This is an optimization exercise on Yosys and OpenROAD, whose aim is a short achievable clock period and few clock cycles, not a production implementation.
At most, simulation tests tie the RTL to the original design; equivalence was not proved.
Some runs may be left out. An edit can pass the tests and still lose a function that they never use.
The RTL of run 4 was laid out without a check of its function.
Power and IR drop assume default switching activity.

`design/flow/design.v`:
```
`timescale 1ns / 1ps
module Pred_static(
    input  [31:0] inst,
    output        taken,
    output [31:0] off
    );
    wire [4:0] op   = inst[6:2];
    wire       jal  = (op == 5'b11011);
    wire       jalr = (op == 5'b11001);
    wire       beq  = (op == 5'b11000) && (inst[14:12] == 3'b000);
    wire       bne  = (op == 5'b11000) && (inst[14:12] == 3'b001);
    wire       same = (inst[19:15] == inst[24:20]);
    wire [31:0] immI = {{20{inst[31]}}, inst[31:20]};
    wire [31:0] immB = {{19{inst[31]}}, inst[31], inst[7], inst[30:25], inst[11:8], 1'b0};
    wire [31:0] immJ = {{11{inst[31]}}, inst[31], inst[19:12], inst[20], inst[30:21], 1'b0};
    assign taken = jal | jalr | (beq & (same | inst[31])) | (bne & ~same);
    assign off   = jal ? immJ : jalr ? immI : immB;
endmodule
module Pipeline_CPU(
    input [31:0] Data_in,
    input clk,
    input rst,
    input [31:0] inst_IF,
    output [31:0] PC_out_IF,
    output [31:0] Addr_out,
    output [31:0] Data_out,
    output MemRW_Mem
    );
    reg  [9:0]  fa;           
    reg  [31:0] pc_redir;     
    reg         d_valid;
    reg  [31:0] ir;
    reg  [31:0] pc_d;
    reg         d_pred;       
    reg  [31:0] d_off;        
    reg  [31:0] d_sel1, d_sel2;    
    reg         x_valid;
    reg  [31:0] x_aa, x_ab;   
    reg  [31:0] x_dbn;        
    reg  [31:0] x_la, x_lb;   
    reg  [31:0] x_san;        
    reg  [4:0]  x_sh;         
    reg  [31:0] x_ca, x_cb;   
    reg  [31:0] x_sd;         
    reg  [4:0]  x_rd;
    reg         x_late;       
    reg         x_w, x_load, x_store, x_br, x_bne, x_pred;
    reg  [31:0] x_alt;
    reg         x_add, x_sub, x_and, x_or, x_xor, x_sll, x_srl, x_sra, x_slt, x_sltu;
    reg  [31:0] m_res, m_addr, m_sd;
    reg  [4:0]  m_rd;
    reg         m_w, m_load, m_store;
    reg  [31:0] rf [1:31];
    wire [31:0] x_sum   = x_aa + x_ab;
    wire [31:0] x_dif   = x_aa + x_dbn + 32'd1;
    wire [31:0] x_sa    = ~x_san;
    wire        x_lt_s  = (x_la[31] ^ x_lb[31]) ? x_la[31] : x_dif[31];
    wire        x_lt_u  = (x_la[31] ^ x_lb[31]) ? x_lb[31] : x_dif[31];
    wire        x_fill = x_sra & x_sa[31];
    wire [31:0] l0 = x_sh[0] ? {x_sa[30:0], 1'b0}  : x_sa;
    wire [31:0] l1 = x_sh[1] ? {l0[29:0], 2'b0}    : l0;
    wire [31:0] l2 = x_sh[2] ? {l1[27:0], 4'b0}    : l1;
    wire [31:0] l3 = x_sh[3] ? {l2[23:0], 8'b0}    : l2;
    wire [31:0] x_shl = x_sh[4] ? {l3[15:0], 16'b0} : l3;
    wire [31:0] r0 = x_sh[0] ? {x_fill, x_sa[31:1]}     : x_sa;
    wire [31:0] r1 = x_sh[1] ? {{2{x_fill}}, r0[31:2]}  : r0;
    wire [31:0] r2 = x_sh[2] ? {{4{x_fill}}, r1[31:4]}  : r1;
    wire [31:0] r3 = x_sh[3] ? {{8{x_fill}}, r2[31:8]}  : r2;
    wire [31:0] x_shr = x_sh[4] ? {{16{x_fill}}, r3[31:16]} : r3;
    wire [31:0] x_fast  = ({32{x_add}} & x_sum) | ({32{x_sub}} & x_dif)
                        | ({32{x_and}} & (x_la & x_lb))
                        | ({32{x_or}}  & (x_la | x_lb))
                        | ({32{x_xor}} & (x_la ^ x_lb));
    wire [31:0] x_slow  = ({32{x_sll}} & x_shl)
                        | ({32{x_srl | x_sra}} & x_shr)
                        | {31'd0, (x_slt & x_lt_s) | (x_sltu & x_lt_u)};
    wire [31:0] x_res   = x_fast | x_slow;
    wire        x_eq     = (x_ca == x_cb);
    wire        x_taken  = x_eq ^ x_bne;
    wire        redirect = x_valid & x_br & (x_taken ^ x_pred);
    wire [31:0] m_val = m_load ? Data_in : m_res;
    assign Addr_out  = m_addr;
    assign Data_out  = m_sd;
    assign MemRW_Mem = m_store;
    wire [4:0] d_op  = ir[6:2];
    wire [2:0] d_f3  = ir[14:12];
    wire       d_f7  = ir[30];
    wire [4:0] d_rd  = ir[11:7];
    wire [4:0] d_rs1 = ir[19:15];
    wire [4:0] d_rs2 = ir[24:20];
    wire d_opr  = (d_op == 5'b01100);
    wire d_opi  = (d_op == 5'b00100);
    wire d_ld   = (d_op == 5'b00000);
    wire d_st   = (d_op == 5'b01000);
    wire d_jal  = (d_op == 5'b11011);
    wire d_jalr = (d_op == 5'b11001);
    wire d_lui  = (d_op == 5'b01101);
    wire d_link = d_jal | d_jalr | d_lui;
    wire d_isbr = (d_op == 5'b11000) && (d_f3[2:1] == 2'b00);
    wire [31:0] d_pc4   = pc_d + 32'd4;
    wire [31:0] d_pcoff = pc_d + d_off;
    wire [31:0] d_next  = d_pred ? d_pcoff : d_pc4;     
    wire d_use1 = d_opr | d_opi | d_ld | d_st | d_isbr;
    wire d_use2 = d_opr | d_st | d_isbr;
    wire d_wr   = (d_opr | d_opi | d_ld | d_link) & (d_rd != 5'd0);
    wire [31:0] immI = {{20{ir[31]}}, ir[31:20]};
    wire [31:0] immS = {{20{ir[31]}}, ir[31:25], ir[11:7]};
    reg  [31:0] rf1, rf2;
    integer k;
    always @(*) begin
        rf1 = 32'd0;
        rf2 = 32'd0;
        for (k = 1; k < 32; k = k + 1) begin
            rf1 = rf1 | ({32{d_sel1[k]}} & rf[k]);
            rf2 = rf2 | ({32{d_sel2[k]}} & rf[k]);
        end
    end
    wire by1x = x_valid & x_w & (x_rd == d_rs1);
    wire by2x = x_valid & x_w & (x_rd == d_rs2);
    wire by1m = m_w & (m_rd == d_rs1);
    wire by2m = m_w & (m_rd == d_rs2);
    wire [31:0] rs1e = by1m ? m_val : rf1;       
    wire [31:0] rs2e = by2m ? m_val : rf2;
    wire [31:0] rs1v = by1x ? x_fast : rs1e;
    wire [31:0] rs2v = by2x ? x_fast : rs2e;
    wire stall = d_valid & x_valid & x_late & x_w &
                 ((d_use1 & (x_rd == d_rs1)) | (d_use2 & (x_rd == d_rs2)));
    wire [3:0] fn   = {d_f3, d_f7};
    wire a_and  = (d_opr & (fn == 4'b1110)) | (d_opi & (d_f3 == 3'b111));
    wire a_or   = (d_opr & (fn == 4'b1100)) | (d_opi & (d_f3 == 3'b110));
    wire a_xor  = (d_opr & (fn == 4'b1000)) | (d_opi & (d_f3 == 3'b100));
    wire a_sll  = (d_opr & (fn == 4'b0010)) | (d_opi & (d_f3 == 3'b001));
    wire a_srl  = (d_opr & (fn == 4'b1010)) | (d_opi & (d_f3 == 3'b101) & ~d_f7);
    wire a_sra  = (d_opr & (fn == 4'b1011)) | (d_opi & (d_f3 == 3'b101) & d_f7);
    wire a_slt  = (d_opr & (fn == 4'b0100)) | (d_opi & (d_f3 == 3'b010));
    wire a_sltu = (d_opr & (fn == 4'b0110)) | (d_opi & (d_f3 == 3'b011));
    wire a_sub  = d_opr & (fn == 4'b0001);
    wire a_add  = ~(a_and | a_or | a_xor | a_sll | a_srl | a_sra | a_slt | a_sltu | a_sub);
    wire        sel_ax = by1x & ~d_link;
    wire [31:0] d_a_e  = d_link ? 32'd0 : rs1e;
    wire [31:0] d_a    = sel_ax ? x_fast : d_a_e;
    wire        b_imm  = d_link | d_opi | d_ld | d_st;
    wire        sel_bx = by2x & ~b_imm;
    wire [31:0] b_con  = d_link ? d_pc4 : (d_opi | d_ld) ? immI : immS;
    wire [31:0] d_b_e  = b_imm ? b_con : rs2e;
    wire [31:0] d_b    = sel_bx ? x_fast : d_b_e;
    wire        f_pred;
    wire [31:0] f_off;
    Pred_static pred_f(.inst(inst_IF), .taken(f_pred), .off(f_off));
    wire [4:0]  f_op   = inst_IF[6:2];
    wire        f_jal  = (f_op == 5'b11011);
    wire        f_jalr = (f_op == 5'b11001);
    wire [9:0]  f_tj   = fa + {inst_IF[20], inst_IF[30:22]};
    wire [9:0]  f_ti   = fa + inst_IF[31:22];
    wire [9:0]  f_tb   = fa + {inst_IF[7], inst_IF[30:25], inst_IF[11:9]};
    wire [9:0]  f_t4   = fa + 10'd1;
    wire        f_selb = f_pred & ~f_jal & ~f_jalr;
    wire [9:0]  f_next = ({10{f_jal}} & f_tj) | ({10{f_jalr}} & f_ti) |
                         ({10{f_selb}} & f_tb) | ({10{~f_pred}} & f_t4);
    wire [31:0] f_sel1 = 32'd1 << inst_IF[19:15];
    wire [31:0] f_sel2 = 32'd1 << inst_IF[24:20];
    assign PC_out_IF = {20'd0, fa, 2'b00};
    always @(posedge clk or posedge rst) begin
        if (rst) begin
            fa       <= 10'd0;
            pc_redir <= 32'd0;
            d_valid  <= 1'b0;
            ir       <= 32'd0;
            pc_d     <= 32'd0;
            d_pred   <= 1'b0;
            d_off    <= 32'd0;
            d_sel1   <= 32'd0;
            d_sel2   <= 32'd0;
        end else if (redirect) begin
            fa       <= x_alt[11:2];
            pc_redir <= x_alt;
            d_valid  <= 1'b0;
        end else if (!stall) begin
            fa       <= f_next;
            d_valid  <= 1'b1;
            ir       <= inst_IF;
            d_pred   <= f_pred;
            d_off    <= f_off;
            d_sel1   <= f_sel1;
            d_sel2   <= f_sel2;
            pc_d     <= d_valid ? d_next : pc_redir;
        end
    end
    always @(posedge clk or posedge rst) begin
        if (rst) begin
            x_valid <= 1'b0;
            x_w     <= 1'b0;
            x_load  <= 1'b0;
            x_late  <= 1'b0;
            x_store <= 1'b0;
            x_br    <= 1'b0;
            x_bne   <= 1'b0;
            x_pred  <= 1'b0;
            x_rd    <= 5'd0;
            x_aa    <= 32'd0;
            x_ab    <= 32'd0;
            x_dbn   <= 32'd0;
            x_la    <= 32'hffffffff;
            x_lb    <= 32'hffffffff;
            x_san   <= 32'd0;
            x_sh    <= 5'h1f;
            x_ca    <= 32'd0;
            x_cb    <= 32'd0;
            x_sd    <= 32'hffffffff;
            x_alt   <= 32'd0;
            x_add   <= 1'b0;
            x_sub   <= 1'b0;
            x_and   <= 1'b0;
            x_or    <= 1'b0;
            x_xor   <= 1'b0;
            x_sll   <= 1'b0;
            x_srl   <= 1'b0;
            x_sra   <= 1'b0;
            x_slt   <= 1'b0;
            x_sltu  <= 1'b0;
        end else begin
            x_valid <= d_valid & ~stall & ~redirect;
            x_w     <= d_wr;
            x_load  <= d_ld;
            x_late  <= d_ld | a_sll | a_srl | a_sra | a_slt | a_sltu;
            x_store <= d_st;
            x_br    <= d_isbr;
            x_bne   <= d_f3[0];
            x_pred  <= d_pred;
            x_rd    <= d_rd;
            x_aa    <= d_a;
            x_ab    <= d_b;
            x_dbn   <= ~d_b;
            x_la    <= d_a;
            x_lb    <= d_b;
            x_san   <= ~d_a;
            x_sh    <= d_b[4:0];
            x_ca    <= rs1v;
            x_cb    <= rs2v;
            x_sd    <= rs2v;
            x_alt   <= d_pred ? d_pc4 : d_pcoff;
            x_add   <= a_add;
            x_sub   <= a_sub;
            x_and   <= a_and;
            x_or    <= a_or;
            x_xor   <= a_xor;
            x_sll   <= a_sll;
            x_srl   <= a_srl;
            x_sra   <= a_sra;
            x_slt   <= a_slt;
            x_sltu  <= a_sltu;
        end
    end
    always @(posedge clk or posedge rst) begin
        if (rst) begin
            m_res   <= 32'd0;
            m_addr  <= 32'hffffffff;
            m_sd    <= 32'd0;
            m_rd    <= 5'd0;
            m_w     <= 1'b0;
            m_load  <= 1'b0;
            m_store <= 1'b0;
        end else begin
            m_res   <= x_res;
            m_addr  <= x_res;
            m_sd    <= x_sd;
            m_rd    <= x_rd;
            m_w     <= x_valid & x_w;
            m_load  <= x_valid & x_load;
            m_store <= x_valid & x_store;
        end
    end
    integer i;
    always @(posedge clk or posedge rst) begin
        if (rst) begin
            for (i = 1; i < 32; i = i + 1)
                rf[i] <= 32'd0;
        end else if (m_w) begin
            rf[m_rd] <= m_val;
        end
    end
endmodule
```
`design/flow/run.sh`:
```
#!/bin/bash
# synth_recipe.tcl (not shown) runs the flow's synth.tcl, then flattens the netlist and writes it again
# the make line also repeats each setting of config.mk as NAME=value (left out here)
make -C /OpenROAD-flow-scripts/flow DESIGN_CONFIG=/design/flow/config.mk WORK_HOME=/design/flow/orfs CLKGATE_MAP_FILE= SYNTH_SCRIPT=/design/flow/synth_recipe.tcl finish
```
`design/flow/config.mk`:
```
export PLATFORM = sky130hd
export DESIGN_NAME = Pipeline_CPU
export DESIGN_NICKNAME = Pipeline_CPU
export VERILOG_FILES = /design/flow/design.v
export SDC_FILE = /design/flow/constraint.sdc
export NUM_CORES = 4
export LEC_CHECK = 0
export CAP_MARGIN = 30
export CORE_MARGIN = 2
export CORE_UTILIZATION = 30
export SETUP_SLACK_MARGIN = 5
export SLEW_MARGIN = 30
```
`design/flow/constraint.sdc`:
```
create_clock -name core_clock -period 8.0 [get_ports {clk}]
set_input_delay 1.6000 -clock core_clock [delete_from_list [all_inputs] [get_ports {clk}]]
set_output_delay 1.6000 -clock core_clock [all_outputs]
set_load 0.01 [all_outputs]
```
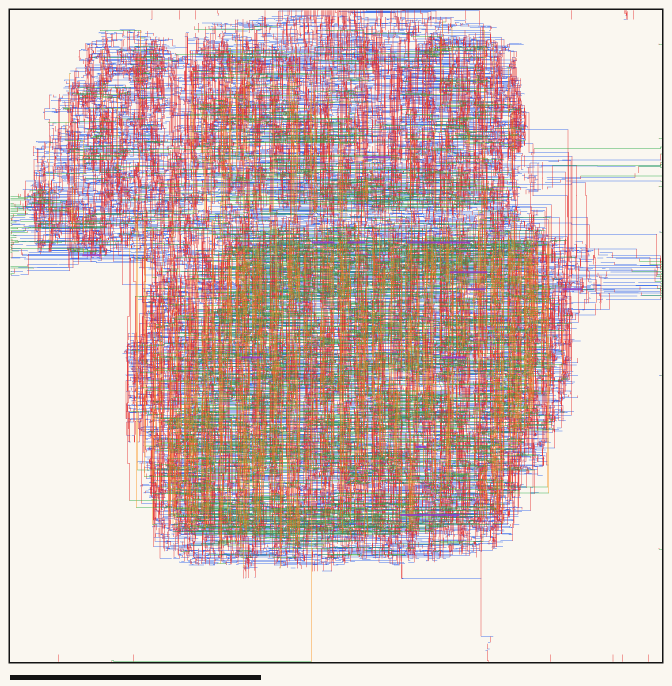
*Routed metal, one color a layer, run 1*
Scale bar: 200 um.
- orange: M4 (wire length 31.0 mm)
- green: M3 (wire length 60.4 mm)
- red: M2 (wire length 156 mm)
- blue: M1 (wire length 148 mm)
- purple: M5 (wire length 252 um)

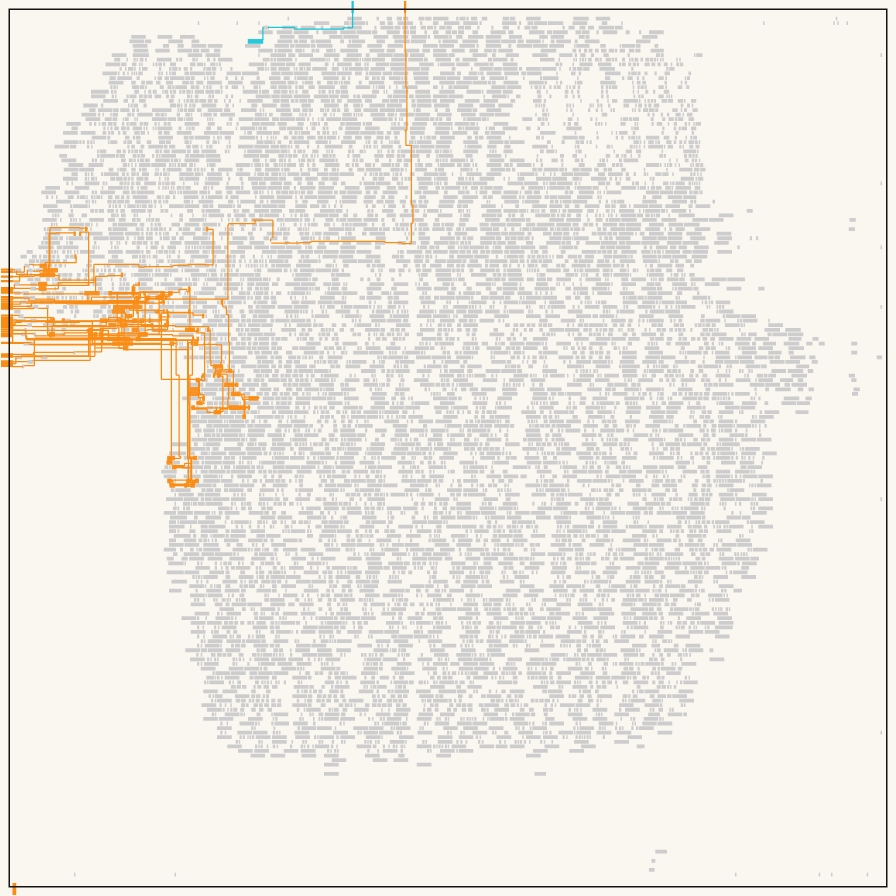
*I/O nets highlighted, run 1*
- orange: inst_IF (bits 32; direction input; edge 29 left, 2 bottom, 1 top; end cells 111; buffers 32; wire 4710 um)
- cyan: MemRW_Mem (bits 1; direction output; edge top; end cells 1; buffers 1; wire 69.9 um)

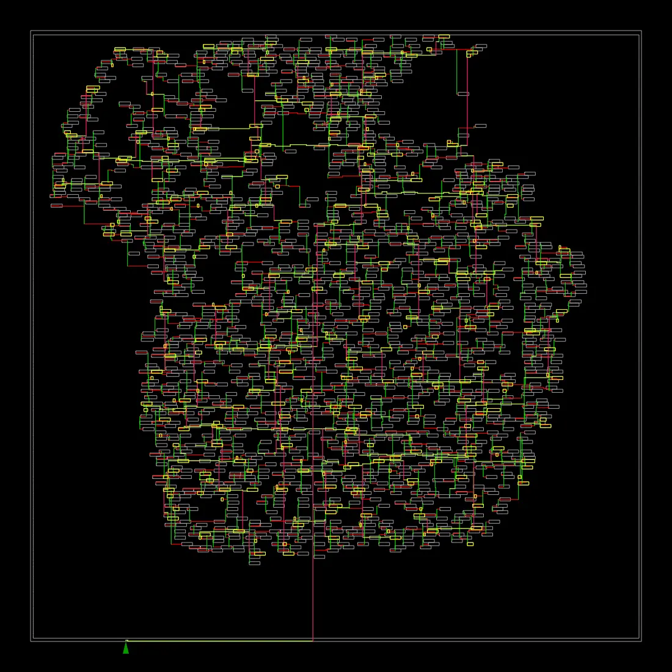
*Clock nets, run 1*
clock skew: 0.0820 ns
CLK BUF: 253
CTS Buf Count: 178
Clk Latency, worst-skew pair: 0.90 ns
P_clk: 8.68 mW

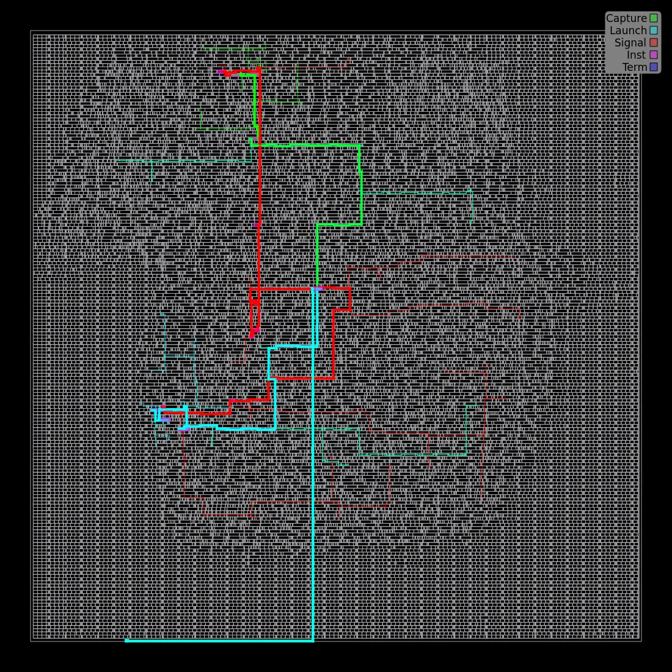
*Path with the least slack, run 1*
PnR worst setup slack: 4.72 ns
Period minus WS final: 3.28 ns
Finished Core Util: 0.376

==> flow_summary.json, run 1 <==
{
  "outcome": "finished clean",
  "placed_area_mm2": 0.0860,
  "peakVddDrop_mv": 0.182,
  "grt.total_usage": 0.279,
  "cts_resized": 971,
  "drc_errors": 0,
  "hold_path_end": "m_sd[3]$_DFF_PP0_",
  "syn_area_per_cell_um2": 9.60,
  "synth_async_sr_flop_share": 1.00,
  "drt_iter0_markers": 14058,
  "fin_area_mm2": 0.0997,
  "holdPathStages": 0,
  "grt_setup_unrepaired": "true",
  "place_inst": 11544,
  "path_cells": "buf_4 > buf_4 > a22o_1 > a221oi_1 > nand4_1 > nor3_2 > mux2i_2 > nor2_1 > a211oi_4",
  "synth_seq_cells": 1621,
  "critPathArrivalTime_ns": 4.04,
  "yosysMostFrequentCell": "dfrtp_1",
  "synth.area.top_cells": "dfrtp_1 47%, a21oi_1 5.0%, dfstp_2 4.2%, o21ai_0 4.2%, nand2_1 4.1%",
  "max_slew.worst_pin.slew_ns": 1.20,
  "finalPower_mw": 31.8,
  "grt_pass1_wl_um": 547000,
  "start_kind": "register",
  "cts_setup_buffers": 141,
  "wl_per_cell_um": 32.5,
  "ys.flop_type": "dfrtp_1",
  "use_met3": 0.118,
  "gp_congestion": 0.975,
  "dpl.hpwl_um": 232000,
  "cts_tree": "done",
  "max_freq_mhz": 304,
  "reg2reg_from": "d_sel1[31]$_DFFE_PP0P_",
  "netlist_instances": 8334,
  "routed_wirelength_um": 396000,
  "top_layer_used": "met5",
  "start_util": 0.302,
  "power_switching_mw": 12.3,
  "critPathBufInv": 2,
  "maxCapViolCount": 0,
  "reg2regPathDepth": 9,
  "ys_types": 100,
  "yosysWarnings": 2,
  "seqPwrFrac": 0.371,
  "synthesis.area_mm2": 0.0800,
  "p_int_mw": 19.5,
  "rrSetupSlack_ns": 4.72,
  "setup_tns_ns": 0,
  "cpPeakStageDelay_ns": 0.62,
  "cpMostUsedCell": "buf_4",
  "crit_fanout": 18,
  "synth_top_area_cell": "dfrtp_1",
  "crit_path_top_delay_cell": "mux2i_2",
  "min_from": "x_sd[3]$_DFF_PP1_",
  "dr_wl_met2_um": 156000,
  "stdcell_count": 12170,
  "slew_viol_final": 0,
  "port_buffers": 138,
  "synth_top_cell_area_share": 0.467,
  "vias": 76822,
  "switching_share": 0.386,
  "first_pass_iters": 14,
  "fin_nets": 8715,
  "htree_num_levels": 4,
  "p_leak_nw": 40.1,
  "regMostFlops": "rf",
  "p_clk_frac": 0.273,
  "cts_buffer_depth": 3,
  "path_delay_family": "buffers and inverters",
  "clkSinkCount": 1621,
  "first_global_vias": 71938,
  "routed_via_density": 6.31,
  "cp.required_ns": 8.76,
  "grt_use_met1": 0.363,
  "hold_class": "reg2reg",
  "reg2reg_to": "x_aa[24]$_DFF_PP0_",
  "globalRoute.busiestLayer": "met2",
  "path_class": "reg2reg",
  "num_io_pins": 163,
  "drive_gt1_frac": 0.204,
  "wl_met1_um": 148000,
  "grt_overflow_total": 0,
  "power.density_mw_per_mm2": 319,
  "die_area_mm2": 0.271,
  "grt_start_max_net_pins": 171,
  "postCtsHoldBufs": 0,
  "finalCritPeriodShare": 0.411,
  "antenna_found_initial": 25,
  "setup_viol": 0
}
Testbench counts for the RTL of run 1, summed over its fixed seeds: cycles 18,357.
[run 1: power groups by stage]
| stage | registers [mW] | logic [mW] | clock network, mW |
|---|---|---|---|
| final | 11.8 | 11.3 | 8.68 |
| after detailed placement | 11.8 | 8.78 | 0 |
| after CTS | 11.7 | 10.2 | 8.68 |
| after global routing | 11.9 | 12.0 | 9.04 |
| after global placement | 11.7 | 8.49 | 0 |
| after floorplan | 11.3 | 5.48 | 0 |
[run 1: cells by family after synthesis]
group | Yosys count | synth area share
xor+xnor | 171 | 0.0187
flops | 1621 | 0.509
compound gates | 2935 | 0.242
mux | 255 | 0.0352
buf+inv | 847 | 0.0413
simple gates | 2328 | 0.126
other cells | 1 | 0.0000469
fa+ha+maj | 176 | 0.0280
[run 1: layout by cell type (no fill, tap or decap), types with 121 or more instances in the layout]
cell type	synthesis	layout
nand2_1	868	821
buf_4	22	264
inv_1	131	121
clkbuf_16	0	185
buf_6	0	157
o21ai_0	669	614
dfstp_2	128	127
nand4_1	153	153
dfrtp_1	1493	1404
ha_1	171	129
nor2_1	856	823
a22o_1	276	276
mux2i_1	189	140
a221oi_1	275	268
a21oi_1	798	761
a22oi_1	387	383
[run 1: area by class of cell]
cell class,count,area [um2]
Multi-Input combinational cell,5900,40700
Inverter,140,541
Timing Repair Buffer,632,6900
Clock buffer,253,5080
Fill cell,25899,166000
Clock inverter,80,1080
Tap cell,3533,4420
Antenna cell,11,27.5
Sequential cell,1621,40900
[run 1: metrics by stage]
step	hold WS, ns	utilization	setup slack (ns)
floorplan	0.352	-	-15.96
global placement	0.381	0.322	3.19
global route	0.354	0.376	4.70
finish	0.352	0.376	4.72
CTS	0.348	0.363	4.76
detailed placement	0.381	0.324	3.22
[run 1: how the worst max path moves through the flow]
stage                                       from              endpoint  slack, ns  cells past startpoint
after floorplan                              rst  d_off[0]$_DFFE_PP0P_     -15.96                      1
after global placement               inst_IF[22]     fa[6]$_DFFE_PP0P_       3.19                     12
after detailed placement             inst_IF[22]     fa[6]$_DFFE_PP0P_       3.22                     12
after CTS                      x_aa[0]$_DFF_PP0_   x_san[28]$_DFF_PP0_       4.76                     14
after global routing          x_aa[15]$_DFF_PP0_   m_res[26]$_DFF_PP0_       4.70                     13
final                     d_sel1[31]$_DFFE_PP0P_    x_aa[24]$_DFF_PP0_       4.72                      9
==> run 2, diff against run 1 <==
--- a/design/flow/design.v
+++ b/design/flow/design.v
@@ -67,11 +67,12 @@
     wire [31:0] r2 = x_sh[2] ? {{4{x_fill}}, r1[31:4]}  : r1;
     wire [31:0] r3 = x_sh[3] ? {{8{x_fill}}, r2[31:8]}  : r2;
     wire [31:0] x_shr = x_sh[4] ? {{16{x_fill}}, r3[31:16]} : r3;
-    wire [31:0] x_fast  = ({32{x_add}} & x_sum) | ({32{x_sub}} & x_dif)
-                        | ({32{x_and}} & (x_la & x_lb))
+    wire [31:0] x_log   = ({32{x_and}} & (x_la & x_lb))
                         | ({32{x_or}}  & (x_la | x_lb))
                         | ({32{x_xor}} & (x_la ^ x_lb));
-    wire [31:0] x_slow  = ({32{x_sll}} & x_shl)
+    wire [31:0] x_fast  = ({32{x_add}} & x_sum) | x_log;
+    wire [31:0] x_slow  = ({32{x_sub}} & x_dif)
+                        | ({32{x_sll}} & x_shl)
                         | ({32{x_srl | x_sra}} & x_shr)
                         | {31'd0, (x_slt & x_lt_s) | (x_sltu & x_lt_u)};
     wire [31:0] x_res   = x_fast | x_slow;
@@ -138,12 +139,14 @@
     wire a_add  = ~(a_and | a_or | a_xor | a_sll | a_srl | a_sra | a_slt | a_sltu | a_sub);
     wire        sel_ax = by1x & ~d_link;
     wire [31:0] d_a_e  = d_link ? 32'd0 : rs1e;
-    wire [31:0] d_a    = sel_ax ? x_fast : d_a_e;
+    wire [31:0] d_a    = ({32{sel_ax & x_add}} & x_sum) | ({32{sel_ax}} & x_log)
+                       | ({32{~sel_ax}} & d_a_e);
     wire        b_imm  = d_link | d_opi | d_ld | d_st;
     wire        sel_bx = by2x & ~b_imm;
     wire [31:0] b_con  = d_link ? d_pc4 : (d_opi | d_ld) ? immI : immS;
     wire [31:0] d_b_e  = b_imm ? b_con : rs2e;
-    wire [31:0] d_b    = sel_bx ? x_fast : d_b_e;
+    wire [31:0] d_b    = ({32{sel_bx & x_add}} & x_sum) | ({32{sel_bx}} & x_log)
+                       | ({32{~sel_bx}} & d_b_e);
     wire        f_pred;
     wire [31:0] f_off;
     Pred_static pred_f(.inst(inst_IF), .taken(f_pred), .off(f_off));
@@ -197,16 +200,11 @@
             x_bne   <= 1'b0;
             x_pred  <= 1'b0;
             x_rd    <= 5'd0;
-            x_aa    <= 32'd0;
-            x_ab    <= 32'd0;
-            x_dbn   <= 32'd0;
-            x_la    <= 32'hffffffff;
-            x_lb    <= 32'hffffffff;
-            x_san   <= 32'd0;
+            x_la    <= 32'd0;
+            x_lb    <= 32'd0;
             x_sh    <= 5'h1f;
             x_ca    <= 32'd0;
             x_cb    <= 32'd0;
-            x_sd    <= 32'hffffffff;
             x_alt   <= 32'd0;
             x_add   <= 1'b0;
             x_sub   <= 1'b0;
@@ -222,22 +220,17 @@
             x_valid <= d_valid & ~stall & ~redirect;
             x_w     <= d_wr;
             x_load  <= d_ld;
-            x_late  <= d_ld | a_sll | a_srl | a_sra | a_slt | a_sltu;
+            x_late  <= d_ld | a_sub | a_sll | a_srl | a_sra | a_slt | a_sltu;
             x_store <= d_st;
             x_br    <= d_isbr;
             x_bne   <= d_f3[0];
             x_pred  <= d_pred;
             x_rd    <= d_rd;
-            x_aa    <= d_a;
-            x_ab    <= d_b;
-            x_dbn   <= ~d_b;
             x_la    <= d_a;
             x_lb    <= d_b;
-            x_san   <= ~d_a;
             x_sh    <= d_b[4:0];
             x_ca    <= rs1v;
             x_cb    <= rs2v;
-            x_sd    <= rs2v;
             x_alt   <= d_pred ? d_pc4 : d_pcoff;
             x_add   <= a_add;
             x_sub   <= a_sub;
@@ -254,22 +247,27 @@
     always @(posedge clk or posedge rst) begin
         if (rst) begin
             m_res   <= 32'd0;
-            m_addr  <= 32'hffffffff;
-            m_sd    <= 32'd0;
             m_rd    <= 5'd0;
             m_w     <= 1'b0;
             m_load  <= 1'b0;
             m_store <= 1'b0;
         end else begin
             m_res   <= x_res;
-            m_addr  <= x_res;
-            m_sd    <= x_sd;
             m_rd    <= x_rd;
             m_w     <= x_valid & x_w;
             m_load  <= x_valid & x_load;
             m_store <= x_valid & x_store;
         end
     end
+    always @(posedge clk) begin
+        x_aa    <= d_a;
+        x_ab    <= d_b;
+        x_dbn   <= ~d_b;
+        x_san   <= ~d_a;
+        x_sd    <= rs2v;
+        m_addr  <= x_res;
+        m_sd    <= x_sd;
+    end
     integer i;
     always @(posedge clk or posedge rst) begin
         if (rst) begin
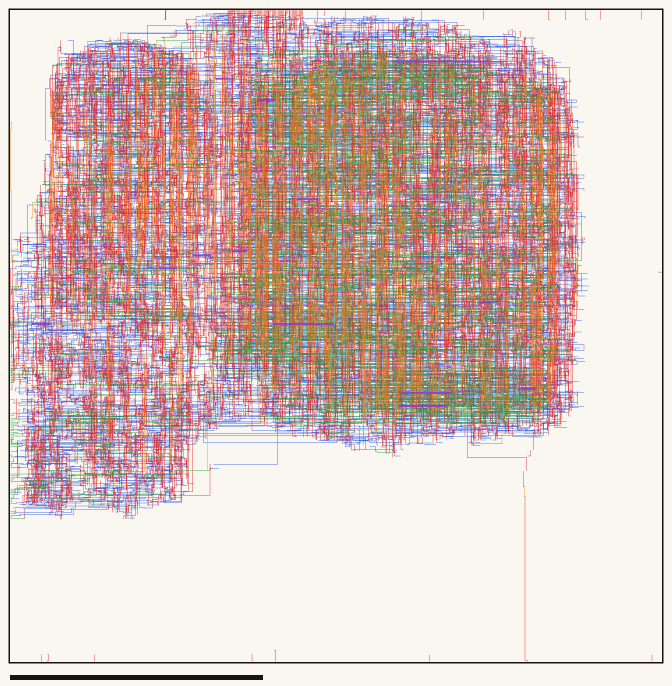
*Routed metal, one color a layer, run 2*
Scale bar: 200 um.
- purple: M5 (wire length 303 um)
- orange: M4 (wire length 35.6 mm)
- blue: M1 (wire length 139 mm)
- green: M3 (wire length 57.0 mm)
- red: M2 (wire length 153 mm)

==> flow_summary.json, run 2 <==
{
  "crit_path_top_delay_cell": "nor3_4",
  "num_io_pins": 163,
  "seq_area_frac_synth": 0.505,
  "synth_top_area_cell": "dfrtp_1",
  "taps": 3402,
  "cts_inserted_buffers": 173,
  "seqPwrFrac": 0.380,
  "reg2reg_from": "d_sel1[13]$_DFFE_PP0P_",
  "hold_class": "reg2reg",
  "die_area_mm2": 0.265,
  "max_slew.worst_pin.slew_ns": 1.14,
  "cp.depth": 11,
  "seq_area_mm2": 0.0398,
  "port_buffers": 138,
  "n_all_buffers": 599,
  "cts_buffer_depth": 3,
  "design.core.area_mm2": 0.260,
  "netlist_instances": 8256,
  "multi_input_area_share": 0.406,
  "largest_register_ff_count": 992,
  "start_util": 0.302,
  "synthesis.area_mm2": 0.0783,
  "grt_overflow_total": 0,
  "pg_clk_mw": 8.56,
  "endpoint_kind": "register",
  "finalClockSkew_ns": 0.0465,
  "routed_via_density": 6.35,
  "regMostFlops": "rf",
  "crit_path_end": "x_la[14]$_DFF_PP0_",
  "cpPeakStageDelay_ns": 0.47,
  "cts-root-buf": "clkbuf_16",
  "grt_pass1_wl_um": 532000,
  "drive_gt1_frac": 0.174,
  "multiInputGateArea_mm2": 0.0388,
  "nClkBuffers": 258,
  "layout_common_cells": "1315 x dfrtp_1, 833 x nor2_1, 788 x nand2_1",
  "crit_fanout": 19,
  "grt_start_max_net_pins": 168,
  "nMultiInputCombCells": 5787,
  "synth_async_sr_flop_share": 0.862,
  "p_leak_nw": 38.8,
  "synth_top_cell_area_share": 0.446,
  "p_clk_frac": 0.279,
  "setup_viol": 0,
  "slew_viol_final": 0,
  "die_h_um": 515,
  "powerComb_mw": 10.4,
  "num_rows": 187,
  "reg2regPathDepth": 11,
  "vias": 75735,
  "relSlewSlack": 0.240,
  "yosysMostFrequentCell": "dfrtp_1",
  "max_freq_mhz": 308,
  "reg2reg_to": "x_la[14]$_DFF_PP0_",
  "synth_seq_cells": 1626,
  "p_int_mw": 19.0,
  "critPathBufInv": 3,
  "cts_tree": "done",
  "pwr-share-comb": 0.341,
  "finalHoldViolCount": 0,
  "ys_types": 89,
  "synth_edf_count": 0,
  "inverters": 162,
  "syn_area_per_cell_um2": 9.49,
  "postCtsHoldBufs": 0,
  "path_delay_family": "simple AND/OR/NAND/NOR gates",
  "power_leader": "registers",
  "power_switching_mw": 11.6,
  "finalPower_mw": 30.7,
  "finalCritPeriodShare": 0.405,
  "die-width_um": 515,
  "cts.clk_slew.worst_paths_ns": 0.06,
  "drt_iter0_markers": 14523,
  "n_fill_cell": 25530,
  "grt.total_usage": 0.279,
  "maxCapViolCount": 0,
  "antenna_found_initial": 34,
  "fin_nets": 8591,
  "critPathArrivalTime_ns": 3.97,
  "area_growth_pct": 22.1,
  "clock_latency_ns": 0.88,
  "first_global_vias": 70163,
  "htree_num_levels": 4,
  "powerSeq_mw": 11.6,
  "routed_wirelength_um": 386000,
  "clkCellAreaFrac": 0.0625,
  "cp.required_ns": 8.72,
  "synth.area.top_cells": "dfrtp_1 45%, dfxtp_1 5.7%, a21oi_1 5.1%, o21ai_0 4.2%, nor2_1 4.1%",
  "ant_nets": 0,
  "drc_errors": 0,
  "biggestCellCategory": "registers",
  "dpl.hpwl_um": 224000,
  "start_kind": "register",
  "path_class": "reg2reg",
  "buf_share": 0.0634,
  "num_antenna_cells": 33,
  "ys.flop_type": "dfrtp_1",
  "seq_cell_count": 1626,
  "switching_share": 0.380,
  "path_cells": "buf_4 > buf_6 > a22o_1 > a221oi_1 > nand4_1 > nor3_4 > mux2i_2 > nand2_1 > o21ai_1 > nand2_2 > inv_1",
  "synth.top_cells.by_count": "1397 x dfrtp_1, 859 x nor2_1, 815 x nand2_1, 795 x a21oi_1, 665 x o21ai_0",
  "power.density_mw_per_mm2": 320,
  "crit_start": "d_sel1[13]$_DFFE_PP0P_",
  "first_pass_iters": 17,
  "rrSetupSlack_ns": 4.76,
  "clkSinkCount": 1626,
  "grt_setup_unrepaired": "true",
  "yosysWarnings": 2,
  "layout_commonest_cell": "dfrtp_1",
  "seq_share": 0.416,
  "outcome": "finished clean",
  "setup_tns_ns": 0,
  "peakVddDrop_mv": 0.279,
  "period_needed_ns": 3.24,
  "gp_congestion": 0.970,
  "wl_per_cell_um": 32.3
}
Testbench counts for the RTL of run 2, summed over its fixed seeds: cycles 18,367.
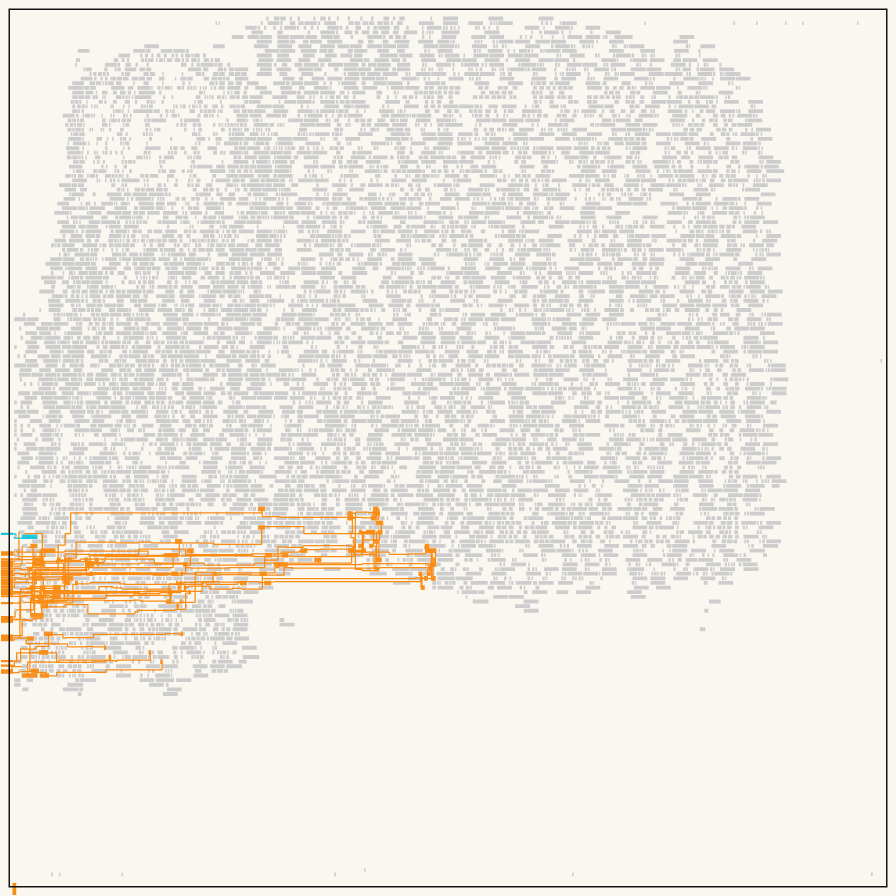
*I/O nets highlighted, run 2*
- orange: inst_IF (bits 32; direction input; edge 30 left, 2 bottom; end cells 111; buffers 32; wire 4970 um)
- cyan: MemRW_Mem (bits 1; direction output; edge left; end cells 1; buffers 1; wire 17.9 um)

==> run 2: routing by layer <==
| metal | share of wire | GRT usage | vias up |
|---|---|---|---|
| met5 | 0.00078 | 0.00311 | - |
| met4 | 0.092 | 0.200 | 26 |
| met3 | 0.15 | 0.122 | 2022 |
| met2 | 0.40 | 0.388 | 6720 |
| met1 | 0.36 | 0.342 | 36660 |
| li1 | - | - | 30307 |
==> run 2: cell families (layout without fill, tap and decap cells) <==
| family | Yosys count | after routing | synth area share |
|---|---|---|---|
| compound gates | 2884 | 2884 | 0.242 |
| xor+xnor | 177 | 177 | 0.0198 |
| fa+ha+maj | 176 | 176 | 0.0286 |
| buf+inv | 870 | 1082 | 0.0429 |
| flops | 1626 | 1626 | 0.505 |
| mux | 282 | 288 | 0.0387 |
| other cells | 1 | 55 | 0.0000479 |
| simple gates | 2240 | 2240 | 0.122 |
==> run 2: per-stage QoR <==
stage,hold WS (ns),cell area (um2),setup slack [ns],utilization,std cells
final,0.324,95700,4.76,0.368,11930
after detailed placement,0.314,84100,3.30,0.324,11328
after CTS,0.320,93700,4.80,0.361,11829
after floorplan,0.310,78400,-13.00,-,8277
after global placement,0.316,83600,3.29,0.322,11307
after global routing,0.337,95600,4.72,0.368,11898
==> run 2: repair_timing <==
item	CTS	global route
gates cloned	14	3
buffers inserted	166	64
pin swaps	105	106
setup endpoints to repair	1054	942
endpoints found under the hold margin	0	0
resized for setup	834	293
==> run 2: how the worst min path moves through the flow <==
stage	from	endpoint	slack (ns)	cells after the start
finish	x_sd[17]$_DFF_P_	m_sd[17]$_DFF_P_	0.32	0
global route	x_sd[17]$_DFF_P_	m_sd[17]$_DFF_P_	0.34	0
CTS	x_sd[17]$_DFF_P_	m_sd[17]$_DFF_P_	0.32	0
detailed placement	x_sd[24]$_DFF_P_	m_sd[24]$_DFF_P_	0.31	0
global placement	x_sd[3]$_DFF_P_	m_sd[3]$_DFF_P_	0.32	0
floorplan	x_sd[0]$_DFF_P_	m_sd[0]$_DFF_P_	0.31	0
==> run 2: worst register-to-register path, stage by stage, from the launching register on <==
cell and delay [ns]:
dfrtp_2 0.39, buf_4 0.33, buf_6 0.31, a22o_1 0.34, a221oi_1 0.21, nand4_1 0.19
nor3_4 0.47, mux2i_2 0.27, nand2_1 0.13, o21ai_1 0.16, nand2_2 0.20, inv_1 0.07
### Path with the least slack, run 2

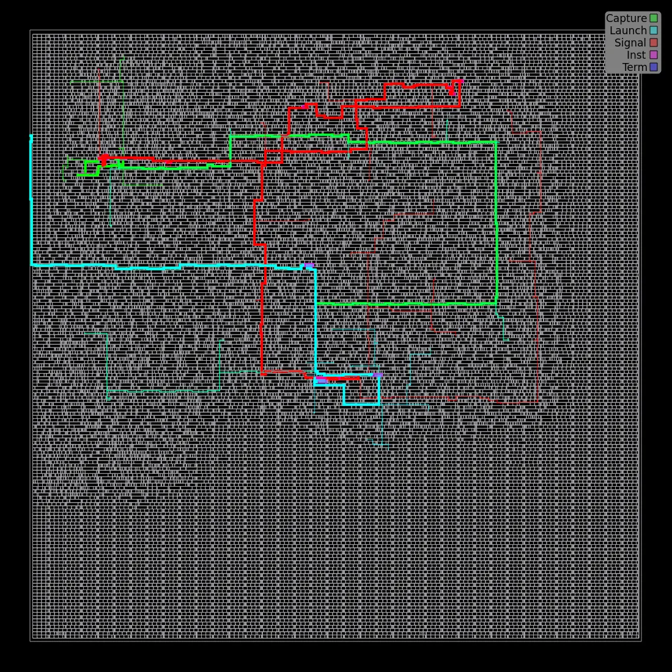

## Run 3: files that changed since run 2, shown whole
==> design/flow/design.v <==
`timescale 1ns / 1ps
module Pred_static(
    input  [31:0] inst,
    output        taken,
    output [31:0] off
    );
    wire [4:0] op   = inst[6:2];
    wire       jal  = (op == 5'b11011);
    wire       jalr = (op == 5'b11001);
    wire       beq  = (op == 5'b11000) && (inst[14:12] == 3'b000);
    wire       bne  = (op == 5'b11000) && (inst[14:12] == 3'b001);
    wire       same = (inst[19:15] == inst[24:20]);
    wire [31:0] immI = {{20{inst[31]}}, inst[31:20]};
    wire [31:0] immB = {{19{inst[31]}}, inst[31], inst[7], inst[30:25], inst[11:8], 1'b0};
    wire [31:0] immJ = {{11{inst[31]}}, inst[31], inst[19:12], inst[20], inst[30:21], 1'b0};
    assign taken = jal | jalr | (beq & (same | inst[31])) | (bne & ~same);
    assign off   = jal ? immJ : jalr ? immI : immB;
endmodule
module Sum_eq(
    input  [31:0] a,
    input  [31:0] b,
    input  [31:0] c,
    output        eq
    );
    wire [31:0] h  = a ^ b;
    wire [31:0] co = (a & b) | (h & ~c);
    assign eq = ((h ^ c) == {co[30:0], 1'b0});
endmodule
module Pipeline_CPU(
    input [31:0] Data_in,
    input clk,
    input rst,
    input [31:0] inst_IF,
    output [31:0] PC_out_IF,
    output [31:0] Addr_out,
    output [31:0] Data_out,
    output MemRW_Mem
    );
    reg  [9:0]  fa;           
    reg  [9:0]  fa_n;         
    reg  [31:0] pc_redir;     
    reg         d_valid;
    reg  [31:0] ir;
    reg  [31:0] pc_d;
    reg         d_pred;       
    reg  [31:0] d_off;        
    reg  [31:0] d_r1, d_r2;   
    reg         by1x, by2x;   
    reg         by1m, by2m;   
    reg         d_same;       
    reg         d_z1, d_z2;   
    reg         x_valid;
    reg  [31:0] x_aa, x_ab;   
    reg  [31:0] x_dbn;        
    reg  [31:0] x_la, x_lb;   
    reg  [31:0] x_san;        
    reg  [4:0]  x_shn;        
    reg  [31:0] x_sd;         
    reg  [4:0]  x_rd;
    reg         x_late;       
    reg         x_w, x_load, x_store;
    reg         x_add, x_sub, x_and, x_or, x_xor, x_sll, x_srl, x_sra, x_slt, x_sltu;
    reg  [31:0] m_res, m_addr, m_sd;
    reg  [4:0]  m_rd;
    reg  [31:1] m_we;         
    reg         m_w, m_load, m_store;
    reg  [31:0] rf [1:31];
    wire [31:0] x_sum   = x_aa + x_ab;
    wire [32:0] x_dif1  = {x_aa, 1'b1} + {x_dbn, 1'b1};
    wire [31:0] x_dif   = x_dif1[32:1];
    wire [31:0] x_sa    = ~x_san;
    wire [4:0]  x_sh    = ~x_shn;
    wire        x_lt_s  = (x_la[31] ^ x_lb[31]) ? x_la[31] : x_dif[31];
    wire        x_lt_u  = (x_la[31] ^ x_lb[31]) ? x_lb[31] : x_dif[31];
    wire        x_fill = x_sra & x_sa[31];
    wire [31:0] l0 = x_sh[0] ? {x_sa[30:0], 1'b0}  : x_sa;
    wire [31:0] l1 = x_sh[1] ? {l0[29:0], 2'b0}    : l0;
    wire [31:0] l2 = x_sh[2] ? {l1[27:0], 4'b0}    : l1;
    wire [31:0] l3 = x_sh[3] ? {l2[23:0], 8'b0}    : l2;
    wire [31:0] x_shl = x_sh[4] ? {l3[15:0], 16'b0} : l3;
    wire [31:0] r0 = x_sh[0] ? {x_fill, x_sa[31:1]}     : x_sa;
    wire [31:0] r1 = x_sh[1] ? {{2{x_fill}}, r0[31:2]}  : r0;
    wire [31:0] r2 = x_sh[2] ? {{4{x_fill}}, r1[31:4]}  : r1;
    wire [31:0] r3 = x_sh[3] ? {{8{x_fill}}, r2[31:8]}  : r2;
    wire [31:0] x_shr = x_sh[4] ? {{16{x_fill}}, r3[31:16]} : r3;
    wire [31:0] x_log   = ({32{x_and}} & (x_la & x_lb))
                        | ({32{x_or}}  & (x_la | x_lb))
                        | ({32{x_xor}} & (x_la ^ x_lb));
    wire [31:0] x_fast  = ({32{x_add}} & x_sum) | x_log;
    wire [31:0] x_slow  = ({32{x_sub}} & x_dif)
                        | ({32{x_sll}} & x_shl)
                        | ({32{x_srl | x_sra}} & x_shr)
                        | {31'd0, (x_slt & x_lt_s) | (x_sltu & x_lt_u)};
    wire [31:0] x_res   = x_fast | x_slow;
    wire [31:0] m_val = m_load ? Data_in : m_res;
    assign Addr_out  = m_addr;
    assign Data_out  = m_sd;
    assign MemRW_Mem = m_store;
    wire [4:0] d_op  = ir[6:2];
    wire [2:0] d_f3  = ir[14:12];
    wire       d_f7  = ir[30];
    wire [4:0] d_rd  = ir[11:7];
    wire [4:0] d_rs1 = ir[19:15];
    wire [4:0] d_rs2 = ir[24:20];
    wire d_opr  = (d_op == 5'b01100);
    wire d_opi  = (d_op == 5'b00100);
    wire d_ld   = (d_op == 5'b00000);
    wire d_st   = (d_op == 5'b01000);
    wire d_jal  = (d_op == 5'b11011);
    wire d_jalr = (d_op == 5'b11001);
    wire d_lui  = (d_op == 5'b01101);
    wire d_link = d_jal | d_jalr | d_lui;
    wire d_isbr = (d_op == 5'b11000) && (d_f3[2:1] == 2'b00);
    wire [31:0] d_pc4   = pc_d + 32'd4;
    wire [31:0] d_pcoff = pc_d + d_off;
    wire [31:0] d_next  = d_pred ? d_pcoff : d_pc4;     
    wire d_use1 = d_opr | d_opi | d_ld | d_st | d_isbr;
    wire d_use2 = d_opr | d_st | d_isbr;
    wire d_wr   = (d_opr | d_opi | d_ld | d_link) & (d_rd != 5'd0);
    wire [31:0] immI = {{20{ir[31]}}, ir[31:20]};
    wire [31:0] immS = {{20{ir[31]}}, ir[31:25], ir[11:7]};
    wire [31:0] rs1e = by1m ? m_val : d_r1;      
    wire [31:0] rs2e = by2m ? m_val : d_r2;
    wire [31:0] rs1v = by1x ? x_fast : rs1e;
    wire [31:0] rs2v = by2x ? x_fast : rs2e;
    wire stall_x = x_late & ((d_use1 & by1x) | (d_use2 & by2x));
    wire stall_m = d_isbr & m_load & (by1m | by2m);
    wire [31:0] rs1b = by1m ? m_res : d_r1;
    wire [31:0] rs2b = by2m ? m_res : d_r2;
    wire        eq_e = (rs1b == rs2b);
    wire        sz;                              
    Sum_eq se_z(.a(x_la), .b(x_lb), .c(32'd0), .eq(sz));
    wire        eqz_x = (x_add & sz) | (x_xor & (x_la == x_lb))
                      | (x_and & ((x_la & x_lb) == 32'd0))
                      | (x_or  & ((x_la | x_lb) == 32'd0));
    wire        bx     = by1x | by2x;
    wire        d_resd = d_same | ~bx | (by1x & d_z2) | (by2x & d_z1);
    wire        d_eq   = d_same | (bx ? eqz_x : eq_e);
    wire        d_taken = d_eq ^ d_f3[0];
    wire [31:0] d_alt  = d_pred ? d_pc4 : d_pcoff;     
    wire stall_b = d_isbr & ~d_resd;
    wire stall   = d_valid & (stall_x | stall_m | stall_b);
    wire redir_d = d_valid & ~stall & d_isbr & (d_taken ^ d_pred);
    wire [3:0] fn   = {d_f3, d_f7};
    wire a_and  = (d_opr & (fn == 4'b1110)) | (d_opi & (d_f3 == 3'b111));
    wire a_or   = (d_opr & (fn == 4'b1100)) | (d_opi & (d_f3 == 3'b110));
    wire a_xor  = (d_opr & (fn == 4'b1000)) | (d_opi & (d_f3 == 3'b100));
    wire a_sll  = (d_opr & (fn == 4'b0010)) | (d_opi & (d_f3 == 3'b001));
    wire a_srl  = (d_opr & (fn == 4'b1010)) | (d_opi & (d_f3 == 3'b101) & ~d_f7);
    wire a_sra  = (d_opr & (fn == 4'b1011)) | (d_opi & (d_f3 == 3'b101) & d_f7);
    wire a_slt  = (d_opr & (fn == 4'b0100)) | (d_opi & (d_f3 == 3'b010));
    wire a_sltu = (d_opr & (fn == 4'b0110)) | (d_opi & (d_f3 == 3'b011));
    wire a_sub  = d_opr & (fn == 4'b0001);
    wire a_add  = ~(a_and | a_or | a_xor | a_sll | a_srl | a_sra | a_slt | a_sltu | a_sub);
    wire        sel_ax = by1x & ~d_link;
    wire [31:0] d_a_e  = d_link ? 32'd0 : rs1e;
    wire [31:0] d_a    = ({32{sel_ax & x_add}} & x_sum) | ({32{sel_ax}} & x_log)
                       | ({32{~sel_ax}} & d_a_e);
    wire        b_imm  = d_link | d_opi | d_ld | d_st;
    wire        sel_bx = by2x & ~b_imm;
    wire [31:0] b_con  = d_link ? d_pc4 : (d_opi | d_ld) ? immI : immS;
    wire [31:0] d_b_e  = b_imm ? b_con : rs2e;
    wire [31:0] d_b    = ({32{sel_bx & x_add}} & x_sum) | ({32{sel_bx}} & x_log)
                       | ({32{~sel_bx}} & d_b_e);
    wire        f_pred;
    wire [31:0] f_off;
    Pred_static pred_f(.inst(inst_IF), .taken(f_pred), .off(f_off));
    wire [4:0]  f_op   = inst_IF[6:2];
    wire        f_jal  = (f_op == 5'b11011);
    wire        f_jalr = (f_op == 5'b11001);
    wire [9:0]  fa_i   = ~fa_n;
    wire [9:0]  f_tj   = fa_i + {inst_IF[20], inst_IF[30:22]};
    wire [9:0]  f_ti   = fa_i + inst_IF[31:22];
    wire [9:0]  f_tb   = fa_i + {inst_IF[7], inst_IF[30:25], inst_IF[11:9]};
    wire [9:0]  f_t4   = fa_i + 10'd1;
    wire        f_selb = f_pred & ~f_jal & ~f_jalr;
    wire [9:0]  f_next = ({10{f_jal}} & f_tj) | ({10{f_jalr}} & f_ti) |
                         ({10{f_selb}} & f_tb) | ({10{~f_pred}} & f_t4);
    wire [4:0]  f_rs1  = inst_IF[19:15];
    wire [4:0]  f_rs2  = inst_IF[24:20];
    wire        f_m1   = m_w & (m_rd == f_rs1);
    wire        f_m2   = m_w & (m_rd == f_rs2);
    wire [31:0] f_sel1 = 32'd1 << inst_IF[19:15];
    wire [31:0] f_sel2 = 32'd1 << inst_IF[24:20];
    reg  [31:0] f_r1, f_r2;
    integer k;
    always @(*) begin
        f_r1 = 32'd0;
        f_r2 = 32'd0;
        for (k = 1; k < 32; k = k + 1) begin
            f_r1 = f_r1 | ({32{f_sel1[k]}} & rf[k]);
            f_r2 = f_r2 | ({32{f_sel2[k]}} & rf[k]);
        end
    end
    assign PC_out_IF = {20'd0, fa, 2'b00};
    always @(posedge clk or posedge rst) begin
        if (rst) begin
            fa       <= 10'd0;
            pc_redir <= 32'd0;
            d_valid  <= 1'b0;
            ir       <= 32'd0;
            pc_d     <= 32'd0;
            d_pred   <= 1'b0;
            d_off    <= 32'd0;
            d_r1     <= 32'd0;
            d_r2     <= 32'd0;
            by1x     <= 1'b0;
            by2x     <= 1'b0;
            by1m     <= 1'b0;
            by2m     <= 1'b0;
            d_same   <= 1'b0;
            d_z1     <= 1'b0;
            d_z2     <= 1'b0;
            fa_n     <= 10'h3ff;
        end else if (stall) begin
            d_r1     <= rs1e;
            d_r2     <= rs2e;
            by1x     <= 1'b0;
            by2x     <= 1'b0;
            by1m     <= by1x;
            by2m     <= by2x;
        end else begin
            fa       <= redir_d ? d_alt[11:2] : f_next;
            fa_n     <= ~(redir_d ? d_alt[11:2] : f_next);
            pc_redir <= d_alt;       
            d_valid  <= ~redir_d;
            ir       <= inst_IF;
            d_pred   <= f_pred;
            d_off    <= f_off;
            d_r1     <= f_m1 ? m_val : f_r1;
            d_r2     <= f_m2 ? m_val : f_r2;
            by1x     <= d_valid & d_wr & (d_rd == f_rs1);
            by2x     <= d_valid & d_wr & (d_rd == f_rs2);
            by1m     <= x_valid & x_w & (x_rd == f_rs1);
            by2m     <= x_valid & x_w & (x_rd == f_rs2);
            d_same   <= (f_rs1 == f_rs2);
            d_z1     <= (f_rs1 == 5'd0);
            d_z2     <= (f_rs2 == 5'd0);
            pc_d     <= d_valid ? d_next : pc_redir;
        end
    end
    always @(posedge clk or posedge rst) begin
        if (rst) begin
            x_valid <= 1'b0;
            x_w     <= 1'b0;
            x_load  <= 1'b0;
            x_late  <= 1'b0;
            x_store <= 1'b0;
            x_rd    <= 5'd0;
            x_la    <= 32'd0;
            x_lb    <= 32'd0;
            x_shn   <= 5'h1f;
            x_add   <= 1'b0;
            x_sub   <= 1'b0;
            x_and   <= 1'b0;
            x_or    <= 1'b0;
            x_xor   <= 1'b0;
            x_sll   <= 1'b0;
            x_srl   <= 1'b0;
            x_sra   <= 1'b0;
            x_slt   <= 1'b0;
            x_sltu  <= 1'b0;
        end else begin
            x_valid <= d_valid & ~stall;
            x_w     <= d_wr;
            x_load  <= d_ld;
            x_late  <= d_ld | a_sub | a_sll | a_srl | a_sra | a_slt | a_sltu;
            x_store <= d_st;
            x_rd    <= d_rd;
            x_la    <= d_a;
            x_lb    <= d_b;
            x_shn   <= ~d_b[4:0];
            x_add   <= a_add;
            x_sub   <= a_sub;
            x_and   <= a_and;
            x_or    <= a_or;
            x_xor   <= a_xor;
            x_sll   <= a_sll;
            x_srl   <= a_srl;
            x_sra   <= a_sra;
            x_slt   <= a_slt;
            x_sltu  <= a_sltu;
        end
    end
    always @(posedge clk or posedge rst) begin
        if (rst) begin
            m_res   <= 32'd0;
            m_rd    <= 5'd0;
            m_we    <= 31'd0;
            m_w     <= 1'b0;
            m_load  <= 1'b0;
            m_store <= 1'b0;
        end else begin
            m_res   <= x_res;
            m_rd    <= x_rd;
            m_we    <= (x_valid & x_w) ? (32'd1 << x_rd) >> 1 : 31'd0;
            m_w     <= x_valid & x_w;
            m_load  <= x_valid & x_load;
            m_store <= x_valid & x_store;
        end
    end
    always @(posedge clk) begin
        x_aa    <= d_a;
        x_ab    <= d_b;
        x_dbn   <= ~d_b;
        x_san   <= ~d_a;
        x_sd    <= rs2v;
        m_addr  <= x_res;
        m_sd    <= x_sd;
    end
    integer i;
    always @(posedge clk or posedge rst) begin
        if (rst) begin
            for (i = 1; i < 32; i = i + 1)
                rf[i] <= 32'd0;
        end else begin
            for (i = 1; i < 32; i = i + 1)
                if (m_we[i])
                    rf[i] <= m_val;
        end
    end
endmodule
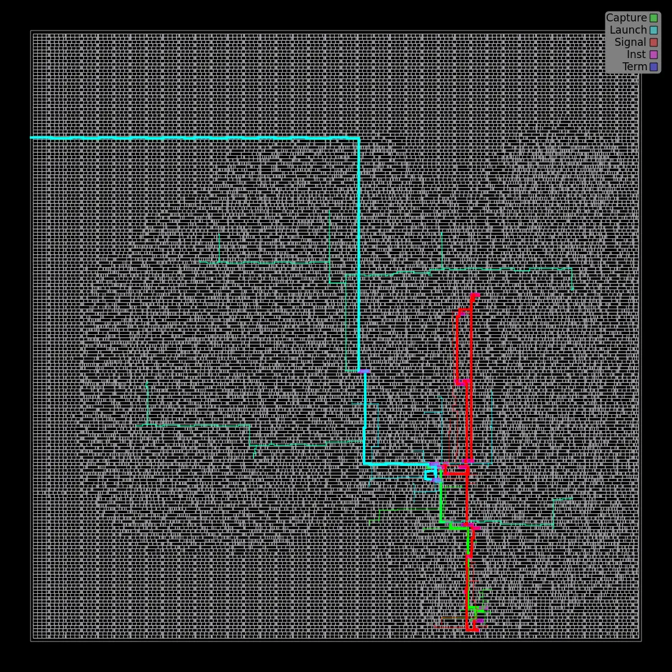
*Path with the least slack, run 3*
Period minus WS final: 3.32 ns
non-filler cells in the finished layout: 12.7k
PnR worst setup slack: 4.68 ns
Final TNS setup: 0 ns

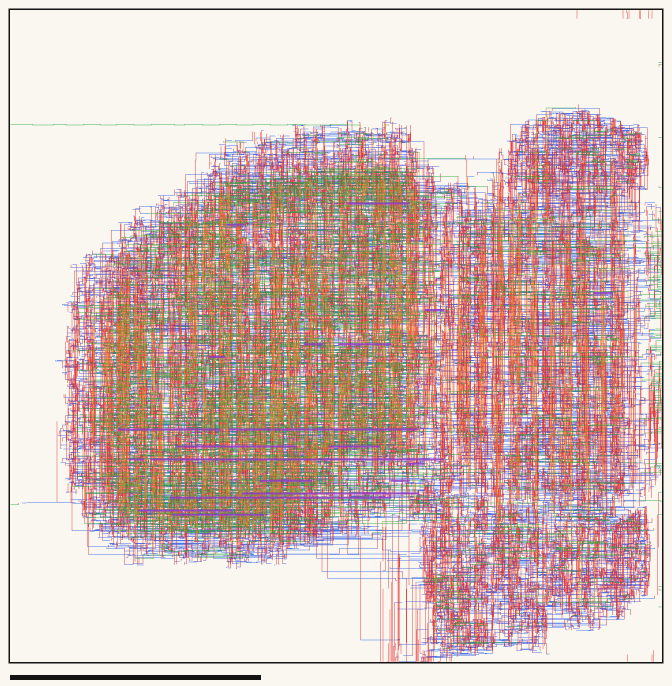
*Routed metal, one color a layer, run 3*
Scale bar: 200 um.
- red: M2 (wire length 168 mm)
- green: M3 (wire length 61.2 mm)
- orange: M4 (wire length 40.3 mm)
- blue: M1 (wire length 149 mm)
- purple: M5 (wire length 1290 um)

==> flow_summary.json, run 3 <==
{
  "num_io_pins": 163,
  "design.core.area_mm2": 0.265,
  "yosysWarnings": 2,
  "regMostFlops": "rf",
  "reg2regPathDepth": 14,
  "hold-worst-slack_ns": 0.326,
  "drt_iter0_markers": 16269,
  "ys_types": 98,
  "p_leak_nw": 39.9,
  "path_delay_family": "compound AO/OA/AOI/OAI gates",
  "first_global_vias": 75204,
  "synth_top_area_cell": "dfrtp_1",
  "slew_viol_final": 0,
  "crit_fanout": 9,
  "finalHoldViolCount": 0,
  "cts_resized": 944,
  "grt_start_max_net_pins": 175,
  "clkSinkCount": 1572,
  "synth_seq_cells": 1572,
  "cpPeakStageDelay_ns": 0.52,
  "cts_setup_buffers": 218,
  "wl_per_cell_um": 33.1,
  "netlist_instances": 8658,
  "power_switching_mw": 12.5,
  "switching_share": 0.399,
  "path_cells": "buf_6 > buf_6 > mux2i_4 > xnor2_4 > nor4_4 > o2111ai_2 > a211oi_2 > a211oi_4 > buf_12 > xnor2_4 > buf_12 > nor2_4 > inv_4 > a211o_1",
  "rrSetupSlack_ns": 4.68,
  "path_class": "reg2reg",
  "cts_inserted_buffers": 170,
  "layout_commonest_cell": "nor2_1",
  "first_pass_iters": 17,
  "num_rows": 189,
  "grt_setup_unrepaired": "true",
  "synth_top_cell_area_share": 0.418,
  "clock_latency_ns": 0.88,
  "peakVddDrop_mv": 0.270,
  "max_freq_mhz": 302,
  "yosysMostFrequentCell": "nor2_1",
  "crit_start": "by1m$_DFF_PP0_",
  "reg2reg_from": "by1m$_DFF_PP0_",
  "die_h_um": 520,
  "ys.flop_type": "dfrtp_1",
  "drive_gt1_frac": 0.213,
  "port_buffers": 138,
  "drc_errors": 0,
  "synth_edf_count": 0,
  "setup_viol": 0,
  "largest_register_ff_count": 992,
  "gp_congestion": 1.04,
  "placed_area_mm2": 0.0867,
  "seq_area_frac_synth": 0.479,
  "p_int_mw": 18.8,
  "cts.clk_slew.worst_paths_ns": 0.06,
  "layout_common_cells": "1365 x nor2_1, 1282 x dfrtp_1, 1210 x a21oi_1",
  "critPathArrivalTime_ns": 4.09,
  "finalCritPeriodShare": 0.414,
  "htree_num_levels": 4,
  "synth.top_cells.by_count": "1438 x nor2_1, 1333 x dfrtp_1, 1256 x a21oi_1, 598 x clkbuf_1, 420 x nand2_1",
  "ant_nets": 0,
  "cp.required_ns": 8.77,
  "crit_path_end": "fa_n[5]$_DFFE_PP1N_",
  "cp.depth": 14,
  "cts-root-buf": "clkbuf_16",
  "synthesis.area_mm2": 0.0798,
  "synth.area.top_cells": "dfrtp_1 42%, a21oi_1 7.9%, nor2_1 6.8%, dfxtp_1 5.6%, a221oi_1 4.3%",
  "maxCapViolCount": 0,
  "antenna_found_initial": 24,
  "vias": 81693,
  "hold_class": "reg2reg",
  "postCtsHoldBufs": 0,
  "start_util": 0.301,
  "die_area_mm2": 0.270,
  "routed_via_density": 6.44,
  "fin_nets": 9244,
  "synth_async_sr_flop_share": 0.858,
  "finish.utilization": 0.387,
  "die-width_um": 520,
  "finalPower_mw": 31.3,
  "endpoint_kind": "register",
  "critPathBufInv": 5,
  "routed_wirelength_um": 420000,
  "pre_cts_slack_ns": 2.17,
  "holdPathStages": 0,
  "finalClockSkew_ns": 0.0484,
  "place_inst": 11889,
  "start_kind": "register",
  "cts_buffer_depth": 3,
  "cts_tree": "done",
  "power.density_mw_per_mm2": 306,
  "relSlewSlack": 0.300,
  "area_growth_pct": 28.5,
  "grt_overflow_total": 0,
  "pwr-share-comb": 0.356,
  "p_clk_frac": 0.272,
  "dpl.hpwl_um": 260000,
  "outcome": "finished clean",
  "max_slew.worst_pin.slew_ns": 1.05,
  "fin_area_mm2": 0.103,
  "reg2reg_to": "fa_n[5]$_DFFE_PP1N_",
  "grt_pass1_wl_um": 573000,
  "seqPwrFrac": 0.371,
  "syn_area_per_cell_um2": 9.22,
  "crit_path_top_delay_cell": "dfrtp_4",
  "grt.total_usage": 0.293
}
Testbench counts for the RTL of run 3, summed over its fixed seeds: cycles 17,936.
run 3: changes by cell type in the layout (fill, tap and decap cells not counted), sizes merged, moves of 43 or more:
| cell | change |
|---|---|
| nor2 | +582 |
| a21oi | +460 |
| nand2 | -393 |
| o21ai | -383 |
| buf | +272 |
| a22oi | -223 |
| a22o | +117 |
| a221oi | +95 |
| mux2i | -76 |
| dfrtp | -64 |
| xnor2 | +64 |
| a211oi | +56 |
| o31ai | -50 |
| o221ai | +43 |
run 3: how the worst min path moves through the flow:
stage                                   to              from  slack (ns)
final                     m_sd[21]$_DFF_P_  x_sd[21]$_DFF_P_        0.33
after global routing      m_sd[17]$_DFF_P_  x_sd[17]$_DFF_P_        0.33
after CTS                 m_sd[21]$_DFF_P_  x_sd[21]$_DFF_P_        0.32
after detailed placement  m_sd[24]$_DFF_P_  x_sd[24]$_DFF_P_        0.31
after global placement    m_sd[26]$_DFF_P_  x_sd[26]$_DFF_P_        0.31
after floorplan            m_sd[0]$_DFF_P_   x_sd[0]$_DFF_P_        0.31
run 3: cell type report:
cell class / instances / area (um2)
fillers: 25733 / 162000
multi-input cells: 6193 / 43000
flip-flops and latches: 1572 / 38400
repair buffers: 891 / 10100
clock buffers: 234 / 4920
well taps: 3533 / 4420
clock inverters: 77 / 1040
inverters: 174 / 678
diodes: 18 / 45.0
run 3: logic make-up (layout without fill, tap and decap cells):
| family | count (synthesis) | in the layout | synth area share |
|---|---|---|---|
| buffers and inverters | 919 | 1376 | 0.0454 |
| multiplexers | 191 | 192 | 0.0289 |
| XOR/XNOR | 241 | 241 | 0.0265 |
| flip-flops | 1572 | 1572 | 0.479 |
| AND/OR/NAND/NOR | 2478 | 2480 | 0.135 |
| other | 1 | 40 | 0.0000470 |
| AO/OA/AOI/OAI | 3080 | 3082 | 0.257 |
| adder cells (fa/ha/maj) | 176 | 176 | 0.0281 |
run 3: power by group through the flow:
stage | clock network [mW] | registers (mW) | logic (mW)
detailed placement | 0 | 11.6 | 9.17
CTS | 8.55 | 11.4 | 9.94
global route | 8.89 | 11.7 | 11.8
global placement | 0 | 11.5 | 8.91
floorplan | 0 | 10.9 | 5.83
finish | 8.54 | 11.6 | 11.2
run 3: metal layers:
metal / share of wire / track usage
met5: 0.0031 / 0.00737
met4: 0.096 / 0.204
met3: 0.15 / 0.122
met2: 0.40 / 0.415
met1: 0.35 / 0.358
### Clock nets, run 3

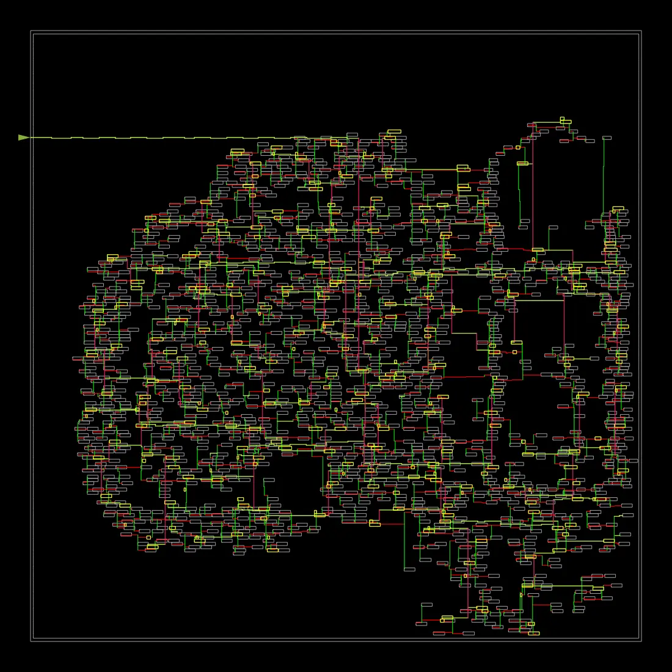

--- run 4 (changed files replaced; the others as in run 3) ---
==> design/flow/design.v <==
`timescale 1ns / 1ps
module Pred_static(
    input  [31:0] inst,
    output        taken,
    output        is_br,
    output [31:0] off
    );
    wire [4:0] op   = inst[6:2];
    wire       jal  = (op == 5'b11011);
    wire       jalr = (op == 5'b11001);
    wire       beq  = (op == 5'b11000) && (inst[14:12] == 3'b000);
    wire       bne  = (op == 5'b11000) && (inst[14:12] == 3'b001);
    wire       same = (inst[19:15] == inst[24:20]);
    wire [31:0] immI = {{20{inst[31]}}, inst[31:20]};
    wire [31:0] immB = {{19{inst[31]}}, inst[31], inst[7], inst[30:25], inst[11:8], 1'b0};
    wire [31:0] immJ = {{11{inst[31]}}, inst[31], inst[19:12], inst[20], inst[30:21], 1'b0};
    assign is_br = beq | bne;
    assign taken = jal | jalr | (beq & (same | inst[31])) | (bne & ~same);
    assign off   = jal ? immJ : jalr ? immI : immB;
endmodule
module Pipeline_CPU(
    input [31:0] Data_in,
    input clk,
    input rst,
    input [31:0] inst_IF,
    output [31:0] PC_out_IF,
    output [31:0] Addr_out,
    output [31:0] Data_out,
    output MemRW_Mem
    );
    reg  [9:0]  fa;           
    reg  [31:0] pc_redir;     
    reg         d_valid;
    reg  [31:0] ir;
    reg  [31:0] pc_d;
    reg         x_valid;
    reg  [31:0] x_a, x_b, x_sd;
    reg  [4:0]  x_rd;
    reg         x_w, x_load, x_store, x_br, x_bne, x_pred;
    reg  [31:0] x_alt;
    reg         x_add, x_sub, x_and, x_or, x_xor, x_sll, x_srl, x_sra, x_slt, x_sltu;
    reg  [31:0] m_res, m_sd;
    reg  [4:0]  m_rd;
    reg         m_w, m_load, m_store;
    reg  [31:0] rf [1:31];
    wire        x_cmp   = x_sub | x_slt | x_sltu;
    wire [31:0] x_sum   = x_a + (x_cmp ? ~x_b : x_b) + {31'd0, x_cmp};
    wire        x_lt_s  = (x_a[31] ^ x_b[31]) ? x_a[31] : x_sum[31];
    wire        x_lt_u  = (x_a[31] ^ x_b[31]) ? x_b[31] : x_sum[31];
    wire [31:0] x_shl   = x_a << x_b[4:0];
    wire [31:0] x_shr   = $signed({x_sra & x_a[31], x_a}) >>> x_b[4:0];
    wire [31:0] x_res   = ({32{x_add | x_sub}} & x_sum)
                        | ({32{x_and}} & (x_a & x_b))
                        | ({32{x_or}}  & (x_a | x_b))
                        | ({32{x_xor}} & (x_a ^ x_b))
                        | ({32{x_sll}} & x_shl)
                        | ({32{x_srl | x_sra}} & x_shr)
                        | {31'd0, (x_slt & x_lt_s) | (x_sltu & x_lt_u)};
    wire        x_eq     = (x_a == x_b);
    wire        x_taken  = x_eq ^ x_bne;
    wire        redirect = x_valid & x_br & (x_taken ^ x_pred);
    wire [31:0] m_val = m_load ? Data_in : m_res;
    assign Addr_out  = m_res;
    assign Data_out  = m_sd;
    assign MemRW_Mem = m_store;
    wire [4:0] d_op  = ir[6:2];
    wire [2:0] d_f3  = ir[14:12];
    wire       d_f7  = ir[30];
    wire [4:0] d_rd  = ir[11:7];
    wire [4:0] d_rs1 = ir[19:15];
    wire [4:0] d_rs2 = ir[24:20];
    wire d_opr  = (d_op == 5'b01100);
    wire d_opi  = (d_op == 5'b00100);
    wire d_ld   = (d_op == 5'b00000);
    wire d_st   = (d_op == 5'b01000);
    wire d_jal  = (d_op == 5'b11011);
    wire d_jalr = (d_op == 5'b11001);
    wire d_lui  = (d_op == 5'b01101);
    wire d_link = d_jal | d_jalr | d_lui;
    wire        d_pred, d_isbr;
    wire [31:0] d_off;
    Pred_static pred_d(.inst(ir), .taken(d_pred), .is_br(d_isbr), .off(d_off));
    wire [31:0] d_pc4   = pc_d + 32'd4;
    wire [31:0] d_pcoff = pc_d + d_off;
    wire [31:0] d_next  = d_pred ? d_pcoff : d_pc4;     
    wire d_use1 = d_opr | d_opi | d_ld | d_st | d_isbr;
    wire d_use2 = d_opr | d_st | d_isbr;
    wire d_wr   = (d_opr | d_opi | d_ld | d_link) & (d_rd != 5'd0);
    wire [31:0] immI = {{20{ir[31]}}, ir[31:20]};
    wire [31:0] immS = {{20{ir[31]}}, ir[31:25], ir[11:7]};
    wire [31:0] rf1 = (d_rs1 == 5'd0) ? 32'd0 : rf[d_rs1];
    wire [31:0] rf2 = (d_rs2 == 5'd0) ? 32'd0 : rf[d_rs2];
    wire by1x = x_valid & x_w & (x_rd == d_rs1);
    wire by2x = x_valid & x_w & (x_rd == d_rs2);
    wire by1m = m_w & (m_rd == d_rs1);
    wire by2m = m_w & (m_rd == d_rs2);
    wire [31:0] rs1v = by1x ? x_res : by1m ? m_val : rf1;
    wire [31:0] rs2v = by2x ? x_res : by2m ? m_val : rf2;
    wire stall = d_valid & x_valid & x_load & x_w &
                 ((d_use1 & (x_rd == d_rs1)) | (d_use2 & (x_rd == d_rs2)));
    wire [3:0] fn   = {d_f3, d_f7};
    wire r_sub  = d_opr & (fn == 4'b0001);
    wire r_and  = d_opr & (fn == 4'b1110);
    wire r_or   = d_opr & (fn == 4'b1100);
    wire r_xor  = d_opr & (fn == 4'b1000);
    wire r_sll  = d_opr & (fn == 4'b0010);
    wire r_srl  = d_opr & (fn == 4'b1010);
    wire r_sra  = d_opr & (fn == 4'b1011);
    wire r_slt  = d_opr & (fn == 4'b0100);
    wire r_sltu = d_opr & (fn == 4'b0110);
    wire i_and  = d_opi & (d_f3 == 3'b111);
    wire i_or   = d_opi & (d_f3 == 3'b110);
    wire i_xor  = d_opi & (d_f3 == 3'b100);
    wire i_sll  = d_opi & (d_f3 == 3'b001);
    wire i_srl  = d_opi & (d_f3 == 3'b101) & ~d_f7;
    wire i_sra  = d_opi & (d_f3 == 3'b101) & d_f7;
    wire i_slt  = d_opi & (d_f3 == 3'b010);
    wire i_sltu = d_opi & (d_f3 == 3'b011);
    wire a_and  = r_and | i_and;
    wire a_or   = r_or  | i_or;
    wire a_xor  = r_xor | i_xor;
    wire a_sll  = r_sll | i_sll;
    wire a_srl  = r_srl | i_srl;
    wire a_sra  = r_sra | i_sra;
    wire a_slt  = r_slt | i_slt;
    wire a_sltu = r_sltu | i_sltu;
    wire a_sub  = r_sub;
    wire a_add  = ~(a_and | a_or | a_xor | a_sll | a_srl | a_sra | a_slt | a_sltu | a_sub);
    wire [31:0] d_a = d_link ? 32'd0 : rs1v;
    wire [31:0] d_b = d_link ? d_pc4 : (d_opi | d_ld) ? immI : d_st ? immS : rs2v;
    wire        f_pred, f_isbr;
    wire [31:0] f_off;
    Pred_static pred_f(.inst(inst_IF), .taken(f_pred), .is_br(f_isbr), .off(f_off));
    wire [9:0]  f_next = fa + (f_pred ? f_off[11:2] : 10'd1);
    assign PC_out_IF = {20'd0, fa, 2'b00};
    always @(posedge clk or posedge rst) begin
        if (rst) begin
            fa       <= 10'd0;
            pc_redir <= 32'd0;
            d_valid  <= 1'b0;
            ir       <= 32'd0;
            pc_d     <= 32'd0;
        end else if (redirect) begin
            fa       <= x_alt[11:2];
            pc_redir <= x_alt;
            d_valid  <= 1'b0;
        end else if (!stall) begin
            fa       <= f_next;
            d_valid  <= 1'b1;
            ir       <= inst_IF;
            pc_d     <= d_valid ? d_next : pc_redir;
        end
    end
    always @(posedge clk or posedge rst) begin
        if (rst) begin
            x_valid <= 1'b0;
            x_w     <= 1'b0;
            x_load  <= 1'b0;
            x_store <= 1'b0;
            x_br    <= 1'b0;
            x_bne   <= 1'b0;
            x_pred  <= 1'b0;
            x_rd    <= 5'd0;
            x_a     <= 32'd0;
            x_b     <= 32'd0;
            x_sd    <= 32'd0;
            x_alt   <= 32'd0;
            x_add   <= 1'b0;
            x_sub   <= 1'b0;
            x_and   <= 1'b0;
            x_or    <= 1'b0;
            x_xor   <= 1'b0;
            x_sll   <= 1'b0;
            x_srl   <= 1'b0;
            x_sra   <= 1'b0;
            x_slt   <= 1'b0;
            x_sltu  <= 1'b0;
        end else begin
            x_valid <= d_valid & ~stall & ~redirect;
            x_w     <= d_wr;
            x_load  <= d_ld;
            x_store <= d_st;
            x_br    <= d_isbr;
            x_bne   <= d_f3[0];
            x_pred  <= d_pred;
            x_rd    <= d_rd;
            x_a     <= d_a;
            x_b     <= d_b;
            x_sd    <= rs2v;
            x_alt   <= d_pred ? d_pc4 : d_pcoff;
            x_add   <= a_add;
            x_sub   <= a_sub;
            x_and   <= a_and;
            x_or    <= a_or;
            x_xor   <= a_xor;
            x_sll   <= a_sll;
            x_srl   <= a_srl;
            x_sra   <= a_sra;
            x_slt   <= a_slt;
            x_sltu  <= a_sltu;
        end
    end
    always @(posedge clk or posedge rst) begin
        if (rst) begin
            m_res   <= 32'd0;
            m_sd    <= 32'd0;
            m_rd    <= 5'd0;
            m_w     <= 1'b0;
            m_load  <= 1'b0;
            m_store <= 1'b0;
        end else begin
            m_res   <= x_res;
            m_sd    <= x_sd;
            m_rd    <= x_rd;
            m_w     <= x_valid & x_w;
            m_load  <= x_valid & x_load;
            m_store <= x_valid & x_store;
        end
    end
    integer i;
    always @(posedge clk or posedge rst) begin
        if (rst) begin
            for (i = 1; i < 32; i = i + 1)
                rf[i] <= 32'd0;
        end else if (m_w) begin
            rf[m_rd] <= m_val;
        end
    end
endmodule
==> design/flow/config.mk <==
export PLATFORM = sky130hd
export DESIGN_NAME = Pipeline_CPU
export DESIGN_NICKNAME = Pipeline_CPU
export VERILOG_FILES = /design/flow/design.v
export SDC_FILE = /design/flow/constraint.sdc
export NUM_CORES = 4
export LEC_CHECK = 0
export ABC_CLOCK_PERIOD_IN_PS = 2500
export CAP_MARGIN = 30
export CORE_MARGIN = 2
export CORE_UTILIZATION = 40
export SETUP_SLACK_MARGIN = 5
export SLEW_MARGIN = 30
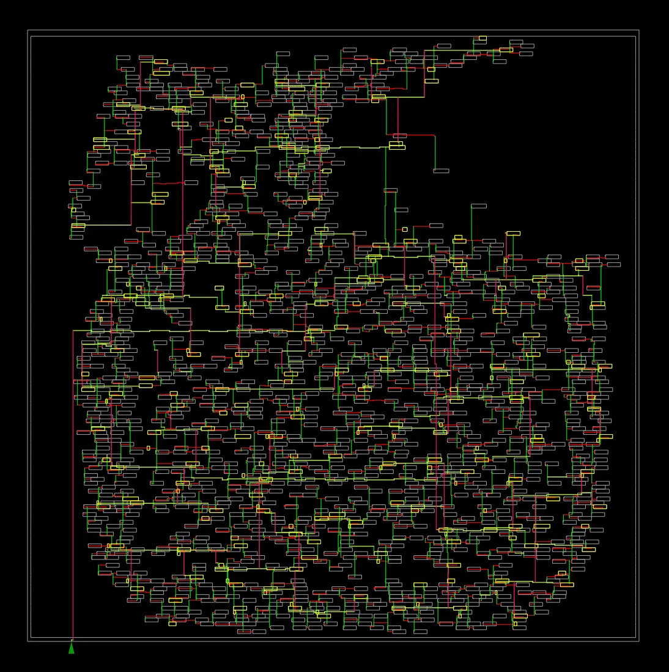
*Clock nets, run 4*
clock sink count: 1319
clock skew: 0.0465 ns

==> flow_summary.json, run 4 <==
{
  "outcome": "finished clean",
  "routed_wirelength_um": 397000,
  "die-width_um": 426,
  "netlist_instances": 7922,
  "layout_commonest_cell": "dfrtp_1",
  "clock_latency_ns": 0.85,
  "critPathBufInv": 10,
  "layout_setup_ws_ns": 4.16,
  "cts.clk_slew.worst_paths_ns": 0.06,
  "first_global_vias": 69940,
  "power.density_mw_per_mm2": 310,
  "synth_edf_count": 0,
  "largest_register_ff_count": 992,
  "synth_seq_cells": 1319,
  "grt_overflow_total": 0,
  "dpl.hpwl_um": 228000,
  "cts-root-buf": "clkbuf_16",
  "grt_setup_unrepaired": "true",
  "grt_start_max_net_pins": 179,
  "yosysMostFrequentCell": "dfrtp_1",
  "cts_tree": "done",
  "place_inst": 9955,
  "htree_num_levels": 4,
  "port_buffers": 138,
  "endpoint_kind": "register",
  "path_delay_family": "buffers and inverters",
  "crit_fanout": 5,
  "layout_common_cells": "1282 x dfrtp_1, 881 x nor2_1, 810 x a21oi_1",
  "regMostFlops": "rf",
  "path_class": "in2reg",
  "max_slew.worst_pin.slew_ns": 1.05,
  "cts_buffer_depth": 3,
  "routed_via_density": 6.95,
  "synth.area.top_cells": "dfrtp_1 46%, a22oi_1 7.6%, a21oi_1 6.3%, nor2_1 5.0%, o21ai_0 4.1%",
  "first_pass_iters": 14,
  "ys_types": 88,
  "drt_iter0_markers": 16066,
  "relSlewSlack": 0.301,
  "seq_area_frac_synth": 0.463,
  "maxCapViolCount": 0,
  "p_leak_nw": 38.0,
  "start_kind": "primary input",
  "fin_nets": 8556,
  "area_growth_pct": 29.4,
  "die_h_um": 426,
  "drc_errors": 0,
  "finalCritPeriodShare": 0.480,
  "cp.required_ns": 8.71,
  "crit_path_top_delay_cell": "clkdlybuf4s50_1",
  "grt.total_usage": 0.425,
  "hold_class": "reg2reg",
  "design.core.area_mm2": 0.176,
  "hold-worst-slack_ns": 0.350,
  "path_cells": "clkdlybuf4s50_1 > nor4_2 > and4_4 > a22oi_2 > inv_1 > ha_1 > a21o_1 > a21oi_4 > buf_4 > buf_6 > buf_6 > buf_6 > buf_6 > buf_6 > buf_6 > buf_6 > xor2_1 > nor2_1 > a21oi_1 > a21oi_1",
  "pre_cts_slack_ns": 2.34,
  "slew_viol_final": 0,
  "ys.flop_type": "dfrtp_1",
  "gp_congestion": 0.981,
  "stdcell_count": 10823,
  "finalHoldViolCount": 0,
  "start_util": 0.404,
  "die_area_mm2": 0.181,
  "setup_viol": 0,
  "synth.top_cells.by_count": "1319 x dfrtp_1, 944 x nor2_1, 896 x a21oi_1, 758 x nand2_1, 720 x a22oi_1",
  "vias": 75258,
  "antenna_found_initial": 33,
  "max_freq_mhz": 260,
  "drive_gt1_frac": 0.247,
  "syn_area_per_cell_um2": 8.99,
  "synth_top_cell_area_share": 0.463,
  "n_fill_cell": 15783,
  "cts_inserted_buffers": 146,
  "peakVddDrop_mv": 0.207,
  "yosysWarnings": 2,
  "synth_top_area_cell": "dfrtp_1",
  "synthesis.area_mm2": 0.0712,
  "ant_nets": 0,
  "cpPeakStageDelay_ns": 0.46,
  "num_io_pins": 163,
  "num_rows": 154,
  "synth_async_sr_flop_share": 1.00,
  "wl_per_cell_um": 36.7,
  "grt_pass1_wl_um": 545000,
  "critPathArrivalTime_ns": 4.55,
  "cpMostUsedCell": "buf_6",
  "setup_tns_ns": 0
}
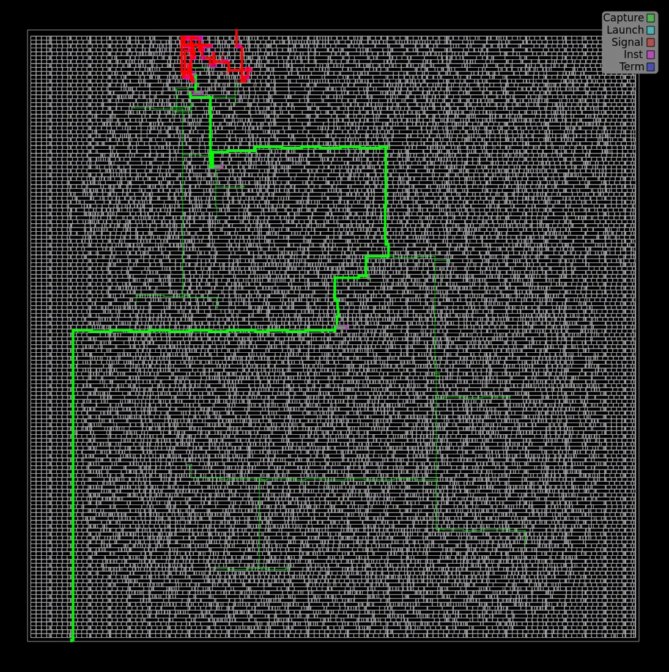
*Path with the least slack, run 4*
Finished Core Util: 0.522
Period minus WS final: 3.84 ns

==> run 4: final cells by class <==
type                    count  area [um2]  share of cell area
well taps                2340        2930              0.0318
multi-input cells        5783       40400               0.439
clock inverters            64         838             0.00910
repair inverters            2        15.0            0.000163
inverters                 123         508             0.00551
flip-flops and latches   1319       33100               0.359
clock buffers             202        4210              0.0456
diodes                     21        52.6            0.000570
repair buffers            969       10100               0.110
==> run 4: worst paths after layout <==
path | start | depth (start not counted) | slack, ns | end
max | inst_IF[13] | 20 | 4.16 | fa[3]$_DFFE_PP0P_
min | x_sd[10]$_DFF_PP0_ | 0 | 0.35 | m_sd[10]$_DFF_PP0_
max reg2reg | ir[17]$_DFFE_PP0P_ | 11 | 4.24 | x_a[20]$_DFF_PP0_
min reg2reg | x_sd[10]$_DFF_PP0_ | 0 | 0.35 | m_sd[10]$_DFF_PP0_
max in group asynchronous | rst | 5 | 5.36 | fa[6]$_DFFE_PP0P_
min in group asynchronous | rst | 3 | 1.28 | rf[4][12]$_DFFE_PP0P_
==> run 4: power breakdown <==
group	switching, mW	internal [mW]
clock network	3.03	4.21
logic	6.75	4.76
registers	1.65	8.20
total	11.4	17.2
==> run 4: through the flow <==
stage	cell area, um2	power (mW)
floorplan	71300	14.2
global placement	75500	17.7
detailed placement	76000	17.9
CTS	89000	27.2
global route	92100	29.4
finish	92100	28.6
==> run 4: routing by layer <==
metal / vias to the layer above / wire length [um] / global-route usage
met5: - / 392 / 0.00926
met4: 38 / 38900 / 0.300
li1: 29753 / - / -
met2: 6793 / 156000 / 0.579
met3: 2222 / 61800 / 0.190
met1: 36452 / 140000 / 0.531
==> run 4: cell families (layout without fill, tap and decap cells) <==
logic type	count (synthesis)	in the layout	synth area share
buf+inv	851	1360	0.0480
xor+xnor	134	134	0.0167
fa+ha+maj	146	146	0.0260
mux	217	217	0.0445
flops	1319	1319	0.463
compound gates	2714	2714	0.240
simple gates	2540	2550	0.161
other cells	1	43	0.0000527
==> run 4: what timing repair did <==
action,4_1_cts,5_1_grt
hold buffers,0,0
pin swaps,338,237
gates resized for setup,1349,374
cloned,31,9
setup endpoints to repair,575,558
setup buffers,396,139

[separate check: timing with driven ports]
How much do the figures lean on ideal ports? The routed layouts below were timed once more, with nothing changed but the port constraints.
Step 1 assumes that a clkbuf_16 drives the clock port and a buf_2 every other input.
Step 2 times the ports against the registers' clock, not the clock port: input delays grow and output delays shrink by t, the midpoint of the rising clock arrivals with the driver on.
Three values: ideal ports, drivers, drivers and shift; two values: the first two.
run | shift t [ns] | setup slack, ns | slew at the worst register clock pin (ns) | worst slew at a driven data input, ns
run 1 | 0.938 | 4.715 / 4.715 / 4.151 | 0.07 / 0.07 | 0.22
run 2 | 0.938 | 4.757 / 4.757 / 3.981 | 0.07 / 0.07 | 0.09
run 3 | 0.947 | 4.685 / 4.685 / 3.836 | 0.07 / 0.07 | 0.17
run 4 | 0.925 | 4.157 / 4.224 / 3.299 | 0.07 / 0.07 | 0.13
After both steps setup and hold are still met in every run listed. For run 4, which loses most, drivers alone change the setup slack by +0.067 ns; drivers and shift together by -0.858 ns.
